Background: an optimization exercise with open tools, aiming at small area, a short achievable clock period and few clock cycles per item. Do not read the settings as production practice.
At most, simulation tests tie the RTL to the original design; equivalence was not proved.
The series may have gaps, and a smaller design here may also do less where the tests do not look.
The RTL of runs 3, 6 and 7 was laid out without a check of its function.

Run 1, routing congestion:
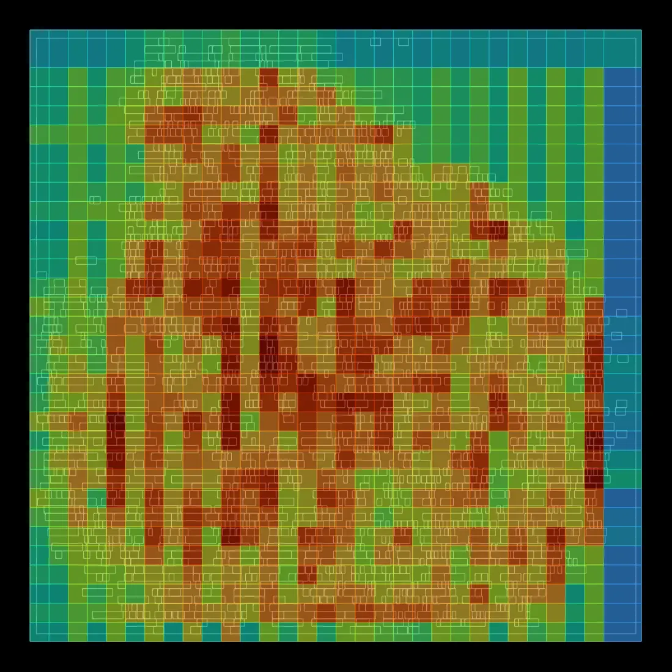
Run 1, placement density heat map:
(1.5 px per um) 22 x 22 tiles, from dark purple (low) to yellow (high), 0 to 100% covered.
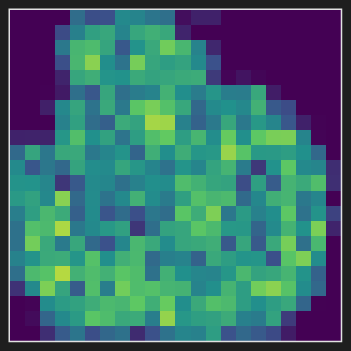
Run 1, the metal 4 layer:
(1.5 px per um) Supply wires on this layer in grey.
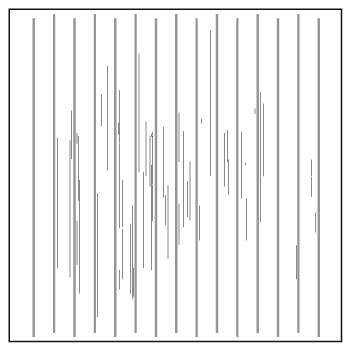
Run 1, the clock network:
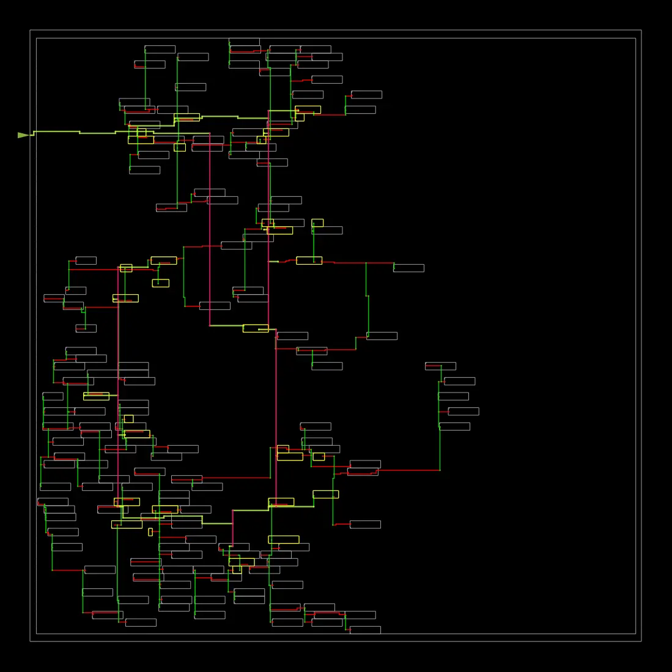
==> design/flow/design.v <==
module alu_multi_cycle #(
    parameter OPERAND_BUS_WIDTH = 8,
    parameter OPERAND_MAX_DATA_WIDTH = 32,
    parameter RESULT_BUS_WIDTH = 16,
    parameter RESULT_MAX_DATA_WIDTH = 64
) (
    input   wire                            clk,
    input   wire                            rst,  
    input   wire                            operand_valid,
    input   wire [2:0]                      op,
    input   wire [OPERAND_BUS_WIDTH-1:0]    a,
    input   wire [OPERAND_BUS_WIDTH-1:0]    b,
    input   wire                            operand_last,
    output  reg                             ready,
    output  reg                             result_valid,
    output  reg  [RESULT_BUS_WIDTH-1:0]     result,
    output  reg                             result_last,
    output  reg                             result_rst
);
    localparam R = 8;                  
    localparam ND = 32 / R;            
    localparam DPB = 8 / R;            
    reg [31:0] opa, opb;               
    reg [2:0]  opc;                    
    reg [1:0]  nb;                     
    reg        s_recv;                 
    reg        s_full;                 
    reg [63:0] o;                      
    reg        m_busy;                 
    reg [$clog2(ND)-1:0] m_dig;        
    wire flush  = !rst || (operand_valid && op == 3'b111);
    wire accept = operand_valid && ready;    
    wire o_free  = !m_busy && (!result_valid || result_last);
    wire is_mul  = (opc == 3'b100);
    wire xfer    = s_full && o_free;
    wire m_last  = m_busy && (m_dig == 0);
    always @(*) begin
        ready  = !s_full || (xfer && (!is_mul || top_dig == 0)) || m_last;
        result = o[15:0];
    end
    wire [$clog2(ND)-1:0] top_dig = (nb + 1) * DPB - 1;
    wire [$clog2(ND)-1:0] dsel    = xfer ? top_dig : m_dig;
    wire [R-1:0]  digit = opa[dsel*R +: R];
    wire [63:0]   acc   = xfer ? 64'd0 : o;
    wire [R+31:0] pp    = digit * opb;
    wire [63:0]   macc  = {acc[63-R:0], {R{1'b0}}} + {{(32-R){1'b0}}, pp};
    reg [63:0] res;
    always @(*) begin
        case (opc)
            3'b001: res = {31'd0, {1'b0, opa} + {1'b0, opb}};
            3'b010: res = {32'd0, opa & opb};
            3'b011: res = {32'd0, opa ^ opb};
            default: res = 64'd0;
        endcase
    end
    always @(posedge clk) begin
        if (flush) begin
            result_rst   <= 1'b1;
            result_valid <= 1'b0;
            result_last  <= 1'b0;
            s_recv       <= 1'b0;
            s_full       <= 1'b0;
            m_busy       <= 1'b0;
        end else begin
            result_rst <= 1'b0;
            if (result_valid && !result_last) begin
                o           <= o >> 16;
                result_last <= (o[63:32] == 32'd0);
            end else begin
                result_valid <= 1'b0;
                result_last  <= 1'b0;
            end
            if (m_busy) begin
                o     <= macc;
                m_dig <= m_dig - 1'b1;
                if (m_last) begin
                    m_busy       <= 1'b0;
                    s_full       <= 1'b0;
                    result_valid <= 1'b1;
                    result_last  <= 1'b0;
                end
            end
            if (xfer) begin
                if (is_mul) begin
                    o <= macc;
                    if (top_dig == 0) begin
                        s_full       <= 1'b0;
                        result_valid <= 1'b1;
                        result_last  <= 1'b0;
                    end else begin
                        m_busy <= 1'b1;
                        m_dig  <= top_dig - 1'b1;
                    end
                end else begin
                    o            <= res;
                    s_full       <= 1'b0;
                    result_valid <= 1'b1;
                    result_last  <= 1'b0;
                end
            end
            if (accept) begin
                if (!s_recv) begin
                    opa <= {24'd0, a};
                    opb <= {24'd0, b};
                    opc <= op;
                    nb  <= 2'd0;
                    if (op != 3'b000) begin
                        if (operand_last) s_full <= 1'b1;
                        else              s_recv <= 1'b1;
                    end
                end else begin
                    opa[(nb+1)*8 +: 8] <= a;
                    opb[(nb+1)*8 +: 8] <= b;
                    nb <= nb + 1'b1;
                    if (operand_last) begin
                        s_recv <= 1'b0;
                        s_full <= 1'b1;
                    end
                end
            end
        end
    end
endmodule
==> design/flow/run.sh <==
#!/bin/bash
# synth_recipe.tcl (not shown) runs the flow's synth.tcl, then flattens the netlist and writes it again
# the make line also repeats each setting of config.mk as NAME=value (left out here)
make -C /OpenROAD-flow-scripts/flow DESIGN_CONFIG=/design/flow/config.mk WORK_HOME=/design/flow/orfs CLKGATE_MAP_FILE= SYNTH_SCRIPT=/design/flow/synth_recipe.tcl finish
==> design/flow/config.mk <==
export PLATFORM = sky130hd
export DESIGN_NAME = alu_multi_cycle
export DESIGN_NICKNAME = alu_multi_cycle
export VERILOG_FILES = /design/flow/design.v
export SDC_FILE = /design/flow/constraint.sdc
export NUM_CORES = 4
export LEC_CHECK = 0
export CAP_MARGIN = 20
export CORE_MARGIN = 2
export CORE_UTILIZATION = 40
export SLEW_MARGIN = 20
==> design/flow/constraint.sdc <==
create_clock -name core_clock -period 10.0 [get_ports {clk}]
set_input_delay 2.0000 -clock core_clock [delete_from_list [all_inputs] [get_ports {clk}]]
set_output_delay 2.0000 -clock core_clock [all_outputs]
set_load 0.01 [all_outputs]
==> impl_metrics.yaml, run 1 <==
run_status:
  outcome: "complete, no violations"
drt:
  top_layer: "met5"
  drtIter0Drc: 1600
  wl_um: 61500
  wl_met2_um: 28500
  via_per_inst: 5.88
  m1WireLength_um: 26800
  vias: 15500
sta:
  relSlewSlack: 0.365
  setup_tns_ps: 0
  hold_viol: 0
  fmax_mhz: 117
  grt_setup_unrepaired: "no"
  worst_slew_pin_slew_ps: 952
  min_period_over_period: 0.856
  slew_viol_final: 0
  setup_violations: 0
clock_tree:
  hold_buffers: 0
  clkTransAtPathRegs_ps: 70
  clock-sinks: 141
  cts-htree-levels: 4
synthesis:
  muxShareOfSynthArea: 0.0361
  yosysUniqueCellTypes: 81
  synth.net_count: 2383
  synth-async-reset-ratio: 0
  synthFlopType: "edfxtp_1"
  yosysSeqAreaShare: 0.223
  syn_area_mm2: 0.0188
  synth_fa_ha_area_frac: 0.298
  synth_xor_area_frac: 0.0285
  yosys_warnings: 1
  synth_compound_area_frac: 0.145
worst_setup_path:
  rrSetupSlack_ps: 1440
  r2r-end: "o[39]$_DFFE_PP_"
  arrival_ps: 8760
  cp_common_cell: "fa_1"
  path_max_fanout: 32
  cp_data_required_time_ps: 10210
  rr_worst_depth: 22
  worstPathCellList: "inv_1 > ha_1 > xnor2_1 > nor2_1 > a21oi_2 > mux4_2 > and2_1 > fa_1 > fa_1 > fa_1 > inv_1 > fa_1 > inv_1 > ha_1 > nand4_1 > nor2_1 > a32oi_1 > a2111oi_1 > or4b_1 > a31o_2 > mux2i_1 > a32o_1"
  crit_path_top_delay_cell: "mux4_2"
grt:
  grt_antenna_before_repair: 2
  grt_pass1_vias: 15600
min_path:
  holdPathStages: 2
  holdPathEnd: "o[44]$_DFFE_PP_"
cells_and_area:
  drive_gt1_frac: 0.0490
  nets: 2351
floorplanning:
  die_w_um: 221
  ios: 43
  fp.coreArea_mm2: 0.0465
job:
  cap_viol_max_count: 0
Testbench counts for the RTL of run 1, summed over its fixed seeds: cycles 25,963, items 8,000.
Back to the opening pictures, 'routing congestion':
met3 usage: 0.0337
GRT Resource Usage Total: 0.262
GRT met1 Usage: 0.364
Core Util, Final: 0.435
DR WL/cell: 23.4 um

Back to the opening pictures, 'placement density heat map':
5.2% of the tiles are over 75% full. The mean over all tiles is 40%. 20% of the tiles are nearly empty. The emptiest ninth of the die: north-east. The fullest tile reaches 89%.

Back to the opening pictures, 'the metal 4 layer':
42 nets have wire on it. The layer carries 1,960 um of wire. The layer holds 3.2% of the routed length. The longest straight run is 97.2 um.

Back to the opening pictures, 'the clock network':
worst setup skew after layout: 12.3 ps
clock buf count: 18
CTS Buf Count: 17

run 1: cell type report:
class / instances / area, um2
Antenna cell: 2 / 5.00
Clock buffer: 18 / 429
Clock inverter: 14 / 188
Fill cell: 4634 / 26300
Inverter: 264 / 991
Multi-Input combinational cell: 1527 / 13100
Sequential cell: 141 / 4170
Tap cell: 607 / 759
Timing Repair Buffer: 58 / 541
run 1: synthesized netlist by cell type (7+ instances only):
master	n	share of area
nor2_1	72	0.014
a211oi_1	22	0.0088
xnor2_1	40	0.019
a21o_1	35	0.014
clkbuf_1	65	0.013
nor4_1	12	0.0040
nand4_1	24	0.0080
buf_4	17	0.0068
and3_1	14	0.0047
nand2_1	205	0.041
a221oi_1	12	0.0056
and2_1	201	0.067
o21ai_1	7	0.0019
buf_2	18	0.0048
xor2_1	21	0.0098
o221ai_1	10	0.0047
nand3_1	46	0.012
a21oi_1	120	0.032
nor3_1	27	0.0072
mux4_2	8	0.0096
a22o_1	27	0.013
a32oi_1	12	0.0056
o21ai_0	67	0.018
nand2b_1	17	0.0057
nor2b_1	46	0.015
inv_1	263	0.053
mux2i_1	28	0.015
ha_1	107	0.071
o211ai_1	8	0.0032
a31oi_1	7	0.0023
mux2_2	18	0.011
a22oi_1	15	0.0060
edfxtp_1	135	0.22
fa_1	212	0.23
run 1: worst max path at each step:
stage                       to  cells past startpoint
2_1_floorplan  o[39]$_DFFE_PP_                     25
3_3_place_gp   o[42]$_DFFE_PP_                     22
3_5_place_dp   o[42]$_DFFE_PP_                     22
4_1_cts        o[42]$_DFFE_PP_                     22
5_1_grt        o[42]$_DFFE_PP_                     22
6_report       o[39]$_DFFE_PP_                     22
run 1: stage by stage:
stage | area, um2 | util | cells | hold WS, ps | setup WS (ps)
2_1_floorplan | 18800 | - | 2041 | 511 | 2520
3_3_place_gp | 19600 | 0.422 | 2597 | 543 | 1680
3_5_place_dp | 19600 | 0.422 | 2597 | 548 | 1500
4_1_cts | 20200 | 0.435 | 2629 | 564 | 1470
5_1_grt | 20200 | 0.435 | 2629 | 590 | 966
6_report | 20200 | 0.435 | 2631 | 562 | 1440
run 1: critical path, delay by kind of cell (launching register included):
family	cells	cell delay, ps
compound gates	5	1840
fa+ha+maj	6	3010
simple gates	5	1260
xor+xnor	1	150
flops	1	660
mux	2	1040
buf+inv	3	320
run 1: cells in the final DEF, fill, tap and decap left out, types with 6 or more instances in the layout:
master,Yosys,final
fa_1,212,212
a22o_1,27,27
inv_8,0,6
o21ai_0,67,67
a21o_1,35,35
a21oi_1,120,118
dfxtp_1,6,6
xor2_1,21,21
mux2i_1,28,28
inv_1,263,263
and2_1,201,201
nand2b_1,17,17
edfxtp_1,135,135
mux2_2,18,18
a221oi_1,12,12
a32oi_1,12,12
a22oi_1,15,15
ha_1,107,107
a31oi_1,7,7
and3_1,14,14
buf_4,17,16
o221ai_1,10,10
a211oi_1,22,22
o22ai_1,6,6
xnor2_1,40,40
o21bai_1,6,6
nand2_1,205,205
clkbuf_16,0,17
o21ai_1,7,6
nor4_1,12,12
nor2b_1,46,46
nand4_1,24,24
nand3_1,46,45
clkdlybuf4s50_1,0,42
mux4_2,8,8
o211ai_1,8,8
nor2_1,72,70
nor3_1,27,27
run 1: routing by layer:
metal,global-route usage,vias up
li1,-,6865
met1,0.364,7874
met2,0.426,616
met3,0.0337,115
met4,0.0849,2
met5,0,-
run 1: cells by family (layout without fill, tap and decap cells):
family | Yosys count | in the layout
AOI/OAI and AO/OA | 402 | 402
xor gates and xnor gates | 61 | 61
adders and majority gates | 319 | 319
buffers and inverters | 373 | 354
DFF | 141 | 141
muxes | 55 | 55
other | 1 | 3
and+or+nand+nor | 689 | 689
run 1: state kept, by name, summed over array words and instances, names as in the netlist, 2 cells and up:
name   flops
opc        3
nb         2
m_dig      2
opb       32
o         64
opa       32
Run 1, placement by cell class:
(2 px per um) Fill, decap, tap and diode cells in grey.
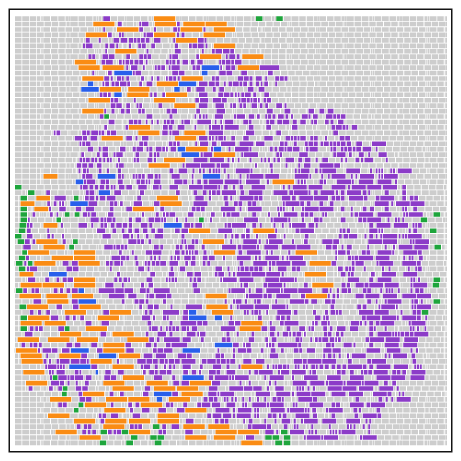

## Run 2: what changed since run 1
--- a/design/flow/config.mk
+++ b/design/flow/config.mk
@@ -5,7 +5,9 @@
 export SDC_FILE = /design/flow/constraint.sdc
 export NUM_CORES = 4
 export LEC_CHECK = 0
+export ABC_CLOCK_PERIOD_IN_PS = 4000
 export CAP_MARGIN = 20
 export CORE_MARGIN = 2
 export CORE_UTILIZATION = 40
+export SETUP_SLACK_MARGIN = 4
 export SLEW_MARGIN = 20
Run 2, placement by cell class:
(2 px per um) Fill, decap, tap and diode cells in grey.
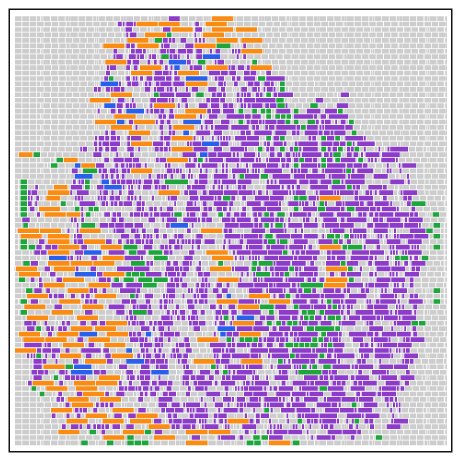
combinational and other logic: drawn in purple, cells 1,803. sequential cells: drawn in orange, cells 141. remaining buffers and delay cells: drawn in green, cells 217. clock drivers and dummy loads: drawn in blue, cells 31.

Run 2, placement density heat map:
(1.5 px per um) 22 x 22 tiles, from dark purple (low) to yellow (high), 0 to 100% covered.
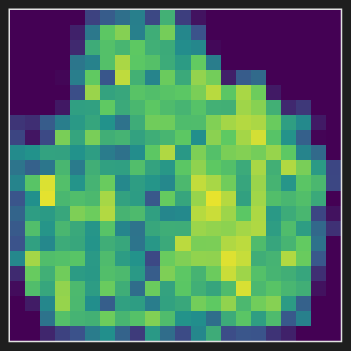
The densest ninth of the die: centre. The mean over all tiles is 48%. 19% of the tiles are nearly empty.

==> impl_metrics.yaml, run 2 <==
synthesis:
  synth-async-reset-ratio: 0
  synth.area.top_cells: "fa_1 (23%), edfxtp_1 (22%), ha_1 (7.1%), and2_1 (6.7%), inv_1 (5.3%)"
  yosys-top-cells-count: "inv_1 (263), fa_1 (212), nand2_1 (205)"
  yosysSeqAreaShare: 0.223
  yosysMostFrequentCell: "inv_1"
worst_setup_path:
  worstPathCellList: "clkinv_4 > ha_4 > xnor2_4 > nor2_2 > a21oi_4 > buf_4 > buf_8 > mux4_2 > and2_4 > fa_1 > fa_2 > fa_1 > inv_2 > fa_1 > inv_1 > ha_4 > a21oi_4 > o31ai_1 > a21o_1 > a31o_1 > or4b_4 > a31o_4 > mux2i_1 > a32o_1"
  crit_family: "adder cells"
  crit_path_top_delay_cell: "mux4_2"
  rr_worst_depth: 24
  cp_common_cell: "fa_1"
  rrSetupSlack_ps: 2980
clock_tree:
  cts-htree-levels: 4
  clkTransAtPathRegs_ps: 70
  hold_buffers: 0
cells_and_area:
  reg_top3: "o x64, opa x32, opb x32"
  largest_register_ffs: 64
  multiInputGateArea_mm2: 0.0151
  drive_gt1_frac: 0.228
  regArea_mm2: 0.00417
  stdcell_count: 2805
  fin_area_mm2: 0.0239
placement:
  numPlacedInstances: 2592
  placed_area_mm2: 0.0199
floorplanning:
  die_w_um: 221
  fp.coreArea_mm2: 0.0465
  ios: 43
min_path:
  holdPathStages: 2
grt:
  grt_usage: 0.294
  grt_antenna_before_repair: 3
drt:
  drtIter0Drc: 1854
sta:
  setup_violations: 0
  min_period_over_period: 0.702
  slew_viol_final: 0
  relSlewSlack: 0.210
run_status:
  outcome: "complete, no violations"
Run 2, the metal 4 layer:
(1.5 px per um) Supply wires on this layer in grey.
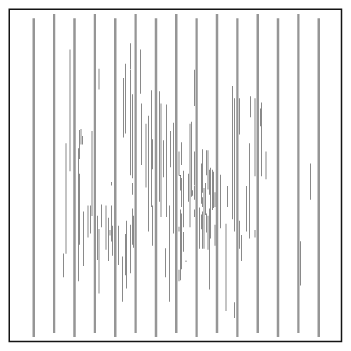
The wires run mostly vertical. 88 nets have wire on it. The longest straight run is 88.4 um. The layer holds 4.8% of the routed length. The layer carries 3,370 um of wire.

Run 2, the clock network:
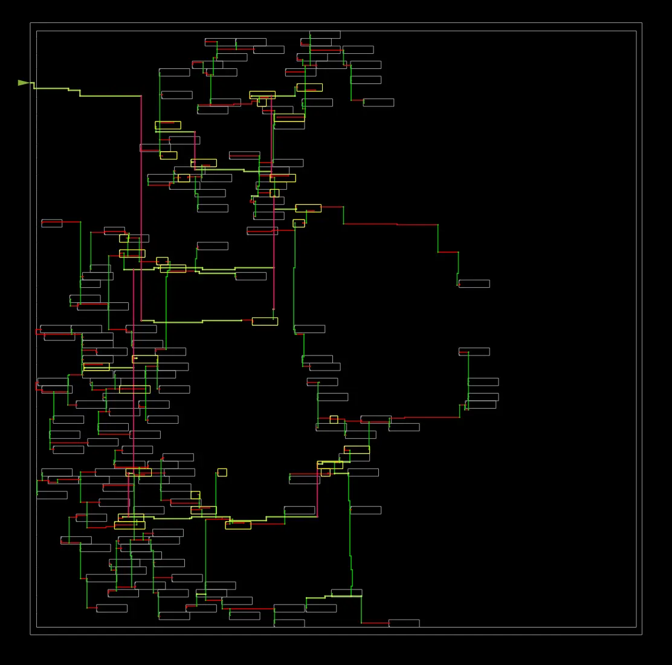
Clock Sinks: 141
sequential cells: 141
worst setup skew after layout: 14.6 ps

run 2: stage by stage:
| stage | hold WS [ps] | utilization | setup WS, ps |
|---|---|---|---|
| 6_report | 576 | 0.514 | 2980 |
| 3_5_place_dp | 550 | 0.429 | 1890 |
| 3_3_place_gp | 576 | 0.429 | 1980 |
| 5_1_grt | 620 | 0.514 | 2810 |
| 2_1_floorplan | 511 | - | 3140 |
| 4_1_cts | 570 | 0.494 | 3110 |
run 2: repair_timing:
action / 4_1_cts / 5_1_grt
buffers inserted: 110 / 50
pin swaps: 87 / 98
gates cloned: 16 / 0
endpoints found under the hold margin: 0 / 0
setup endpoints to repair: 58 / 56
gates resized for setup: 212 / 109
run 2: cells by family (layout without fill, tap and decap cells):
logic type               count (synthesis)  count (layout)  synth area share
adder cells (fa/ha/maj)                319             319             0.298
multiplexers                            55              67            0.0361
XOR/XNOR                                61              61            0.0285
other                                    1               7          0.000200
flip-flops                             141             141             0.223
AND/OR/NAND/NOR                        689             689             0.190
buffers and inverters                  373             512            0.0798
AO/OA/AOI/OAI                          402             402             0.145
run 2: worst max-delay path by stage:
stage / start / endpoint / slack (ps) / depth (start not counted)
after floorplan: nb[0]$_SDFFCE_PN0P_ / o[39]$_DFFE_PP_ / 3140 / 24
after global placement: nb[0]$_SDFFCE_PN0P_ / o[42]$_DFFE_PP_ / 1980 / 22
after detailed placement: nb[0]$_SDFFCE_PN0P_ / o[42]$_DFFE_PP_ / 1890 / 22
after CTS: nb[0]$_SDFFCE_PN0P_ / o[39]$_DFFE_PP_ / 3110 / 26
after global routing: nb[0]$_SDFFCE_PN0P_ / o[39]$_DFFE_PP_ / 2810 / 26
final: nb[0]$_SDFFCE_PN0P_ / o[39]$_DFFE_PP_ / 2980 / 24
run 2: worst reg2reg max path: cells and delay by family, from the launching register on:
family / cells / cell delay [ps]
AOI/OAI and AO/OA: 7 / 1450
xor gates and xnor gates: 1 / 130
DFF: 1 / 410
adders and majority gates: 6 / 2640
and+or+nand+nor: 3 / 860
buffers and inverters: 5 / 480
muxes: 2 / 800
run 2: metal layers:
layer  up-vias  global-route usage  wire (um)
li1       7261                   -          -
met1      8583               0.390      27600
met2       974               0.456      31200
met3       226              0.0718       7630
met4         2               0.130       3370
met5         -                   0         13
run 2: layout make-up:
cell class,count,share of cell area
multi-input combinational,1539,0.634
sequential,141,0.175
timing repair buffer,217,0.0910
inverter,264,0.0417
tap,607,0.0318
clock buffer,17,0.0178
clock inverter,14,0.00838
antenna,6,0.000629
Run 2, routing congestion:
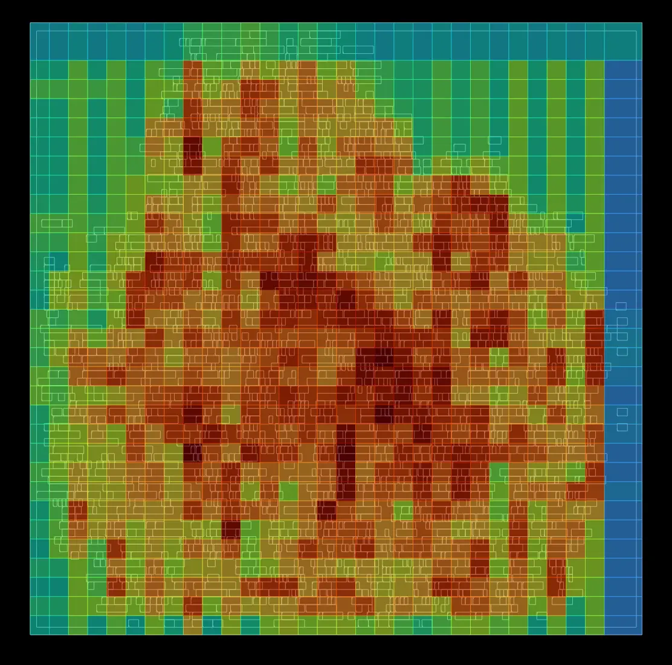

## Run 3: what changed since run 2
==> design/flow/design.v (replaced) <==
module alu_multi_cycle #(
    parameter OPERAND_BUS_WIDTH = 8,
    parameter OPERAND_MAX_DATA_WIDTH = 32,
    parameter RESULT_BUS_WIDTH = 16,
    parameter RESULT_MAX_DATA_WIDTH = 64
) (
    input   wire                            clk,
    input   wire                            rst,  
    input   wire                            operand_valid,
    input   wire [2:0]                      op,
    input   wire [OPERAND_BUS_WIDTH-1:0]    a,
    input   wire [OPERAND_BUS_WIDTH-1:0]    b,
    input   wire                            operand_last,
    output  reg                             ready,
    output  reg                             result_valid,
    output  reg  [RESULT_BUS_WIDTH-1:0]     result,
    output  reg                             result_last,
    output  reg                             result_rst
);
    typedef enum logic [1:0] {
        IDLE,
        RECEIVE,
        EXECUTE,
        SEND
    } state_t;
    state_t state, next_state;
    reg [OPERAND_MAX_DATA_WIDTH-1:0] operand_a, operand_b;
    reg [RESULT_MAX_DATA_WIDTH-1:0] result_full;
    reg [$clog2(OPERAND_MAX_DATA_WIDTH/OPERAND_BUS_WIDTH):0] operand_shift_cnt;
    reg [$clog2(RESULT_MAX_DATA_WIDTH/RESULT_BUS_WIDTH):0] result_shift_cnt;
    reg [2:0] op_reg;
    always @( * ) begin
        result = result_full[result_shift_cnt*RESULT_BUS_WIDTH +: RESULT_BUS_WIDTH];
        ready = state == IDLE || state == RECEIVE;
    end
    always @(posedge clk) begin
        if (op == 3'b111 && operand_valid || (!rst)) begin
            state <= IDLE;
            result_rst          <= 1'b1;
            result_valid        <= 1'b0;
            result_last         <= 1'b0;
            operand_a           <= '0;
            operand_b           <= '0;
            result_full         <= '0;
            operand_shift_cnt   <= 0;
            result_shift_cnt    <= 0;
            op_reg              <= 3'b000;
        end else begin
            result_rst <= 1'b0;
            case (state)
                IDLE: begin
                    operand_shift_cnt <= 0;
                    operand_a <= '0;
                    operand_b <= '0;
                    result_valid <= 0;
                    result_last <= 0;
                    result_shift_cnt <= 0;
                    result_full         <= '0;
                    if (operand_valid) begin
                        operand_a[OPERAND_BUS_WIDTH-1:0] <= a;
                        operand_b[OPERAND_BUS_WIDTH-1:0] <= b;
                        op_reg <= op;
                        operand_shift_cnt <= 1;
                        if (op == 0) begin
                            state <= IDLE;
                        end else if (operand_last) begin
                            state <= EXECUTE;
                        end else begin 
                            state <= RECEIVE;
                        end
                    end
                end
                RECEIVE: begin
                    if (operand_valid) begin
                        operand_a[operand_shift_cnt*OPERAND_BUS_WIDTH +: OPERAND_BUS_WIDTH] <= a;
                        operand_b[operand_shift_cnt*OPERAND_BUS_WIDTH +: OPERAND_BUS_WIDTH] <= b;
                        operand_shift_cnt <= operand_shift_cnt + 1;
                        if (operand_last) begin
                            state <= EXECUTE;
                        end
                    end
                end
                EXECUTE: begin
                    case (op_reg)
                        3'b000: result_full <= 0;  
                        3'b001: result_full <= operand_a + operand_b;  
                        3'b010: result_full <= operand_a & operand_b;  
                        3'b011: result_full <= operand_a ^ operand_b;  
                        3'b100: result_full <= operand_a * operand_b;  
                        3'b111: result_full <= 0;  
                        default: result_full <= 0;
                    endcase
                    result_shift_cnt <= 0;
                    result_valid <= 1;               
                    if (RESULT_MAX_DATA_WIDTH <= RESULT_BUS_WIDTH) begin 
                        state <= IDLE;
                        result_last <= 1;
                    end else begin 
                        state <= SEND;
                    end
                end
                SEND: begin
                    result_shift_cnt <= result_shift_cnt + 1;
                    result_valid <= 1;
                    if (result_full >> (result_shift_cnt+2)*RESULT_BUS_WIDTH == 0) begin 
                        state <= IDLE;
                        result_last <= 1;
                    end
                end
            endcase
        end
    end
endmodule
--- a/design/flow/config.mk
+++ b/design/flow/config.mk
@@ -5,9 +5,7 @@
 export SDC_FILE = /design/flow/constraint.sdc
 export NUM_CORES = 4
 export LEC_CHECK = 0
-export ABC_CLOCK_PERIOD_IN_PS = 4000
 export CAP_MARGIN = 20
 export CORE_MARGIN = 2
 export CORE_UTILIZATION = 40
-export SETUP_SLACK_MARGIN = 4
 export SLEW_MARGIN = 20
Run 3, routing congestion:
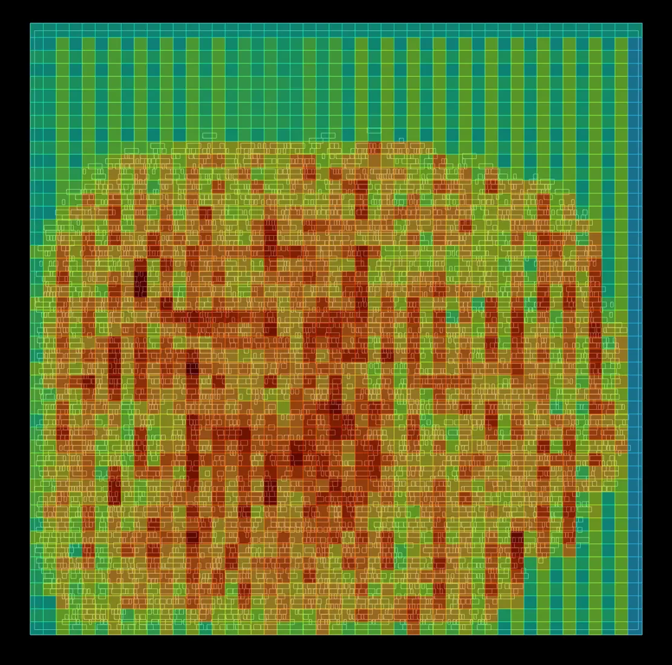
met2 usage: 0.405
GRT met1 Usage: 0.343
Core Util, Final: 0.428
DR WL/cell: 21.5 um

Run 3, clock wires, drivers and flops:
(1.5 px per um)
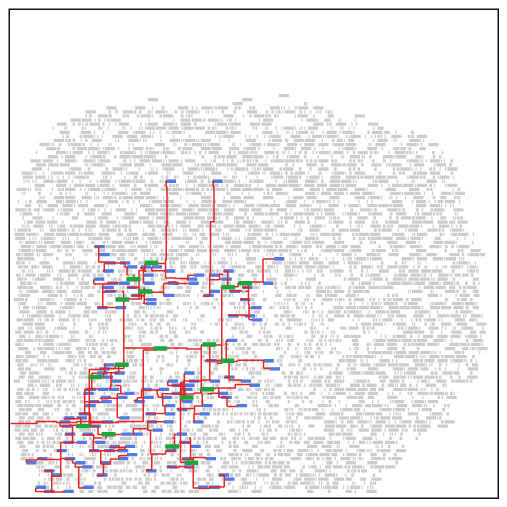
clock wires: drawn in red, length 2,190 um. flip-flops: drawn in blue, count 142. clock drivers: drawn in green, count 17.
There are 18 routed clock nets.

==> impl_metrics.yaml, run 3 <==
run_status:
  outcome: "complete, no violations"
clock_tree:
  hold_buffers: 0
  cts-htree-levels: 4
  ctsResizeCount: 0
  clkTransAtPathRegs_ps: 80
  cts_setup_buffers: 0
sta:
  relSlewSlack: 0.221
  setup_violations: 0
  slew_viol_final: 0
  final.min_clock_period_ps: 8800
  whs_ps: 464
  min_period_over_period: 0.880
grt:
  top_usage_layer: "met2"
  grt_antenna_before_repair: 3
  grt_util_met3: 0.0273
  grt_usage: 0.246
synthesis:
  muxShareOfSynthArea: 0.0157
  synth_fa_ha_area_frac: 0.529
  yosysSeqAreaShare: 0.0690
  yosys.area_share.simple: 0.176
  synth_top_family_by_area: "adder cells"
  synth_compound_area_frac: 0.0846
  synth.area.top_cells: "fa_1 (44%), ha_1 (9.4%), and2_1 (8.8%), inv_1 (8.2%), dfxtp_1 (6.9%)"
  synth-async-reset-ratio: 0
  yosysMostFrequentCell: "inv_1"
  synth_xor_area_frac: 0.0183
  yosys-top-cells-count: "inv_1 (901), fa_1 (896), and2_1 (579)"
cells_and_area:
  drive_gt1_frac: 0.0401
  largest_register_ffs: 64
  reg_top3: "result_full x64, operand_a x32, operand_b x32"
worst_setup_path:
  crit_path_top_delay_cell: "dfxtp_1"
  crit_family: "adder cells"
  arrival_ps: 9130
  cp_common_cell: "fa_1"
  rr_worst_depth: 26
  rrSetupSlack_ps: 1200
drt:
  drtIter0Drc: 2418
floorplanning:
  fp.coreArea_mm2: 0.102
  ios: 43
  die_w_um: 325
job:
  cap_viol_max_count: 0
min_path:
  holdPathStages: 2
Run 3, the metal 4 layer:
(1 px per um) Supply wires on this layer in grey.
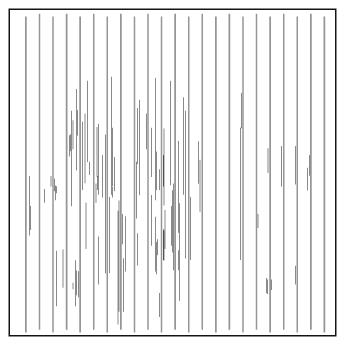
The wires run mostly vertical. The layer carries 4,090 um of wire. The longest straight run is 148 um. 67 nets have wire on it.

Run 3, the clock network:
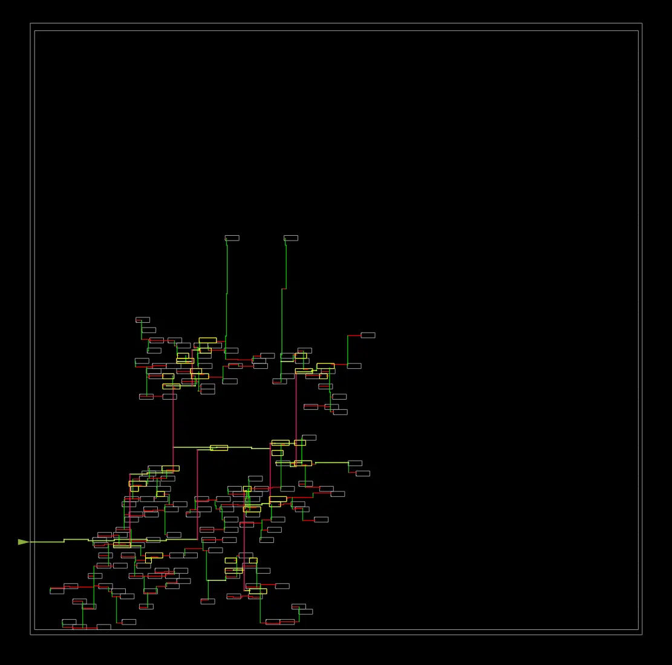
worst setup skew after layout: 18.3 ps
clock buf count: 17
Clock Sinks: 142
Skew-Pair Late Insertion Delay: 470 ps

## run 3: logic make-up (layout without fill, tap and decap cells)
kind of cell / after synthesis / count (layout)
DFF: 142 / 142
muxes: 44 / 44
and+or+nand+nor: 1446 / 1446
adders and majority gates: 1204 / 1204
other: 0 / 2
buffers and inverters: 1179 / 1070
xor gates and xnor gates: 86 / 86
AOI/OAI and AO/OA: 525 / 525
## run 3: worst max path at each step
stage	start	to	slack [ps]	cells past startpoint
global route	operand_a[13]$_SDFFE_PP0P_	result_full[60]$_SDFFE_PP0P_	860	26
CTS	operand_a[13]$_SDFFE_PP0P_	result_full[60]$_SDFFE_PP0P_	1230	24
finish	operand_a[13]$_SDFFE_PP0P_	result_full[60]$_SDFFE_PP0P_	1200	26
floorplan	operand_a[30]$_SDFFE_PP0P_	result_full[44]$_SDFFE_PP0P_	2820	26
global placement	operand_a[13]$_SDFFE_PP0P_	result_full[60]$_SDFFE_PP0P_	1280	24
detailed placement	operand_a[13]$_SDFFE_PP0P_	result_full[60]$_SDFFE_PP0P_	1210	26
## run 3: worst min-delay path, cell delays in order, from the launching register on
cell and delay [ps]:
dfxtp_1 330, nand2_1 40, o21ai_0 60
## run 3: final cells by class
cell class / instances / area [um2]
multi-input cells: 3305 / 33900
fillers: 10200 / 58400
clock inverters: 15 / 211
well taps: 1368 / 1710
clock buffers: 17 / 425
diodes: 2 / 5.00
repair buffers: 137 / 1130
inverters: 901 / 3380
flip-flops and latches: 142 / 2850
## run 3: per-stage QoR
stage | cell area [um2] | setup slack [ps] | std cells
6_report | 43600 | 1200 | 5887
5_1_grt | 43600 | 864 | 5885
4_1_cts | 43600 | 1230 | 5885
3_5_place_dp | 43000 | 1210 | 5853
3_3_place_gp | 43000 | 1280 | 5853
2_1_floorplan | 41200 | 2820 | 4626
## run 3: layer usage
metal,vias up,wire length (um)
li1,13900,-
met1,16400,55200
met2,1031,59400
met3,180,7690
met4,0,4090
met5,-,0
Run 3, placement density heat map:
(1 px per um) 32 x 32 tiles, from dark purple (low) to yellow (high), 0 to 100% covered.
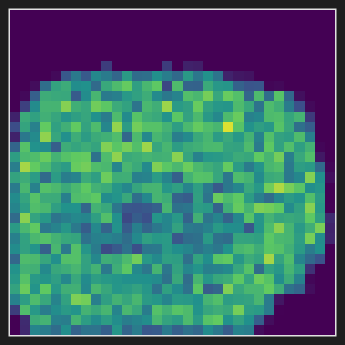

--- run 4 (changed files replaced; the others as in run 3) ---
==> design/flow/design.v <==
module alu_multi_cycle #(
    parameter OPERAND_BUS_WIDTH = 8,
    parameter OPERAND_MAX_DATA_WIDTH = 32,
    parameter RESULT_BUS_WIDTH = 16,
    parameter RESULT_MAX_DATA_WIDTH = 64
) (
    input   wire                            clk,
    input   wire                            rst,  
    input   wire                            operand_valid,
    input   wire [2:0]                      op,
    input   wire [OPERAND_BUS_WIDTH-1:0]    a,
    input   wire [OPERAND_BUS_WIDTH-1:0]    b,
    input   wire                            operand_last,
    output  reg                             ready,
    output  reg                             result_valid,
    output  reg  [RESULT_BUS_WIDTH-1:0]     result,
    output  reg                             result_last,
    output  reg                             result_rst
);
    reg [31:0] opa;       
    reg [31:0] opb;       
    reg        c32;       
    reg [2:0]  opc;       
    reg [1:0]  nb;        
    reg        s_recv;    
    reg        s_full;    
    reg        m_busy;    
    reg [2:0]  didx;      
    reg [1:0]  d_one, d_two, d_neg;    
    reg        d_top;     
    reg [63:0] o;         
    wire flush = !rst || (operand_valid && op == 3'b111);
    always @(*) result = o[15:0];
    wire is_mul  = (opc == 3'b100);
    wire o_free  = !m_busy && (!result_valid || result_last);
    wire xfer    = s_full && o_free;
    wire step    = m_busy || (xfer && is_mul);
    wire m_done  = (didx == 3'd0);
    wire accept  = operand_valid && ready;
    wire first   = !s_recv;
    wire lastb   = operand_last || !first && nb == 2'd3;
    wire o_hi0   = (o[63:32] == 32'd0);
    wire [2:0] cur_op = first ? op : opc;
    wire       cin    = !first && opa[{nb, 3'b000}];    
    wire [8:0] bsum   = {1'b0, a} + {1'b0, b} + {8'd0, cin};
    reg  [7:0] rbyte;
    reg        rcarry;
    always @(*) begin
        rcarry = 1'b0;
        case (cur_op)
            3'b001: {rcarry, rbyte} = bsum;
            3'b010: rbyte = a & b;
            3'b011: rbyte = a ^ b;
            3'b100: rbyte = a;
            default: rbyte = 8'd0;
        endcase
    end
    function automatic [6:0] benc(input [4:0] x);    
        integer m;
        reg b2, b1, b0;
        begin
            benc = 7'd0;
            for (m = 0; m < 2; m = m + 1) begin
                b2 = x[2*m+2]; b1 = x[2*m+1]; b0 = x[2*m];
                benc[m]   = b1 ^ b0;
                benc[2+m] = (b2 & !b1 & !b0) | (!b2 & b1 & b0);
                benc[4+m] = b2 & !(b1 & b0);
            end
            benc[6] = x[4];
        end
    endfunction
    wire [2:0] nd_idx = didx - 3'd1;
    wire [4:0] nd_x   = {opa[{nd_idx, 2'b00} +: 4], (nd_idx == 3'd0) ? 1'b0 : opa[{nd_idx, 2'b00} - 1]};
    wire [4:0] fd_x   = {a[7:4], a[3]};
    reg [41:0] row0, row1;
    always @(*) begin
        row0 = {8'd0, !d_neg[0], ((({33{d_one[0]}} & {1'b0, opb}) | ({33{d_two[0]}} & {opb, 1'b0})) ^ {33{d_neg[0]}})};
        row1 = {6'd0, !d_neg[1], ((({33{d_one[1]}} & {1'b0, opb}) | ({33{d_two[1]}} & {opb, 1'b0})) ^ {33{d_neg[1]}}), 2'b00};
    end
    wire [41:0] kon  = 42'h3ffffffffff - 42'h00a00000000 + 42'd1;   
    wire [39:0] accl = m_busy ? {o[35:0], 4'd0} : (d_top ? {4'd0, opb, 4'd0} : 40'd0);
    wire [41:0] arow = {2'd0, accl[39:4], 1'b0, d_neg[1], 1'b0, d_neg[0]};
    function automatic [83:0] csa(input [41:0] x, input [41:0] y, input [41:0] z);
        csa = {((x & y) | (x & z) | (y & z)) << 1, x ^ y ^ z};
    endfunction
    wire [83:0] l1   = csa(row0, row1, arow);
    wire [83:0] l2   = csa(l1[41:0], l1[83:42], kon);
    wire [41:0] lsum = l2[41:0] + l2[83:42];
    wire [23:0] acch = m_busy ? o[59:36] : 24'd0;
    wire [23:0] hinc = acch + 24'd1;
    wire [23:0] hdec = acch - 24'd1;
    wire [23:0] hsum = lsum[41] ? hdec : (lsum[40] ? hinc : acch);
    wire [63:0] macc = {hsum, lsum[39:0]};
    always @(posedge clk) begin
        if (step)
            o <= macc;
        else if (xfer)
            o <= {31'd0, c32, opa};
        else
            o <= {16'd0, o[63:16]};
    end
    always @(posedge clk) begin
        if (accept) begin
            if (first) begin
                opa <= {16'd0, 7'd0, rcarry, rbyte};
                opb <= {24'd0, b};
                c32 <= 1'b0;
            end else begin
                case (nb)
                    2'd1: begin opa[15:8]  <= rbyte; opa[23:16] <= {7'd0, rcarry}; opb[15:8]  <= b; end
                    2'd2: begin opa[23:16] <= rbyte; opa[31:24] <= {7'd0, rcarry}; opb[23:16] <= b; end
                    default: begin opa[31:24] <= rbyte; c32 <= rcarry; opb[31:24] <= b; end
                endcase
            end
        end
    end
    reg        s_recv_n, s_full_n, m_busy_n, rv_n, rl_n;
    reg [2:0]  didx_n, opc_n;
    reg [1:0]  nb_n;
    reg [6:0]  dsel_n;
    always @(*) begin
        s_recv_n = s_recv;
        s_full_n = s_full;
        m_busy_n = m_busy;
        didx_n   = didx;
        opc_n    = opc;
        nb_n     = nb;
        dsel_n   = {d_top, d_neg, d_two, d_one};
        if (result_valid && !result_last) begin
            rv_n = 1'b1;
            rl_n = o_hi0;
        end else begin
            rv_n = 1'b0;
            rl_n = 1'b0;
        end
        if (step) begin
            didx_n   = nd_idx;
            dsel_n   = benc(nd_x);
            m_busy_n = !m_done;
            if (m_done) begin
                s_full_n = 1'b0;
                rv_n     = 1'b1;
                rl_n     = 1'b0;
            end
        end else if (xfer) begin
            s_full_n = 1'b0;
            rv_n     = 1'b1;
            rl_n     = 1'b0;
        end
        if (accept) begin
            if (first) begin
                opc_n = op;
                nb_n  = 2'd1;
                if (op != 3'b000) begin
                    if (operand_last) s_full_n = 1'b1;
                    else              s_recv_n = 1'b1;
                end
            end else begin
                nb_n = nb + 2'd1;
                if (lastb) begin
                    s_recv_n = 1'b0;
                    s_full_n = 1'b1;
                end
            end
            if (lastb) begin
                didx_n = {nb, 1'b1} & {first ? 2'b00 : 2'b11, 1'b1};
                dsel_n = benc(fd_x);
            end
        end
        if (flush) begin
            s_recv_n = 1'b0;
            s_full_n = 1'b0;
            m_busy_n = 1'b0;
            rv_n     = 1'b0;
            rl_n     = 1'b0;
        end
    end
    wire o_free_n = !m_busy_n && (!rv_n || rl_n);
    wire ready_n  = !s_full_n || (o_free_n && opc_n != 3'b100) || (m_busy_n && didx_n == 3'd0);
    always @(posedge clk) begin
        s_recv       <= s_recv_n;
        s_full       <= s_full_n;
        m_busy       <= m_busy_n;
        didx         <= didx_n;
        opc          <= opc_n;
        nb           <= nb_n;
        {d_top, d_neg, d_two, d_one} <= dsel_n;
        result_valid <= rv_n;
        result_last  <= rl_n;
        ready        <= ready_n;
        result_rst   <= flush;
    end
endmodule
==> design/flow/config.mk <==
export PLATFORM = sky130hd
export DESIGN_NAME = alu_multi_cycle
export DESIGN_NICKNAME = alu_multi_cycle
export VERILOG_FILES = /design/flow/design.v
export SDC_FILE = /design/flow/constraint.sdc
export NUM_CORES = 4
export LEC_CHECK = 0
export CAP_MARGIN = 20
export CORE_MARGIN = 2
export CORE_UTILIZATION = 40
export SETUP_SLACK_MARGIN = 5
export SLEW_MARGIN = 20
Run 4, placement density heat map:
(2 px per um) 18 x 18 tiles, from dark purple (low) to yellow (high), 0 to 100% covered.
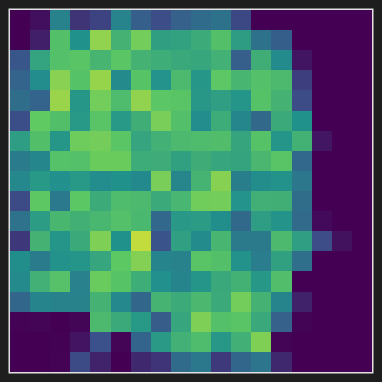
23% of the tiles are nearly empty. The fullest tile reaches 91%. 7.4% of the tiles are over 75% full. The mean over all tiles is 42%.

Run 4, clock wires, drivers and flops:
(2 px per um)
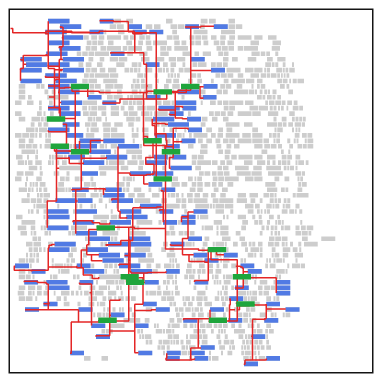
clock drivers: drawn in green, count 17. clock wires: drawn in red, length 2,160 um. flip-flops: drawn in blue, count 151.
There are 18 routed clock nets.

Run 4, placement by cell class:
(2 px per um) Fill, decap, tap and diode cells in grey.
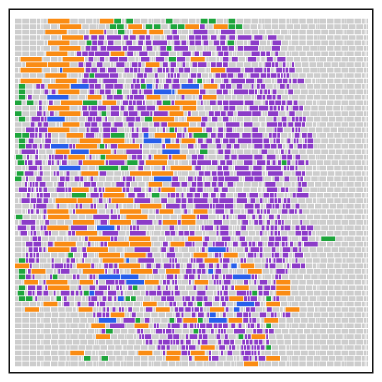
combinational and other logic: drawn in purple, cells 1,126. sequential cells: drawn in orange, cells 151. remaining buffers and delay cells: drawn in green, cells 83. clock drivers and dummy loads: drawn in blue, cells 32.

Run 4, the clock network:
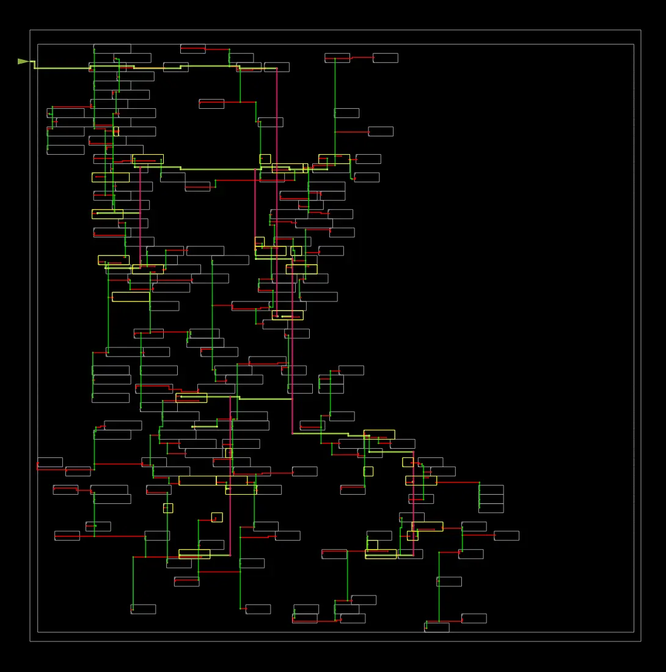
clock buf count: 18
sequential cells: 151
Clock Sinks: 151

==> impl_metrics.yaml, run 4 <==
worst_setup_path:
  cp_common_cell: "ha_1"
  crit_path_top_delay_cell: "fa_1"
  rrSetupSlack_ps: 5090
  arrival_ps: 5200
  rr_worst_depth: 17
  crit_family: "compound AO/OA/AOI/OAI gates"
floorplanning:
  die_w_um: 181
  fp.coreArea_mm2: 0.0307
  ios: 43
drt:
  drtIter0Drc: 1219
  via_per_inst: 6.09
  wl_um: 39000
  wire_per_inst_um: 21.8
cells_and_area:
  fin_util: 0.459
  final_cell_mix: "nand2_1 (114), a22oi_1 (98), ha_1 (91)"
  reg_top3: "o x64, opa x32, opb x32"
  fin_area_mm2: 0.0141
  antennaDiodeCount: 0
  drive_gt1_frac: 0.0991
  largest_register_ffs: 64
synthesis:
  yosysTopAreaCell: "edfxtp_1"
  yosysMostFrequentCell: "nand2_1"
  synth.area.top_cells: "edfxtp_1 (16%), dfxtp_1 (13%), ha_1 (9.9%), xnor2_1 (6.1%), a22oi_1 (6.0%)"
  yosys-top-cells-count: "nand2_1 (114), a22oi_1 (100), ha_1 (99)"
  yosysSeqAreaShare: 0.295
  synth-async-reset-ratio: 0
sta:
  final.min_clock_period_ps: 4910
  relSlewSlack: 0.306
  fin_skew_ps: 12.9
  slew_viol_final: 0
  setup_violations: 0
min_path:
  holdPathStages: 1
  holdPathEnd: "o[44]$_DFF_P_"
job:
  cap_viol_max_count: 0
clock_tree:
  cts-htree-levels: 4
  clkTransAtPathRegs_ps: 60
  clock_latency_ps: 440
  hold_buffers: 0
run_status:
  outcome: "complete, no violations"
placement:
  placed_area_mm2: 0.0131
grt:
  grt_pass1_wl_um: 59500
  grt_antenna_before_repair: 1
  grt_usage: 0.233
Testbench counts for the RTL of run 4, summed over its fixed seeds: cycles 31,033, items 8,000.
[run 4: cells by family (layout without fill, tap and decap cells)]
family,count (synthesis),count (layout),synth area share
flops,151,151,0.295
xor+xnor,109,109,0.0762
buf+inv,166,176,0.0572
mux,35,35,0.0385
fa+ha+maj,131,131,0.150
compound gates,441,441,0.244
simple gates,348,349,0.139
[run 4: worst max-delay path by stage]
stage / slack, ps / to / startpoint / cells past startpoint
after floorplan: 5100 / o[58]$_SDFF_PP0_ / m_busy$_DFF_P_ / 20
after global placement: 4430 / o[58]$_SDFF_PP0_ / m_busy$_DFF_P_ / 15
after detailed placement: 4370 / o[58]$_SDFF_PP0_ / d_neg[1]$_DFF_P_ / 15
after CTS: 5010 / o[58]$_SDFF_PP0_ / m_busy$_DFF_P_ / 15
after global routing: 4940 / o[63]$_SDFF_PP0_ / d_one[0]$_DFF_P_ / 17
final: 5090 / o[63]$_SDFF_PP0_ / d_one[0]$_DFF_P_ / 17
[run 4: final cells by class]
type | count | area, um2
tap | 396 | 495
clock buffer | 18 | 429
multi-input combinational | 1065 | 8220
clock inverter | 14 | 174
fill | 2966 | 16600
timing repair buffer | 83 | 841
sequential | 151 | 3720
inverter | 61 | 229
[run 4: worst register-to-register path: stages (launching register included)]
cell      delay (ps)
dfxtp_1          330
buf_12           180
a22oi_2          260
xnor2_1          130
fa_1             550
inv_1             50
ha_1             290
ha_1             340
a31oi_2          150
a221oi_2         370
a311o_2          320
or4b_4           520
a31oi_4          340
nor2_4           160
nor3_4           370
buf_4            180
a31o_2           140
a32oi_1          100
[run 4: stage by stage]
| stage | std cells | worst slack, ps |
|---|---|---|
| after floorplan | 1381 | 5100 |
| after global placement | 1729 | 4430 |
| after detailed placement | 1729 | 4370 |
| after CTS | 1764 | 5010 |
| after global routing | 1788 | 4940 |
| final | 1788 | 5090 |
[run 4: layer usage]
layer  up-vias  global-route usage  wire, um
met1      5249               0.335     17800
met3        53              0.0320      2720
met2       451               0.372     17800
li1       5129                   -         -
met5         -                   0        12
met4         2              0.0517       695
[run 4: what timing repair did]
item,in CTS,in global routing
setup endpoints to repair,28,26
gates cloned,0,1
gates resized for setup,15,23
setup buffers,3,23
pin swaps,1,9
Run 4, the metal 4 layer:
(2 px per um) Supply wires on this layer in grey.
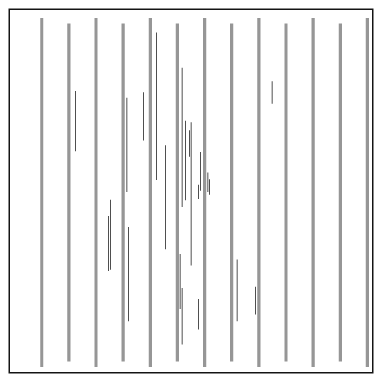

## Run 5: what changed since run 4
--- a/design/flow/config.mk
+++ b/design/flow/config.mk
@@ -8,5 +8,4 @@
 export CAP_MARGIN = 20
 export CORE_MARGIN = 2
 export CORE_UTILIZATION = 40
-export SETUP_SLACK_MARGIN = 5
 export SLEW_MARGIN = 20
Run 5, the metal 4 layer:
(2 px per um) Supply wires on this layer in grey.
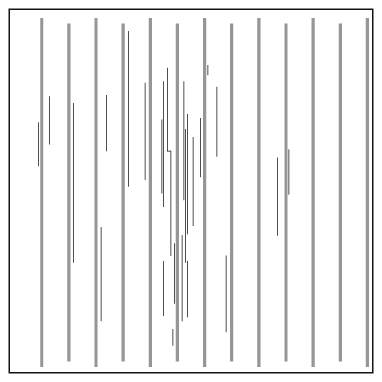
The wires run mostly vertical. The layer carries 1,050 um of wire. The layer holds 2.8% of the routed length. 23 nets have wire on it.

Run 5, clock wires, drivers and flops:
(2 px per um)
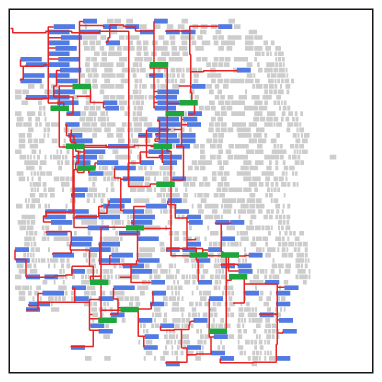
clock drivers: drawn in green, count 17. flip-flops: drawn in blue, count 151. clock wires: drawn in red, length 2,140 um.
There are 18 routed clock nets.

==> impl_metrics.yaml, run 5 <==
run_status:
  outcome: "complete, no violations"
sta:
  fin_skew_ps: 8.88
cells_and_area:
  multiInputGateArea_mm2: 0.00816
  nFillCells: 3026
  drive_gt1_frac: 0.0696
  reg_top3: "o x64, opa x32, opb x32"
  regArea_mm2: 0.00370
  largest_register_ffs: 64
drt:
  via_per_inst: 6.14
  drtIter0Drc: 1103
  wl_um: 38200
  wire_per_inst_um: 21.7
grt:
  grt_pass1_wl_um: 59600
  grt_antenna_before_repair: 0
synthesis:
  synth-async-reset-ratio: 0
  synth.area.top_cells: "edfxtp_1 (16%), dfxtp_1 (13%), ha_1 (9.9%), xnor2_1 (6.1%), a22oi_1 (6.0%)"
  yosysTopAreaCell: "edfxtp_1"
  synth_xor_area_frac: 0.0762
  yosys.area_share.simple: 0.139
  synth_top_family_by_area: "compound AO/OA/AOI/OAI gates"
  muxShareOfSynthArea: 0.0385
clock_tree:
  cts_setup_buffers: 0
placement:
  placed_area_mm2: 0.0131
floorplanning:
  ios: 43
worst_setup_path:
  rr_worst_depth: 15
  arrival_ps: 6230
job:
  cap_viol_max_count: 0
min_path:
  holdPathStages: 2
Run 5, placement density heat map:
(2 px per um) 18 x 18 tiles, from dark purple (low) to yellow (high), 0 to 100% covered.
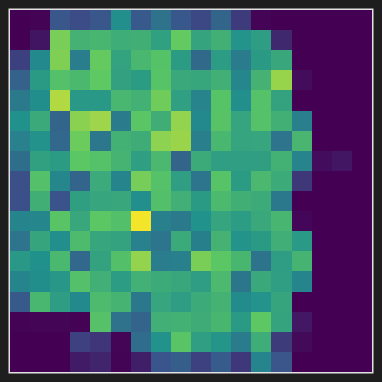
The emptiest ninth of the die: north-east. The fullest tile reaches 98%. The mean over all tiles is 40%.

Run 5, routing congestion:
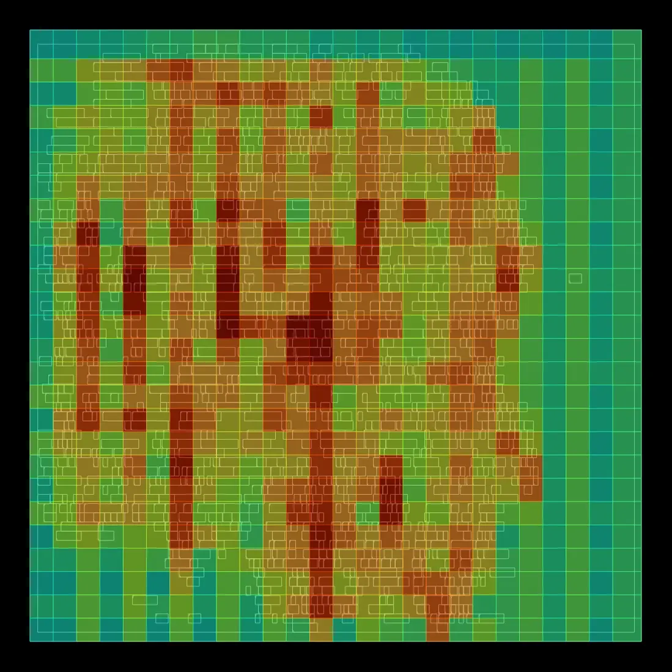
met2 usage: 0.370
Most Used Layer, Global Route: met2
GRT Resource Usage Total: 0.232
Core Util, Final: 0.446

[run 5: per-stage QoR]
step           std cells  utilization  setup slack, ps
2_1_floorplan       1381            -             4710
3_3_place_gp        1727        0.426             4330
3_5_place_dp        1728        0.426             4220
4_1_cts             1760        0.446             4190
5_1_grt             1760        0.446             3840
6_report            1760        0.446             4110
[run 5: cell type report]
class / count / area share
Multi-Input combinational cell: 1064 / 0.595
Tap cell: 396 / 0.0361
Inverter: 61 / 0.0167
Clock buffer: 17 / 0.0310
Clock inverter: 15 / 0.0134
Sequential cell: 151 / 0.270
Timing Repair Buffer: 56 / 0.0383
[run 5: kinds of logic after synthesis]
| logic type | after synthesis |
|---|---|
| compound gates | 441 |
| simple gates | 348 |
| buf+inv | 166 |
| flops | 151 |
| fa+ha+maj | 131 |
| xor+xnor | 109 |
| mux | 35 |
[run 5: layer usage]
layer,track usage,part of all wire,vias to the layer above
met5,0,0,-
met4,0.0836,0.028,0
met3,0.0351,0.074,60
met2,0.370,0.45,457
met1,0.321,0.45,5231
li1,-,-,5057
[run 5: final timing paths]
check                                       from                to  slack (ps)
worst min-delay path            o[55]$_SDFF_PP0_     o[39]$_DFF_P_         520
worst max-delay path              m_busy$_DFF_P_  o[58]$_SDFF_PP0_        4110
worst max register to register    m_busy$_DFF_P_  o[58]$_SDFF_PP0_        4110
worst min register to register  o[55]$_SDFF_PP0_     o[39]$_DFF_P_         520
[run 5: critical path, cell delays in order, from the launching register on]
cell and delay [ps]:
dfxtp_2 910, nor2b_2 320, buf_4 310, a22o_1 240, fa_1 440, ha_1 310
ha_1 440, nand4_1 220, nor4_4 300, nand3_1 120, or4b_4 570, a31oi_4 280
or2_1 490, nand2_4 180, o31a_1 340, a211o_1 260
Run 5, the clock network:
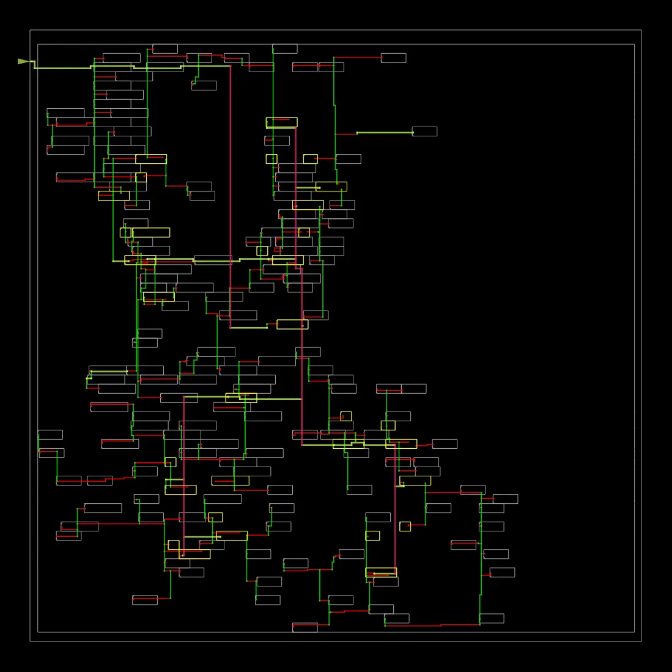

## Run 6: what changed since run 5
--- a/design/flow/design.v
+++ b/design/flow/design.v
@@ -19,7 +19,7 @@
 );
     reg [31:0] opa;       
     reg [31:0] opb;       
-    reg        c32;       
+    reg        cy;        
     reg [2:0]  opc;       
     reg [1:0]  nb;        
     reg        s_recv;    
@@ -41,8 +41,9 @@
     wire lastb   = operand_last || !first && nb == 2'd3;
     wire o_hi0   = (o[63:32] == 32'd0);
     wire [2:0] cur_op = first ? op : opc;
-    wire       cin    = !first && opa[{nb, 3'b000}];    
-    wire [8:0] bsum   = {1'b0, a} + {1'b0, b} + {8'd0, cin};
+    wire       cin    = !first && cy;
+    wire [9:0] bsum_x = {1'b0, a, 1'b1} + {1'b0, b, cin};
+    wire [8:0] bsum   = bsum_x[9:1];
     reg  [7:0] rbyte;
     reg        rcarry;
     always @(*) begin
@@ -77,39 +78,35 @@
         row0 = {8'd0, !d_neg[0], ((({33{d_one[0]}} & {1'b0, opb}) | ({33{d_two[0]}} & {opb, 1'b0})) ^ {33{d_neg[0]}})};
         row1 = {6'd0, !d_neg[1], ((({33{d_one[1]}} & {1'b0, opb}) | ({33{d_two[1]}} & {opb, 1'b0})) ^ {33{d_neg[1]}}), 2'b00};
     end
-    wire [41:0] kon  = 42'h3ffffffffff - 42'h00a00000000 + 42'd1;   
-    wire [39:0] accl = m_busy ? {o[35:0], 4'd0} : (d_top ? {4'd0, opb, 4'd0} : 40'd0);
-    wire [41:0] arow = {2'd0, accl[39:4], 1'b0, d_neg[1], 1'b0, d_neg[0]};
-    function automatic [83:0] csa(input [41:0] x, input [41:0] y, input [41:0] z);
+    wire [63:0] kon  = 64'hffffffffffffffff - 64'h0000000a00000000 + 64'd1;   
+    wire [63:0] arow = m_busy ? {o[59:0], 1'b0, d_neg[1], 1'b0, d_neg[0]}
+                              : {24'd0, (d_top ? opb : 32'd0), 1'b0, d_neg[1], 1'b0, d_neg[0]};
+    function automatic [127:0] csa(input [63:0] x, input [63:0] y, input [63:0] z);
         csa = {((x & y) | (x & z) | (y & z)) << 1, x ^ y ^ z};
     endfunction
-    wire [83:0] l1   = csa(row0, row1, arow);
-    wire [83:0] l2   = csa(l1[41:0], l1[83:42], kon);
-    wire [41:0] lsum = l2[41:0] + l2[83:42];
-    wire [23:0] acch = m_busy ? o[59:36] : 24'd0;
-    wire [23:0] hinc = acch + 24'd1;
-    wire [23:0] hdec = acch - 24'd1;
-    wire [23:0] hsum = lsum[41] ? hdec : (lsum[40] ? hinc : acch);
-    wire [63:0] macc = {hsum, lsum[39:0]};
+    wire [127:0] l1  = csa({22'd0, row0}, {22'd0, row1}, arow);
+    wire [127:0] l2  = csa(l1[63:0], l1[127:64], kon);
+    wire [63:0] macc = l2[63:0] + l2[127:64];
     always @(posedge clk) begin
         if (step)
             o <= macc;
         else if (xfer)
-            o <= {31'd0, c32, opa};
+            o <= {31'd0, cy && nb == 2'd0, opa[31:25], opa[24] | (cy && nb == 2'd3),
+                  opa[23:17], opa[16] | (cy && nb == 2'd2), opa[15:9], opa[8] | (cy && nb == 2'd1), opa[7:0]};
         else
             o <= {16'd0, o[63:16]};
     end
     always @(posedge clk) begin
         if (accept) begin
+            cy <= rcarry;
             if (first) begin
-                opa <= {16'd0, 7'd0, rcarry, rbyte};
+                opa <= {24'd0, rbyte};
                 opb <= {24'd0, b};
-                c32 <= 1'b0;
             end else begin
                 case (nb)
-                    2'd1: begin opa[15:8]  <= rbyte; opa[23:16] <= {7'd0, rcarry}; opb[15:8]  <= b; end
-                    2'd2: begin opa[23:16] <= rbyte; opa[31:24] <= {7'd0, rcarry}; opb[23:16] <= b; end
-                    default: begin opa[31:24] <= rbyte; c32 <= rcarry; opb[31:24] <= b; end
+                    2'd1: begin opa[15:8]  <= rbyte; opb[15:8]  <= b; end
+                    2'd2: begin opa[23:16] <= rbyte; opb[23:16] <= b; end
+                    default: begin opa[31:24] <= rbyte; opb[31:24] <= b; end
                 endcase
             end
         end
--- a/design/flow/config.mk
+++ b/design/flow/config.mk
@@ -8,4 +8,5 @@
 export CAP_MARGIN = 20
 export CORE_MARGIN = 2
 export CORE_UTILIZATION = 40
+export SETUP_SLACK_MARGIN = 5
 export SLEW_MARGIN = 20
Run 6, the clock network:
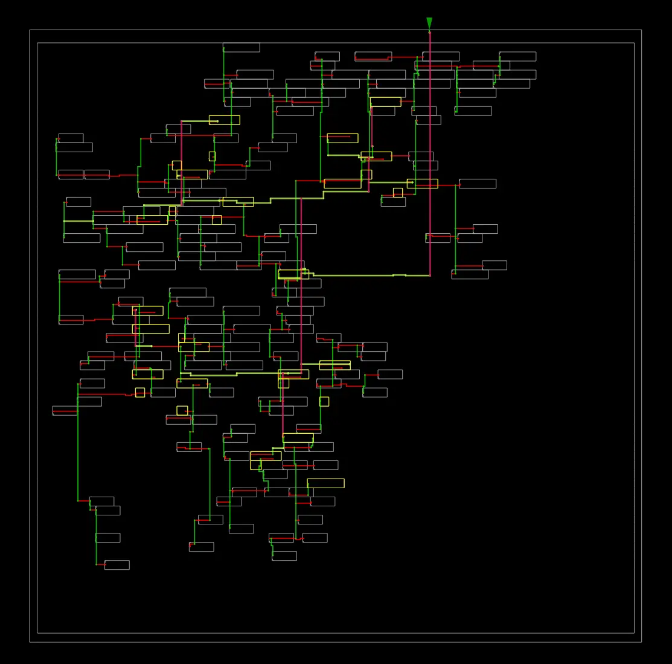
Skew-Pair Late Insertion Delay: 430 ps
worst setup skew after layout: 7.76 ps

Run 6, placement density heat map:
(2 px per um) 18 x 18 tiles, from dark purple (low) to yellow (high), 0 to 100% covered.
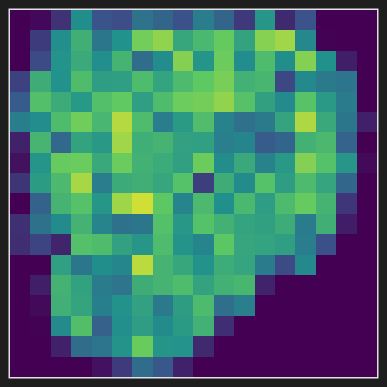
The fullest tile reaches 93%. 21% of the tiles are nearly empty. The emptiest ninth of the die: south-east. 8.6% of the tiles are over 75% full. The mean over all tiles is 41%.

==> impl_metrics.yaml, run 6 <==
drt:
  wl_um: 39500
  via_per_inst: 5.99
  ant_nets: 0
  drtIter0Drc: 1160
  vias: 11200
  wire_per_inst_um: 21.1
sta:
  setup_violations: 0
  final.min_clock_period_ps: 4750
  min_period_over_period: 0.475
  worst_slew_pin_slew_ps: 993
run_status:
  outcome: "complete, no violations"
synthesis:
  yosysTopAreaCell: "edfxtp_1"
  yosysUniqueCellTypes: 73
  yosysSeqAreaShare: 0.287
  synth_enable_flop_cells: 67
  synth-async-reset-ratio: 0
  synth.top_cell.area_share: 0.156
  ys_seq_elements: 151
  synth.area.top_cells: "edfxtp_1 (16%), dfxtp_1 (13%), ha_1 (12%), xnor2_1 (6.8%), nand2_1 (4.9%)"
  yosysMostFrequentCell: "nand2_1"
clock_tree:
  cts-root-buf: "clkbuf_16"
  cts_buffers: 17
  hold_buffers: 0
  tritoncts: "yes"
grt:
  grt_pass1_wl_um: 60400
  grt_max_degree: 68
  grt_usage: 0.233
  gr-total-overflow: 0
  grt_antenna_before_repair: 0
cells_and_area:
  reg_top3: "o x64, opa x32, opb x32"
  nFillCells: 3100
  largest_register_ffs: 64
  drive_gt1_frac: 0.0665
worst_setup_path:
  arrival_ps: 5100
floorplanning:
  ios: 43
placement:
  placed_area_mm2: 0.0135
job:
  cap_viol_max_count: 0
Run 6, clock wires, drivers and flops:
(2 px per um)
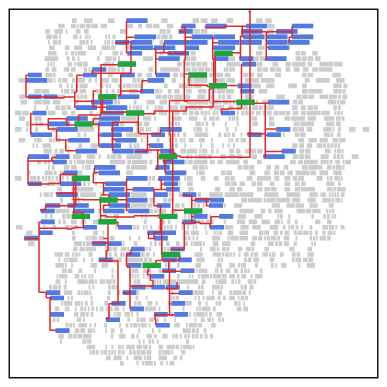
clock wires: drawn in red, length 1,930 um. flip-flops: drawn in blue, count 151. clock drivers: drawn in green, count 17.
There are 18 routed clock nets.

Run 6, the metal 4 layer:
(2 px per um) Supply wires on this layer in grey.
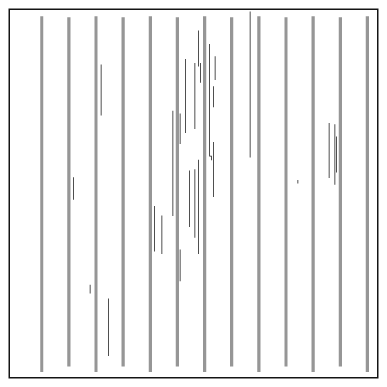
The wires run mostly vertical. The longest straight run is 72.8 um. The layer holds 1.7% of the routed length. 20 nets have wire on it. The layer carries 655 um of wire.

## run 6: cell count changes in the layout (fill, tap and decap cells not counted), sizes merged, moves of 13 or more
| cell | delta |
|---|---|
| a22oi | -22 |
| nor2 | +20 |
| o21bai | +14 |
| o21ai | +15 |
| nand2 | +53 |
| a21oi | +43 |
| ha | +21 |
| a21o | +13 |
| nand3 | -16 |
## run 6: kinds of logic after synthesis
logic type / share of synthesized area
mux: 0.0323
simple gates: 0.139
fa+ha+maj: 0.165
buf+inv: 0.0571
compound gates: 0.236
xor+xnor: 0.0836
flops: 0.287
## run 6: per-layer routing
metal / vias to the layer above / track usage / wire, um
met5: - / 0 / 0
met4: 0 / 0.0525 / 655
met3: 54 / 0.0404 / 2660
met2: 401 / 0.374 / 18100
met1: 5470 / 0.326 / 18100
li1: 5311 / - / -
## run 6: worst paths after layout
| kind | start | to | slack, ps | cells after the start |
|---|---|---|---|---|
| max | d_two[0]$_DFF_P_ | o[63]$_SDFF_PP0_ | 5250 | 17 |
| min | o[62]$_SDFF_PP0_ | o[46]$_DFF_P_ | 460 | 2 |
| max reg2reg | d_two[0]$_DFF_P_ | o[63]$_SDFF_PP0_ | 5250 | 17 |
| min reg2reg | o[62]$_SDFF_PP0_ | o[46]$_DFF_P_ | 460 | 2 |
## run 6: area by class of cell
type                    count  area, um2  area share
multi-input cells        1158       8470       0.597
flip-flops and latches    151       3700       0.261
repair buffers             63        647      0.0456
well taps                 402        503      0.0355
clock buffers              17        425      0.0300
inverters                  69        259      0.0183
clock inverters            15        178      0.0125
## run 6: worst max-delay path: stages (launching register included)
cell and delay, ps:
dfxtp_1 310, buf_4 340, a22oi_1 190, xnor2_1 180, fa_1 540, inv_1 50, ha_1 290, ha_1 330
a31o_2 260, o221ai_2 290, o21ai_2 180, a311o_1 360, o211a_1 280, o21a_4 240, o21ai_4 190, o21ai_2 120
a221oi_2 290, mux2i_1 220
## run 6: metrics by stage
| stage | utilization | setup WS [ps] | hold slack, ps | cells |
|---|---|---|---|---|
| floorplan | - | 5680 | 426 | 1485 |
| global placement | 0.426 | 4860 | 448 | 1840 |
| detailed placement | 0.426 | 4800 | 450 | 1840 |
| CTS | 0.446 | 5080 | 462 | 1872 |
| global route | 0.448 | 5010 | 490 | 1875 |
| finish | 0.448 | 5250 | 465 | 1875 |
## run 6: repair_timing
item	CTS	global route
endpoints found under the hold margin	0	0
endpoints found under the setup margin	10	18
setup buffers	0	2
gates resized for setup	4	9
pin swaps	0	1
gates cloned	0	1
Run 6, routing congestion:
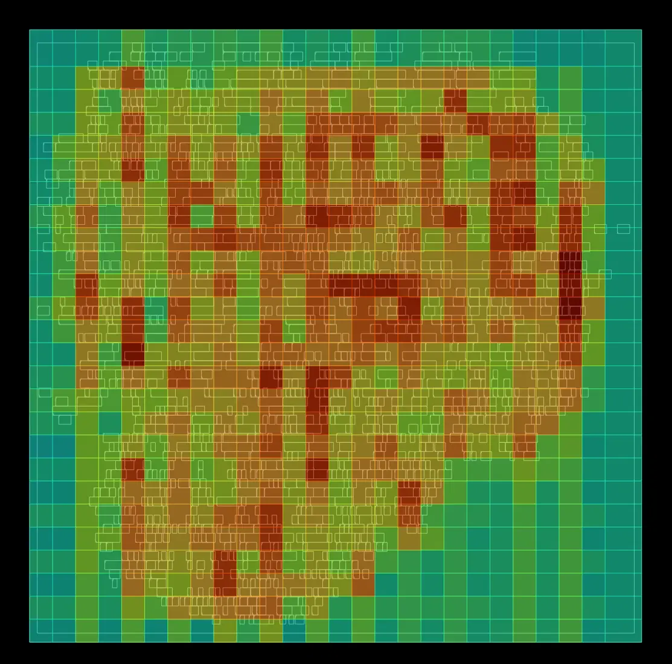

## Run 7: what changed since run 6
--- a/design/flow/design.v
+++ b/design/flow/design.v
@@ -73,20 +73,15 @@
     wire [2:0] nd_idx = didx - 3'd1;
     wire [4:0] nd_x   = {opa[{nd_idx, 2'b00} +: 4], (nd_idx == 3'd0) ? 1'b0 : opa[{nd_idx, 2'b00} - 1]};
     wire [4:0] fd_x   = {a[7:4], a[3]};
-    reg [41:0] row0, row1;
-    always @(*) begin
-        row0 = {8'd0, !d_neg[0], ((({33{d_one[0]}} & {1'b0, opb}) | ({33{d_two[0]}} & {opb, 1'b0})) ^ {33{d_neg[0]}})};
-        row1 = {6'd0, !d_neg[1], ((({33{d_one[1]}} & {1'b0, opb}) | ({33{d_two[1]}} & {opb, 1'b0})) ^ {33{d_neg[1]}}), 2'b00};
-    end
-    wire [63:0] kon  = 64'hffffffffffffffff - 64'h0000000a00000000 + 64'd1;   
+    wire [32:0] pp0 = (({33{d_one[0]}} & {1'b0, opb}) | ({33{d_two[0]}} & {opb, 1'b0})) ^ {33{d_neg[0]}};
+    wire [32:0] pp1 = (({33{d_one[1]}} & {1'b0, opb}) | ({33{d_two[1]}} & {opb, 1'b0})) ^ {33{d_neg[1]}};
+    wire [63:0] row0 = {28'hfffffff, !d_neg[0], d_neg[0], d_neg[0], pp0};
+    wire [63:0] row1 = {28'd0, !d_neg[1], pp1, 2'b00};
     wire [63:0] arow = m_busy ? {o[59:0], 1'b0, d_neg[1], 1'b0, d_neg[0]}
                               : {24'd0, (d_top ? opb : 32'd0), 1'b0, d_neg[1], 1'b0, d_neg[0]};
-    function automatic [127:0] csa(input [63:0] x, input [63:0] y, input [63:0] z);
-        csa = {((x & y) | (x & z) | (y & z)) << 1, x ^ y ^ z};
-    endfunction
-    wire [127:0] l1  = csa({22'd0, row0}, {22'd0, row1}, arow);
-    wire [127:0] l2  = csa(l1[63:0], l1[127:64], kon);
-    wire [63:0] macc = l2[63:0] + l2[127:64];
+    wire [63:0] c1s  = row0 ^ row1 ^ arow;
+    wire [63:0] c1c  = ((row0 & row1) | (row0 & arow) | (row1 & arow)) << 1;
+    wire [63:0] macc = c1s + c1c;
     always @(posedge clk) begin
         if (step)
             o <= macc;
Run 7, routing congestion:
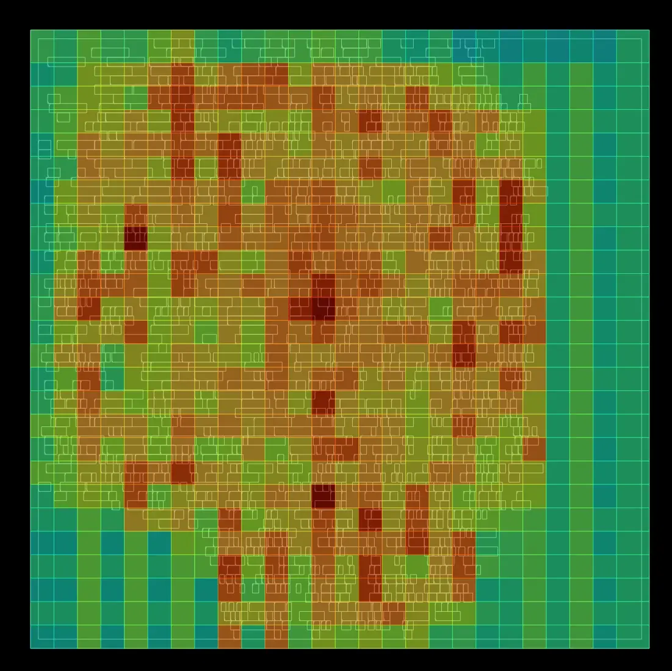
DR WL/cell: 21.4 um
Core Util, Final: 0.442

Run 7, clock wires, drivers and flops:
(2 px per um)
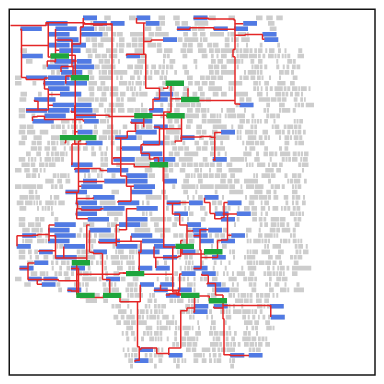
clock drivers: drawn in green, count 17. flip-flops: drawn in blue, count 151. clock wires: drawn in red, length 2,110 um.
There are 18 routed clock nets.

==> impl_metrics.yaml, run 7 <==
sta:
  finalWorstSetupSlack_ps: 5290
  setup_violations: 0
  min_period_over_period: 0.471
  final.min_clock_period_ps: 4710
  whs_ps: 463
  worst_slew_pin_slew_ps: 974
clock_tree:
  clock_latency_ps: 430
  tritoncts: "yes"
placement:
  preCtsSetupSlack_ps: 4930
synthesis:
  synth_enable_flop_cells: 67
  yosysMostFrequentCell: "nand2_1"
  synth-async-reset-ratio: 0
  yosysSeqAreaShare: 0.291
  synth.area.top_cells: "edfxtp_1 (16%), dfxtp_1 (13%), ha_1 (8.3%), a22oi_1 (6.9%), xor2_1 (5.6%)"
grt:
  grt_max_degree: 74
  grt_usage: 0.240
  grt_pass1_wl_um: 61800
  grt_antenna_before_repair: 0
cells_and_area:
  drive_gt1_frac: 0.0624
  multiInputGateArea_mm2: 0.00817
  largest_register_ffs: 64
  reg_top3: "o x64, opa x32, opb x32"
  nFillCells: 3067
  regArea_mm2: 0.00371
worst_setup_path:
  worstPathCellList: "buf_4 > a22oi_1 > xor2_1 > fa_1 > inv_1 > ha_1 > nand4_1 > or3_1 > o311a_1 > o211a_1 > o41ai_4 > buf_4 > a21oi_2 > o21ai_0 > o311ai_1"
  cpPeakStageDelay_ps: 610
  arrival_ps: 5010
drt:
  wl_um: 39900
floorplanning:
  ios: 43
run_status:
  outcome: "complete, no violations"
Run 7, the metal 4 layer:
(2 px per um) Supply wires on this layer in grey.
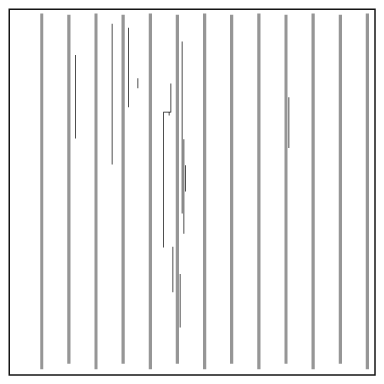
9 nets have wire on it. The layer holds 1.2% of the routed length. The wires run mostly vertical. The longest straight run is 85.7 um.

Run 7, placement density heat map:
(2 px per um) 18 x 18 tiles, from dark purple (low) to yellow (high), 0 to 100% covered.
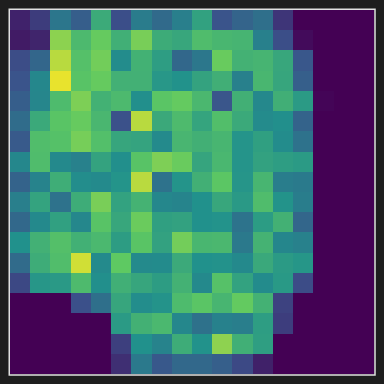
6.8% of the tiles are over 75% full. The mean over all tiles is 40%. The fullest tile reaches 97%. 24% of the tiles are nearly empty. The emptiest ninth of the die: south-east.

[run 7: final cells by class]
cell class              instances  share of cell area
repair buffers                 58              0.0392
multi-input cells            1108               0.589
clock inverters                14             0.00829
well taps                     402              0.0362
inverters                     109              0.0295
flip-flops and latches        151               0.267
clock buffers                  18              0.0309
[run 7: metal layers]
layer | GRT usage | part of all wire | vias to the layer above
li1 | - | - | 5283
met1 | 0.355 | 0.47 | 5446
met2 | 0.370 | 0.45 | 427
met3 | 0.0357 | 0.069 | 28
met4 | 0.0494 | 0.012 | 0
met5 | 0 | 0 | -
[run 7: what timing repair did]
item                                    in CTS  in global routing
gates resized for setup                      3                  8
pin swaps                                    0                  1
hold buffers                                 0                  0
setup buffers                                0                  2
endpoints found under the setup margin       2                 18
[run 7: worst register-to-register path: stages, from the launching register on]
cell and delay (ps):
dfxtp_2 480, buf_4 340, a22oi_1 150, xor2_1 190, fa_1 610, inv_1 50
ha_1 390, nand4_1 220, or3_1 380, o311a_1 400, o211a_1 330, o41ai_4 330
buf_4 190, a21oi_2 70, o21ai_0 300, o311ai_1 140
[run 7: final timing paths]
check / from / to / cells after the start
setup / recovery: d_two[0]$_DFF_P_ / o[62]$_SDFF_PP0_ / 15
hold / removal: o[60]$_SDFF_PP0_ / o[44]$_DFF_P_ / 2
setup reg to reg: d_two[0]$_DFF_P_ / o[62]$_SDFF_PP0_ / 15
hold reg to reg: o[60]$_SDFF_PP0_ / o[44]$_DFF_P_ / 2
[run 7: cells by family after synthesis]
logic type / after synthesis / synth area share
xor+xnor: 126 / 0.0881
simple gates: 375 / 0.141
buf+inv: 216 / 0.0693
flops: 151 / 0.291
compound gates: 463 / 0.245
fa+ha+maj: 117 / 0.135
mux: 27 / 0.0310
[run 7: stage by stage]
step	utilization	instance area (um2)	instances
final	0.442	13900	1860
after global routing	0.442	13900	1860
after CTS	0.441	13800	1858
after detailed placement	0.423	13300	1826
after global placement	0.423	13300	1826
after floorplan	-	12700	1475
Run 7, the clock network:
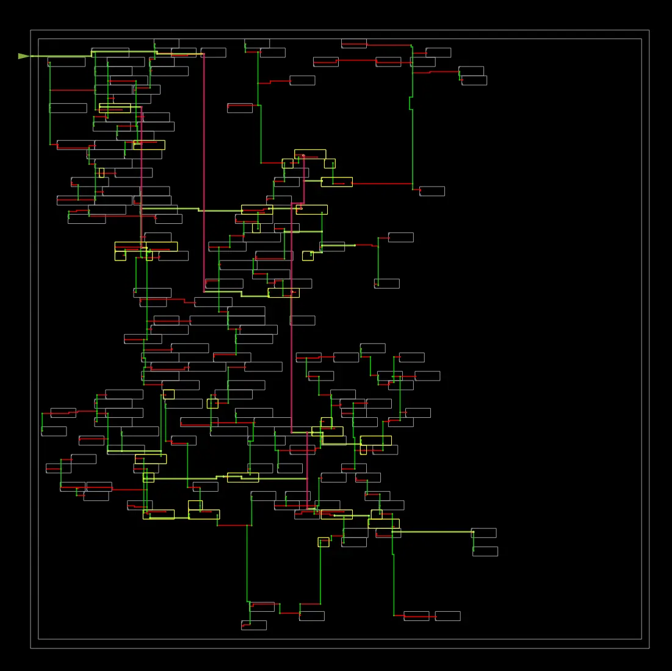

## Run 8: what changed since run 7
--- a/design/flow/design.v
+++ b/design/flow/design.v
@@ -75,13 +75,18 @@
     wire [4:0] fd_x   = {a[7:4], a[3]};
     wire [32:0] pp0 = (({33{d_one[0]}} & {1'b0, opb}) | ({33{d_two[0]}} & {opb, 1'b0})) ^ {33{d_neg[0]}};
     wire [32:0] pp1 = (({33{d_one[1]}} & {1'b0, opb}) | ({33{d_two[1]}} & {opb, 1'b0})) ^ {33{d_neg[1]}};
-    wire [63:0] row0 = {28'hfffffff, !d_neg[0], d_neg[0], d_neg[0], pp0};
-    wire [63:0] row1 = {28'd0, !d_neg[1], pp1, 2'b00};
-    wire [63:0] arow = m_busy ? {o[59:0], 1'b0, d_neg[1], 1'b0, d_neg[0]}
-                              : {24'd0, (d_top ? opb : 32'd0), 1'b0, d_neg[1], 1'b0, d_neg[0]};
-    wire [63:0] c1s  = row0 ^ row1 ^ arow;
-    wire [63:0] c1c  = ((row0 & row1) | (row0 & arow) | (row1 & arow)) << 1;
-    wire [63:0] macc = c1s + c1c;
+    wire [41:0] row0 = {6'b111111, !d_neg[0], d_neg[0], d_neg[0], pp0};
+    wire [41:0] row1 = {6'd0, !d_neg[1], pp1, 2'b00};
+    wire [39:0] accl = m_busy ? {o[35:0], 4'd0} : (d_top ? {4'd0, opb, 4'd0} : 40'd0);
+    wire [41:0] arow = {2'd0, accl[39:4], 1'b0, d_neg[1], 1'b0, d_neg[0]};
+    wire [41:0] c1s  = row0 ^ row1 ^ arow;
+    wire [41:0] c1c  = ((row0 & row1) | (row0 & arow) | (row1 & arow)) << 1;
+    wire [41:0] lsum = c1s + c1c;
+    wire [23:0] acch = m_busy ? o[59:36] : 24'd0;
+    wire [23:0] hinc = acch + 24'd1;
+    wire [23:0] hdec = acch - 24'd1;
+    wire [23:0] hsum = lsum[41] ? hdec : (lsum[40] ? hinc : acch);
+    wire [63:0] macc = {hsum, lsum[39:0]};
     always @(posedge clk) begin
         if (step)
             o <= macc;
--- a/design/flow/config.mk
+++ b/design/flow/config.mk
@@ -7,6 +7,7 @@
 export LEC_CHECK = 0
 export CAP_MARGIN = 20
 export CORE_MARGIN = 2
-export CORE_UTILIZATION = 40
+export CORE_UTILIZATION = 70
+export PLACE_DENSITY = 0.8
 export SETUP_SLACK_MARGIN = 5
 export SLEW_MARGIN = 20
Run 8, the clock network:
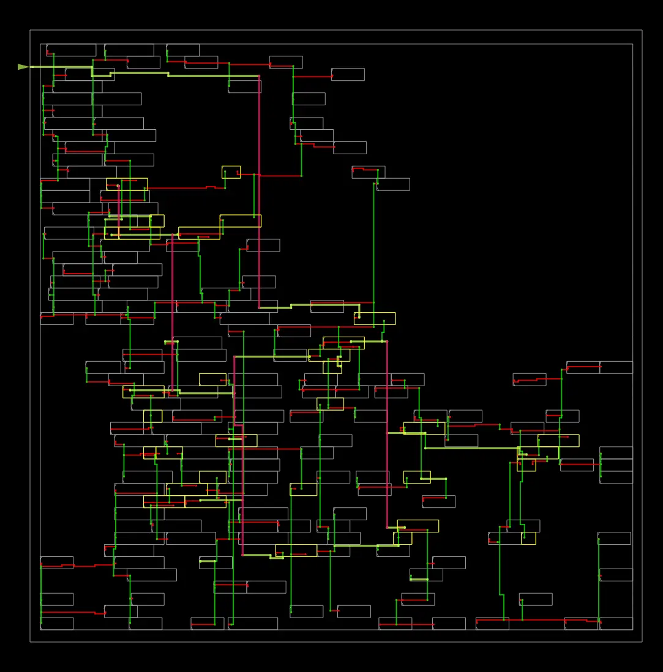
Skew-Pair Late Insertion Delay: 450 ps

Run 8, the metal 4 layer:
(3 px per um) Supply wires on this layer in grey.
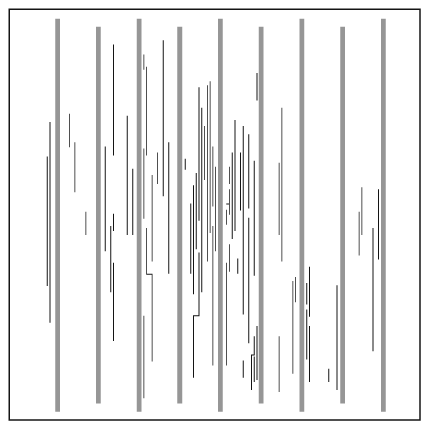
The layer carries 1,750 um of wire. The layer holds 4.5% of the routed length. 61 nets have wire on it. The longest straight run is 66.6 um.

Run 8, placement by cell class:
(3 px per um) Fill, decap, tap and diode cells in grey.
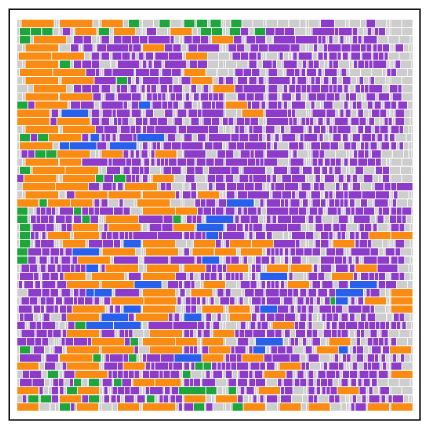
remaining buffers and delay cells: drawn in green, cells 60. sequential cells: drawn in orange, cells 151. combinational and other logic: drawn in purple, cells 1,186. clock drivers and dummy loads: drawn in blue, cells 32.

Run 8, placement density heat map:
(3 px per um) 14 x 14 tiles, from dark purple (low) to yellow (high), 0 to 100% covered.
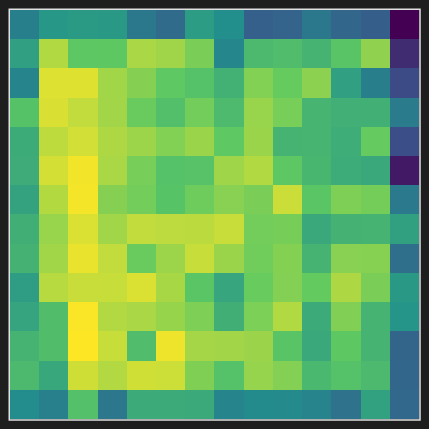
0.50% of the tiles are nearly empty. The emptiest ninth of the die: north-east. The fullest tile reaches 100%.

==> impl_metrics.yaml, run 8 <==
sta:
  fmax_mhz: 207
  worst_slew_pin_slew_ps: 1070
  whs_ps: 513
  min_period_over_period: 0.482
  final.min_clock_period_ps: 4820
  setup_violations: 0
synthesis:
  yosysSeqAreaShare: 0.301
  synth_enable_flop_cells: 67
  synth.area.top_cells: "edfxtp_1 (16%), dfxtp_1 (14%), ha_1 (6.5%), a22oi_1 (6.3%), xor2_1 (5.5%)"
  yosysMostFrequentCell: "nand2_1"
  yosys-top-cells-count: "nand2_1 (146), a21oi_1 (103), a22oi_1 (103)"
  synth-async-reset-ratio: 0
cells_and_area:
  largest_register_ffs: 64
  fin_util: 0.775
  final_cell_mix: "nand2_1 (145), a22oi_1 (103), a21oi_1 (100)"
  largest_register: "o"
  drive_gt1_frac: 0.0742
  stdcell_count: 1654
  reg_top3: "o x64, opa x32, opb x32"
clock_tree:
  clkTransAtPathRegs_ps: 80
  cts-htree-levels: 4
  tritoncts: "yes"
  cts-root-buf: "clkbuf_16"
floorplanning:
  ios: 43
worst_setup_path:
  start_kind: "register"
  cp_data_required_time_ps: 10330
  path_max_fanout: 24
  arrival_ps: 5150
grt:
  grt_usage: 0.421
  grt_max_degree: 59
  grt_antenna_before_repair: 0
  grt_pass1_wl_um: 59200
placement:
  numPlacedInstances: 1620
  dp_hpwl_um: 27800
drt:
  wire_per_inst_um: 23.6
  wl_um: 39000
  drtPass1Iterations: 9
  vias: 11600
job:
  cap_viol_max_count: 0
run_status:
  outcome: "complete, no violations"
Testbench counts for the RTL of run 8, summed over its fixed seeds: cycles 31,033, items 8,000.
## run 8: final timing paths
check                                      start             to  slack, ps  cells past startpoint
worst max-delay path            d_one[0]$_DFF_P_  o[44]$_DFF_P_       5180                     15
worst min-delay path               o[31]$_DFF_P_  o[15]$_DFF_P_        510                      2
worst max register to register  d_one[0]$_DFF_P_  o[44]$_DFF_P_       5180                     15
worst min register to register     o[31]$_DFF_P_  o[15]$_DFF_P_        510                      2
## run 8: stage by stage
stage,area [um2],setup WS (ps)
2_1_floorplan,12300,5080
3_3_place_gp,12600,4300
3_5_place_dp,12600,4430
4_1_cts,13300,5010
5_1_grt,13400,5040
6_report,13400,5180
## run 8: routing by layer
layer	routed length, um	track usage
met4	1750	0.159
met3	5230	0.123
met1	15100	0.580
met5	0	0
met2	16900	0.630
## run 8: final cells by class
cell class / instances / area (um2)
Tap cell: 225 / 282
Clock inverter: 15 / 188
Clock buffer: 17 / 425
Sequential cell: 151 / 3710
Multi-Input combinational cell: 1094 / 7840
Inverter: 92 / 345
Fill cell: 1214 / 3870
Timing Repair Buffer: 60 / 574
## run 8: kinds of logic (layout without fill, tap and decap cells)
family	count (synthesis)	count (layout)	synth area share
AO/OA/AOI/OAI	440	440	0.236
XOR/XNOR	108	108	0.0783
adder cells (fa/ha/maj)	97	97	0.119
buffers and inverters	198	184	0.0671
flip-flops	151	151	0.301
multiplexers	32	32	0.0360
AND/OR/NAND/NOR	417	417	0.162
## run 8: what timing repair did
action	CTS	global route
hold buffers	0	0
resized for setup	9	11
setup buffers	0	1
setup endpoints to repair	24	19
## run 8: critical path, stage by stage (launching register included)
cell,delay [ps]
dfxtp_2,480
buf_6,270
a22oi_1,150
xor2_1,190
fa_1,560
inv_1,50
ha_1,400
and2_1,230
nand3_1,80
or4_1,470
or3_1,400
a21oi_2,300
o21bai_4,240
a2111o_1,430
o211a_1,140
a221o_1,310
Run 8, routing congestion:
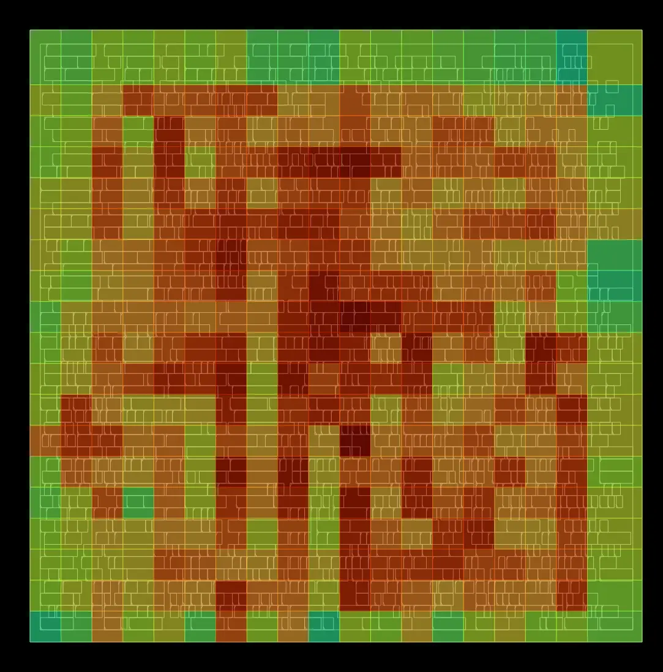

## Run 9: what changed since run 8
--- a/design/flow/config.mk
+++ b/design/flow/config.mk
@@ -7,7 +7,6 @@
 export LEC_CHECK = 0
 export CAP_MARGIN = 20
 export CORE_MARGIN = 2
-export CORE_UTILIZATION = 70
-export PLACE_DENSITY = 0.8
+export CORE_UTILIZATION = 40
 export SETUP_SLACK_MARGIN = 5
 export SLEW_MARGIN = 20
Run 9, routing congestion:
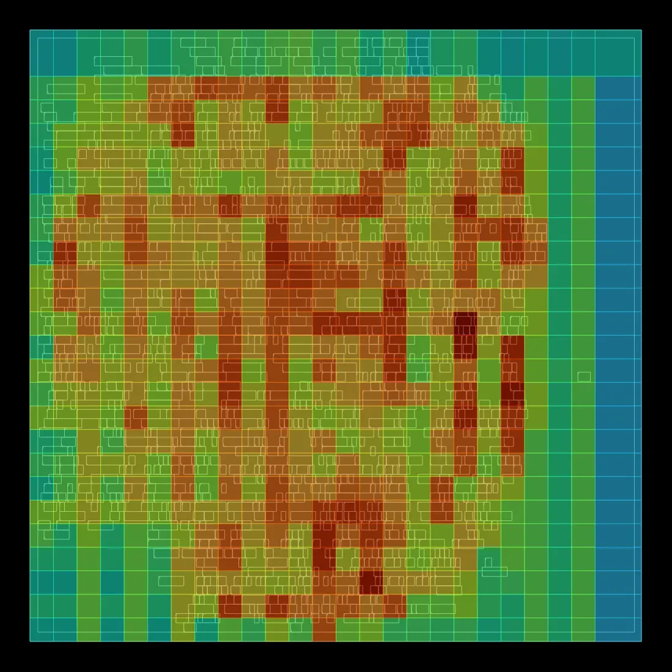
GRT met1 Usage: 0.362
Core Util, Final: 0.445

Run 9, the metal 4 layer:
(2 px per um) Supply wires on this layer in grey.
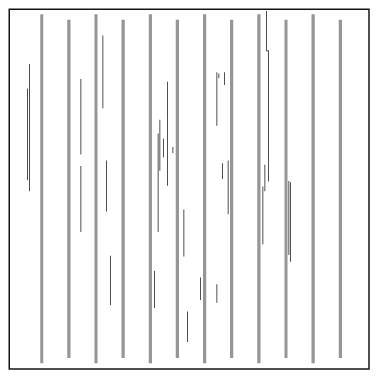
The longest straight run is 65.2 um. 25 nets have wire on it. The layer holds 1.9% of the routed length. The layer carries 750 um of wire.

==> impl_metrics.yaml, run 9 <==
placement:
  dp_hpwl_um: 29500
  numPlacedInstances: 1794
  preCtsSetupSlack_ps: 4540
  placed_area_mm2: 0.0129
clock_tree:
  clkTransAtPathRegs_ps: 70
  cts-htree-levels: 4
  cts-root-buf: "clkbuf_16"
  tritoncts: "yes"
synthesis:
  synth.area.top_cells: "edfxtp_1 (16%), dfxtp_1 (14%), ha_1 (6.5%), a22oi_1 (6.3%), xor2_1 (5.5%)"
  yosysMostFrequentCell: "nand2_1"
  synth-async-reset-ratio: 0
sta:
  setup_violations: 0
  min_period_over_period: 0.481
  finalWorstSetupSlack_ps: 5190
  fmax_mhz: 208
  worst_slew_pin_slew_ps: 985
worst_setup_path:
  endpoint: "o[44]$_DFF_P_"
  path_max_fanout: 57
  start_kind: "register"
  cp_data_required_time_ps: 10320
run_status:
  outcome: "complete, no violations"
grt:
  grt_usage: 0.249
cells_and_area:
  fin_area_mm2: 0.0135
  reg_top3: "o x64, opa x32, opb x32"
  largest_register_ffs: 64
drt:
  vias: 11100
  drtPass1Iterations: 5
Run 9, the clock network:
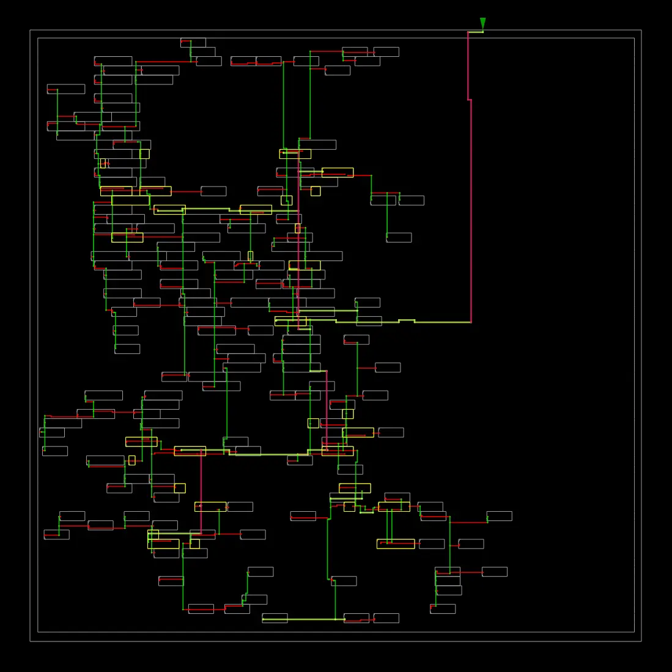
worst setup skew after layout: 16.4 ps
Skew-Pair Late Insertion Delay: 430 ps

Run 9, placement density heat map:
(2 px per um) 18 x 18 tiles, from dark purple (low) to yellow (high), 0 to 100% covered.
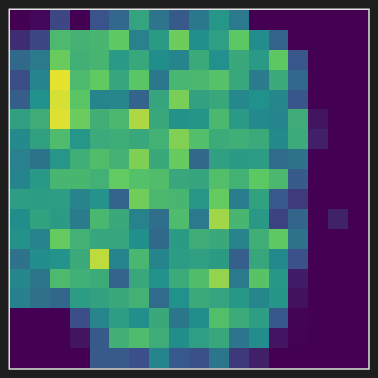
The densest ninth of the die: centre. The emptiest ninth of the die: south-east. 6.5% of the tiles are over 75% full. 22% of the tiles are nearly empty.

==> run 9: cell counts after synthesis <==
No cell type changed its count.
==> run 9: worst max-delay path, cell delays in order, from the launching register on <==
cell	delay (ps)
dfxtp_4	550
buf_8	360
a22oi_1	200
fa_1	510
inv_1	40
ha_1	390
and2_1	230
nand3_1	100
or4_1	490
or3_1	420
a21oi_2	240
o21bai_1	110
buf_4	210
a2111o_1	370
o211a_1	130
a221o_1	320
==> run 9: per-stage QoR <==
stage	utilization	hold WS, ps
5_1_grt	0.445	527
6_report	0.445	505
3_3_place_gp	0.423	476
2_1_floorplan	-	426
3_5_place_dp	0.423	487
4_1_cts	0.443	498
==> run 9: final cells by class <==
cell class	instances	area [um2]
timing repair buffer	61	582
clock buffer	18	429
antenna	1	2.50
clock inverter	14	148
tap	396	495
sequential	151	3700
multi-input combinational	1094	7830
fill	3018	16900
inverter	92	345
==> run 9: kinds of logic (layout without fill, tap and decap cells) <==
group | Yosys count | in the layout | share of synthesized area
AO/OA/AOI/OAI | 440 | 440 | 0.236
AND/OR/NAND/NOR | 417 | 417 | 0.162
buffers and inverters | 198 | 185 | 0.0671
flip-flops | 151 | 151 | 0.301
XOR/XNOR | 108 | 108 | 0.0783
adder cells (fa/ha/maj) | 97 | 97 | 0.119
multiplexers | 32 | 32 | 0.0360
other | 0 | 1 | 0
==> run 9: layer usage <==
metal | wire length, um | global-route usage | vias to the layer above
met5 | 0 | 0 | -
met4 | 750 | 0.0615 | 0
li1 | - | - | 5161
met3 | 3220 | 0.0390 | 59
met2 | 17700 | 0.384 | 494
met1 | 17800 | 0.362 | 5350
==> run 9: worst min path at each step <==
stage,startpoint,endpoint,slack [ps],cells past startpoint
4_1_cts,o[31]$_DFF_P_,o[15]$_DFF_P_,500,2
6_report,o[31]$_DFF_P_,o[15]$_DFF_P_,500,2
5_1_grt,o[63]$_SDFF_PP0_,o[47]$_DFF_P_,530,1
2_1_floorplan,o[19]$_DFF_P_,o[3]$_DFF_P_,430,2
3_3_place_gp,o[31]$_DFF_P_,o[15]$_DFF_P_,480,2
3_5_place_dp,o[63]$_SDFF_PP0_,o[47]$_DFF_P_,490,1
==> run 9: what timing repair did <==
item	4_1_cts	5_1_grt
gates resized for setup	8	13
cloned	0	0
setup buffers	0	0
pin swaps	0	0
hold endpoints to repair	0	0
setup endpoints to repair	24	21
Run 9, clock wires, drivers and flops:
(3 px per um)
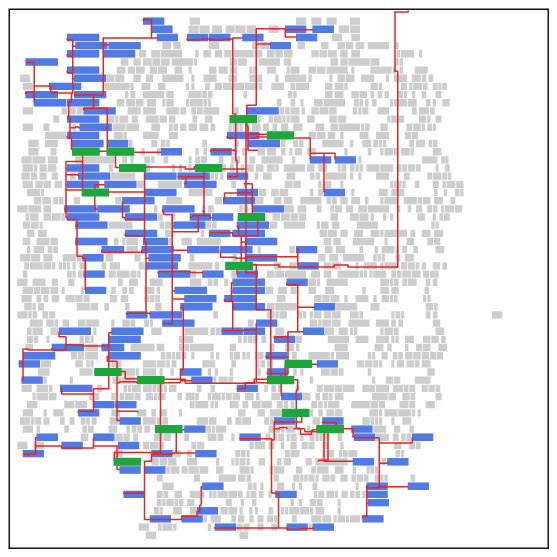

## Run 10: what changed since run 9
--- a/design/flow/design.v
+++ b/design/flow/design.v
@@ -73,6 +73,27 @@
     wire [2:0] nd_idx = didx - 3'd1;
     wire [4:0] nd_x   = {opa[{nd_idx, 2'b00} +: 4], (nd_idx == 3'd0) ? 1'b0 : opa[{nd_idx, 2'b00} - 1]};
     wire [4:0] fd_x   = {a[7:4], a[3]};
+    function automatic [41:0] add42(input [41:0] x, input [41:0] y);
+        reg [41:0] g, p, g0, p0;
+        integer i, l, j;
+        begin
+            g0 = x & y;
+            p0 = x ^ y;
+            g = g0;
+            p = p0;
+            for (l = 0; l < 6; l = l + 1) begin
+                for (i = 41; i >= 0; i = i - 1) begin
+                    if ((i >> l) & 1) begin
+                        j = ((i >> l) << l) - 1;
+                        g[i] = g[i] | (p[i] & g[j]);
+                        p[i] = p[i] & p[j];
+                    end
+                end
+            end
+            add42[0] = p0[0];
+            for (i = 1; i < 42; i = i + 1) add42[i] = p0[i] ^ g[i-1];
+        end
+    endfunction
     wire [32:0] pp0 = (({33{d_one[0]}} & {1'b0, opb}) | ({33{d_two[0]}} & {opb, 1'b0})) ^ {33{d_neg[0]}};
     wire [32:0] pp1 = (({33{d_one[1]}} & {1'b0, opb}) | ({33{d_two[1]}} & {opb, 1'b0})) ^ {33{d_neg[1]}};
     wire [41:0] row0 = {6'b111111, !d_neg[0], d_neg[0], d_neg[0], pp0};
@@ -81,7 +102,7 @@
     wire [41:0] arow = {2'd0, accl[39:4], 1'b0, d_neg[1], 1'b0, d_neg[0]};
     wire [41:0] c1s  = row0 ^ row1 ^ arow;
     wire [41:0] c1c  = ((row0 & row1) | (row0 & arow) | (row1 & arow)) << 1;
-    wire [41:0] lsum = c1s + c1c;
+    wire [41:0] lsum = add42(c1s, c1c);
     wire [23:0] acch = m_busy ? o[59:36] : 24'd0;
     wire [23:0] hinc = acch + 24'd1;
     wire [23:0] hdec = acch - 24'd1;
Run 10, clock wires, drivers and flops:
(3 px per um)
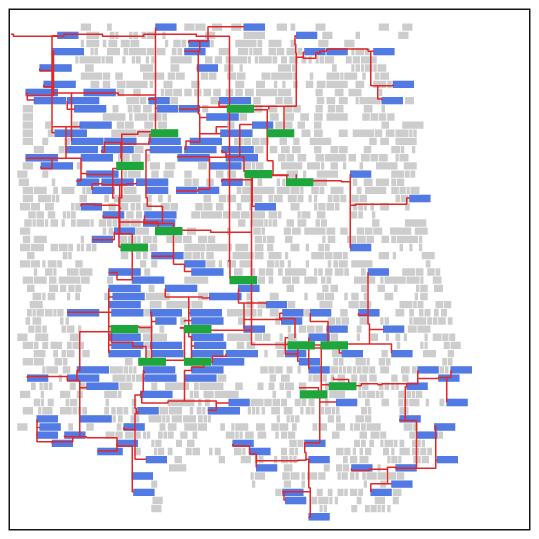
clock drivers: drawn in green, count 17. clock wires: drawn in red, length 2,170 um. flip-flops: drawn in blue, count 151.
There are 18 routed clock nets.

Run 10, the metal 4 layer:
(2 px per um) Supply wires on this layer in grey.
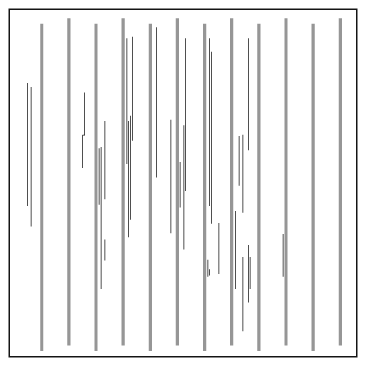
The longest straight run is 85.7 um. The layer carries 1,300 um of wire. The layer holds 3.7% of the routed length. 28 nets have wire on it.

Run 10, placement density heat map:
(2 px per um) 17 x 17 tiles, from dark purple (low) to yellow (high), 0 to 100% covered.
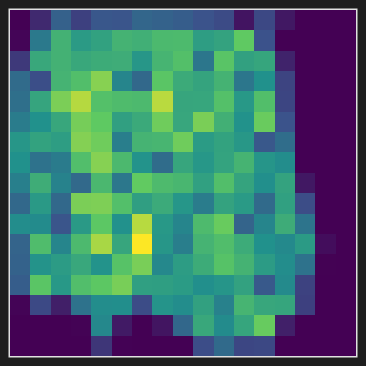
21% of the tiles are nearly empty. The emptiest ninth of the die: north-east. The mean over all tiles is 41%. The fullest tile reaches 100%.

Run 10, placement by cell class:
(3 px per um) Fill, decap, tap and diode cells in grey.
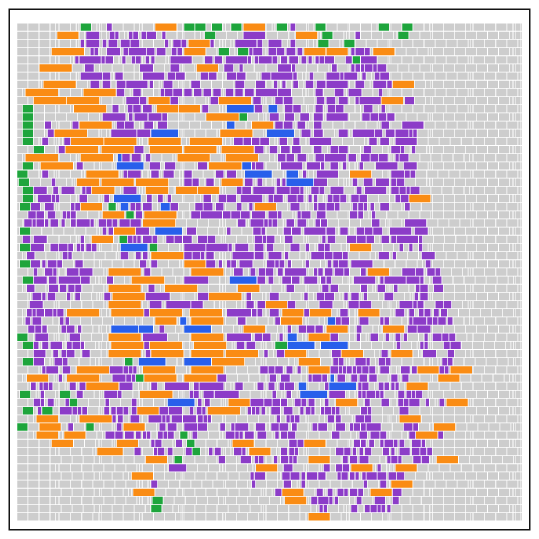
combinational and other logic: drawn in purple, cells 1,008. remaining buffers and delay cells: drawn in green, cells 57. sequential cells: drawn in orange, cells 151. clock drivers and dummy loads: drawn in blue, cells 32.

==> impl_metrics.yaml, run 10 <==
run_status:
  outcome: "complete, no violations"
worst_setup_path:
  crit_path_top_delay_cell: "dfxtp_2"
  path_max_fanout: 25
  cp_data_required_time_ps: 10360
  worstPathCellList: "inv_4 > xnor2_1 > fa_1 > inv_1 > ha_1 > a21oi_1 > o221ai_1 > a41oi_2 > nor3_1 > o21ai_2 > nand3_2 > or4_1 > a211o_1 > nand3_1"
  start_kind: "register"
  cpPeakStageDelay_ps: 650
cells_and_area:
  multiInputGateArea_mm2: 0.00706
  largest_register_ffs: 64
  antennaDiodeCount: 0
  regArea_mm2: 0.00370
  reg_top3: "o x64, opa x32, opb x32"
  fin_area_mm2: 0.0127
clock_tree:
  cts-root-buf: "clkbuf_16"
  clock_latency_ps: 430
  tritoncts: "yes"
sta:
  min_period_over_period: 0.472
  fin_skew_ps: 13.1
  worst_slew_pin_slew_ps: 976
  setup_violations: 0
  setup_tns_ps: 0
  fmax_mhz: 212
placement:
  routabilityCongestion: 0.904
synthesis:
  yosysMostFrequentCell: "a22oi_1"
  syn_area_mm2: 0.0114
  ys_seq_elements: 151
  synth-async-reset-ratio: 0
min_path:
  holdPathStages: 2
drt:
  vias: 9768
floorplanning:
  die_area_mm2: 0.0299
  fp-row-count: 61
  ios: 43
grt:
  grt_usage: 0.236
Testbench counts for the RTL of run 10, summed over its fixed seeds: cycles 31,033, items 8,000.
==> run 10: worst max-delay path: cells and delay by family, from the launching register on <==
kind | cells | cell delay [ps]
adder cells (fa/ha/maj) | 2 | 930
flip-flops | 1 | 650
XOR/XNOR | 1 | 260
AO/OA/AOI/OAI | 5 | 1390
AND/OR/NAND/NOR | 4 | 1040
buffers and inverters | 2 | 380
==> run 10: layout make-up <==
cell class	instances	share of cell area
Sequential cell	151	0.292
Inverter	85	0.0256
Clock buffer	22	0.0392
Multi-Input combinational cell	923	0.557
Timing Repair Buffer	57	0.0424
Clock inverter	10	0.00652
Tap cell	378	0.0373
==> run 10: repair_timing <==
item                       4_1_cts  5_1_grt
resized for setup                5        6
pin swaps                        0        1
buffers inserted                 0        1
setup endpoints to repair       43       30
==> run 10: through the flow <==
| step | utilization | hold WS, ps | setup slack [ps] | std cells |
|---|---|---|---|---|
| floorplan | - | 428 | 5280 | 1244 |
| global placement | 0.432 | 470 | 4630 | 1593 |
| detailed placement | 0.432 | 465 | 4520 | 1593 |
| CTS | 0.453 | 481 | 5060 | 1625 |
| global route | 0.454 | 526 | 4970 | 1626 |
| finish | 0.454 | 481 | 5280 | 1626 |
==> run 10: routing by layer <==
layer	wire length, um	vias up	global-route usage
met3	2940	68	0.0446
li1	-	4518	-
met4	1300	0	0.101
met1	15300	4723	0.324
met5	0	-	0
met2	15800	459	0.363
==> run 10: path summary, 6_finish.rpt <==
kind / from / endpoint
worst min-delay path: o[63]$_SDFF_PP0_ / o[47]$_DFF_P_
worst min register to register: o[63]$_SDFF_PP0_ / o[47]$_DFF_P_
worst max-delay path: d_neg[0]$_DFF_P_ / o[53]$_SDFF_PP0_
worst max register to register: d_neg[0]$_DFF_P_ / o[53]$_SDFF_PP0_
==> run 10: cell families after synthesis <==
family,synth area share
buffers and inverters,0.0620
adder cells (fa/ha/maj),0.134
XOR/XNOR,0.0864
multiplexers,0.0369
flip-flops,0.323
AO/OA/AOI/OAI,0.224
AND/OR/NAND/NOR,0.134
Run 10, routing congestion:
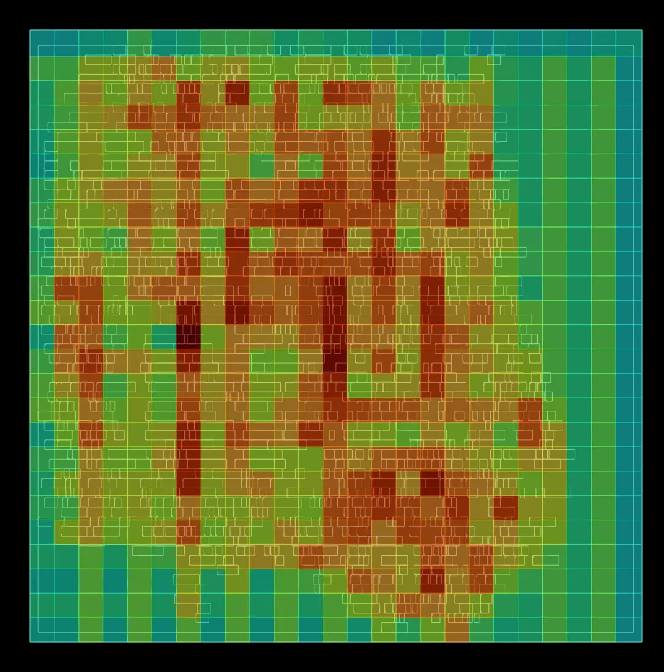

## Run 11: what changed since run 10
==> design/flow/flow/run.sh (new file) <==
#!/bin/bash
set -e
echo "export SETUP_SLACK_MARGIN = 5.5" >> config.mk
bash standard.sh > standard.log 2>&1
==> design/flow/standard.sh (new file) <==
#!/bin/bash
# synth_recipe.tcl (not shown) runs the flow's synth.tcl, then flattens the netlist and writes it again
# the make line also repeats each setting of config.mk as NAME=value (left out here)
make -C /OpenROAD-flow-scripts/flow DESIGN_CONFIG=/design/flow/config.mk WORK_HOME=/design/flow/orfs CLKGATE_MAP_FILE= SYNTH_SCRIPT=/design/flow/synth_recipe.tcl "${@:-finish}"
--- a/design/flow/config.mk
+++ b/design/flow/config.mk
@@ -8,5 +8,5 @@
 export CAP_MARGIN = 20
 export CORE_MARGIN = 2
 export CORE_UTILIZATION = 40
-export SETUP_SLACK_MARGIN = 5
 export SLEW_MARGIN = 20
+export SETUP_SLACK_MARGIN = 5.5
removed: design/flow/run.sh
Run 11, routing congestion:
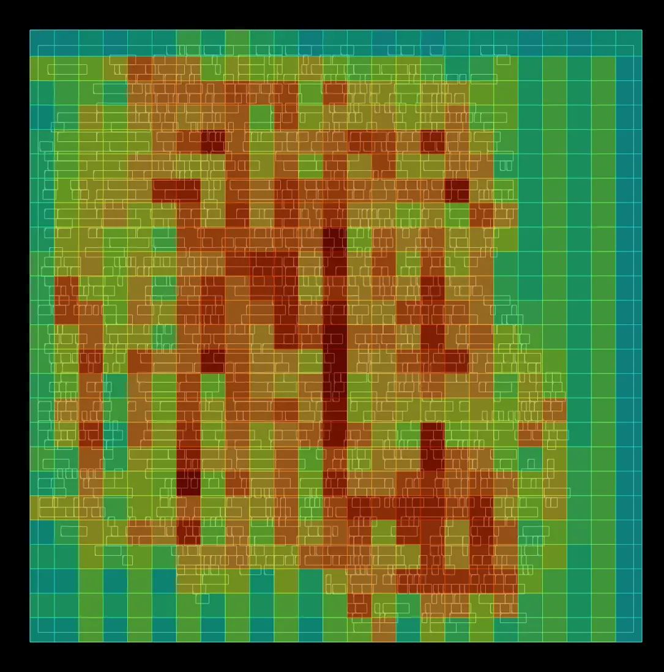
met2 usage: 0.369
GRT Resource Usage Total: 0.235
GRT met1 Usage: 0.329

Run 11, the metal 4 layer:
(2 px per um) Supply wires on this layer in grey.
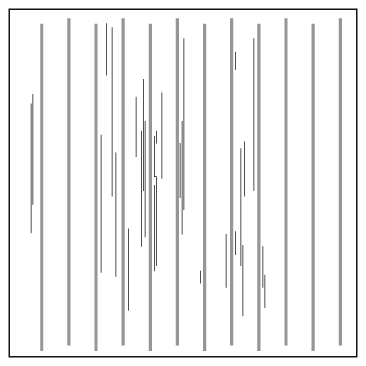
The longest straight run is 85.7 um. 26 nets have wire on it. The wires run mostly vertical.

==> impl_metrics.yaml, run 11 <==
grt:
  grt_max_degree: 54
clock_tree:
  cts-root-buf: "clkbuf_16"
  clkTransAtPathRegs_ps: 70
  clock_latency_ps: 440
  tritoncts: "yes"
sta:
  setup_tns_ps: 0
  fin_skew_ps: 18.8
  worst_slew_pin_slew_ps: 935
  setup_violations: 0
  fmax_mhz: 230
  slew_viol_final: 0
  min_period_over_period: 0.434
worst_setup_path:
  r2r-start: "m_busy$_DFF_P_"
  r2r-end: "o[42]$_DFF_P_"
  path_max_fanout: 3
  endpoint: "opa[29]$_SDFFCE_PN0P_"
  timing.critical_path.from: "a[0]"
  cp_data_required_time_ps: 10260
  start_kind: "primary input"
cells_and_area:
  stdcell_count: 1631
  fin_area_mm2: 0.0128
  nets: 1363
  antennaDiodeCount: 0
  largest_register_ffs: 64
  reg_top3: "o x64, opa x32, opb x32"
placement:
  routabilityCongestion: 0.929
  numPlacedInstances: 1593
synthesis:
  syn_area_mm2: 0.0114
  synth-async-reset-ratio: 0
  synthFlopType: "dfxtp_1"
  yosys-top-cells-count: "a22oi_1 (121), nand2_1 (98), xnor2_1 (89)"
  yosysTopAreaCell: "edfxtp_1"
  yosysMostFrequentCell: "a22oi_1"
floorplanning:
  ios: 43
  die_area_mm2: 0.0299
  die_w_um: 173
run_status:
  outcome: "complete, no violations"
job:
  cap_viol_max_count: 0
Run 11, placement density heat map:
(2 px per um) 17 x 17 tiles, from dark purple (low) to yellow (high), 0 to 100% covered.
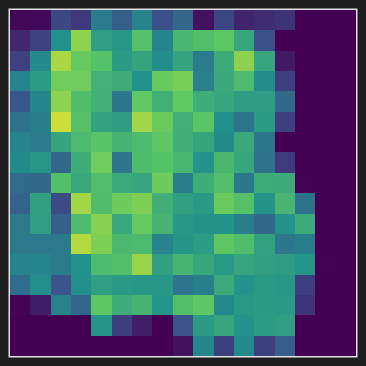
8.7% of the tiles are over 75% full. The emptiest ninth of the die: north-east. The densest ninth of the die: centre. 22% of the tiles are nearly empty. The fullest tile reaches 93%.

Run 11, clock wires, drivers and flops:
(3 px per um)
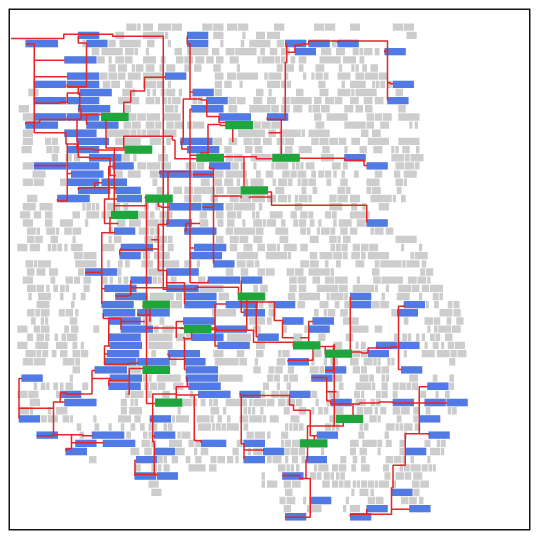
clock drivers: drawn in green, count 17. clock wires: drawn in red, length 2,200 um. flip-flops: drawn in blue, count 151.
There are 18 routed clock nets. Position of the flops: spread over the die.

## run 11: cell count changes in the layout (fill, tap and decap cells not counted), moves of 3 or more
| cell | before | now |
|---|---|---|
| buf_6 | 1 | 5 |
| clkinv_4 | 0 | 4 |
| dfxtp_2 | 3 | 0 |
| dfxtp_4 | 1 | 5 |
## run 11: critical path: stages
cell             delay (ps)
clkdlybuf4s50_1         490
fa_1                    480
a21o_1                  190
a21o_1                  180
a21o_1                  180
a21o_1                  190
nand2_1                  80
xnor2_1                 120
a22oi_1                  80
o21ai_0                 350
and2_1                  260
## run 11: how the worst min path moves through the flow
| stage | slack, ps | to | start | cells after the start |
|---|---|---|---|---|
| 2_1_floorplan | 430 | o[47]$_DFF_P_ | o[63]$_SDFF_PP0_ | 2 |
| 3_3_place_gp | 490 | o[25]$_DFF_P_ | opa[25]$_SDFFCE_PN0P_ | 2 |
| 3_5_place_dp | 490 | o[45]$_DFF_P_ | o[61]$_SDFF_PP0_ | 2 |
| 4_1_cts | 500 | o[45]$_DFF_P_ | o[61]$_SDFF_PP0_ | 2 |
| 5_1_grt | 510 | o[45]$_DFF_P_ | o[61]$_SDFF_PP0_ | 2 |
| 6_report | 510 | o[45]$_DFF_P_ | o[61]$_SDFF_PP0_ | 2 |
## run 11: final cells by class
type                            count  area (um2)  area share
Tap cell                          378         473      0.0369
Clock buffer                       17         425      0.0332
Timing Repair Buffer               62         634      0.0496
Inverter                           85         327      0.0255
Sequential cell                   151        3710       0.290
Multi-Input combinational cell    923        7110       0.555
Clock inverter                     15         120     0.00938
## run 11: cells by family (layout without fill, tap and decap cells)
group | Yosys count | in the layout | synth area share
simple gates | 305 | 305 | 0.134
flops | 151 | 151 | 0.323
compound gates | 377 | 377 | 0.224
buf+inv | 170 | 179 | 0.0620
fa+ha+maj | 100 | 100 | 0.134
xor+xnor | 111 | 111 | 0.0864
mux | 30 | 30 | 0.0369
## run 11: routing by layer
metal	up-vias	global-route usage	part of all wire
met5	-	0	0
met4	0	0.0855	0.034
met3	62	0.0356	0.080
met2	470	0.369	0.45
met1	4705	0.329	0.44
li1	4539	-	-
## run 11: what timing repair did
item,in CTS,in global routing
resized for setup,12,21
cloned,0,1
endpoints found under the setup margin,49,37
pin swaps,1,2
buffers inserted,1,4
hold buffers,0,0
endpoints found under the hold margin,0,0
## run 11: per-stage QoR
step / utilization / setup WS (ps) / hold WS (ps)
4_1_cts: 0.453 / 5490 / 505
6_report: 0.458 / 5660 / 515
3_5_place_dp: 0.432 / 4810 / 489
3_3_place_gp: 0.432 / 4950 / 493
2_1_floorplan: - / 5520 / 428
5_1_grt: 0.458 / 5500 / 507

## afterwards: timing with drivers on the ports
Ports are ideal in the flow. The routed layouts listed here were re-timed in OpenROAD. Step 1 sets driving cells, clkbuf_16 on the clock port and buf_2 on the other inputs (assumed; they add their load-dependent delay and slew). Step 2 adds t to the input delays and takes it off the output delays; t is the mean of the earliest and latest rising clock arrival at the registers after step 1. Input paths then give back, and output paths get back, about the clock's delay inside the block. Three values: no drivers, after step 1, after step 2; two values: the first two.
run | t (ns) | slack for setup (ns) | worst register clock-pin slew, ns | cell pins on the clock port's net
run 1 | 0.502 | 1.443 / 1.443 / 1.443 | 0.07 / 0.07 | 1
run 2 | 0.498 | 2.980 / 2.980 / 2.980 | 0.08 / 0.08 | 1
run 3 | 0.510 | 1.199 / 1.199 / 1.199 | 0.08 / 0.08 | 1
run 4 | 0.487 | 5.086 / 5.086 / 4.727 | 0.07 / 0.07 | 1
run 5 | 0.488 | 4.106 / 4.106 / 4.106 | 0.07 / 0.07 | 1
run 6 | 0.475 | 5.253 / 5.253 / 5.014 | 0.07 / 0.07 | 1
run 7 | 0.478 | 5.290 / 5.290 / 5.131 | 0.07 / 0.07 | 1
run 8 | 0.486 | 5.175 / 5.175 / 4.940 | 0.08 / 0.08 | 1
run 9 | 0.475 | 5.192 / 5.192 / 5.158 | 0.07 / 0.07 | 1
run 10 | 0.475 | 5.282 / 5.282 / 5.144 | 0.07 / 0.07 | 1
run 11 | 0.483 | 5.658 / 5.682 / 5.206 | 0.07 / 0.07 | 1
After both steps setup and hold are still met in every run listed. For run 11, which loses most, drivers alone change the setup slack by +0.024 ns; drivers and shift together by -0.452 ns.
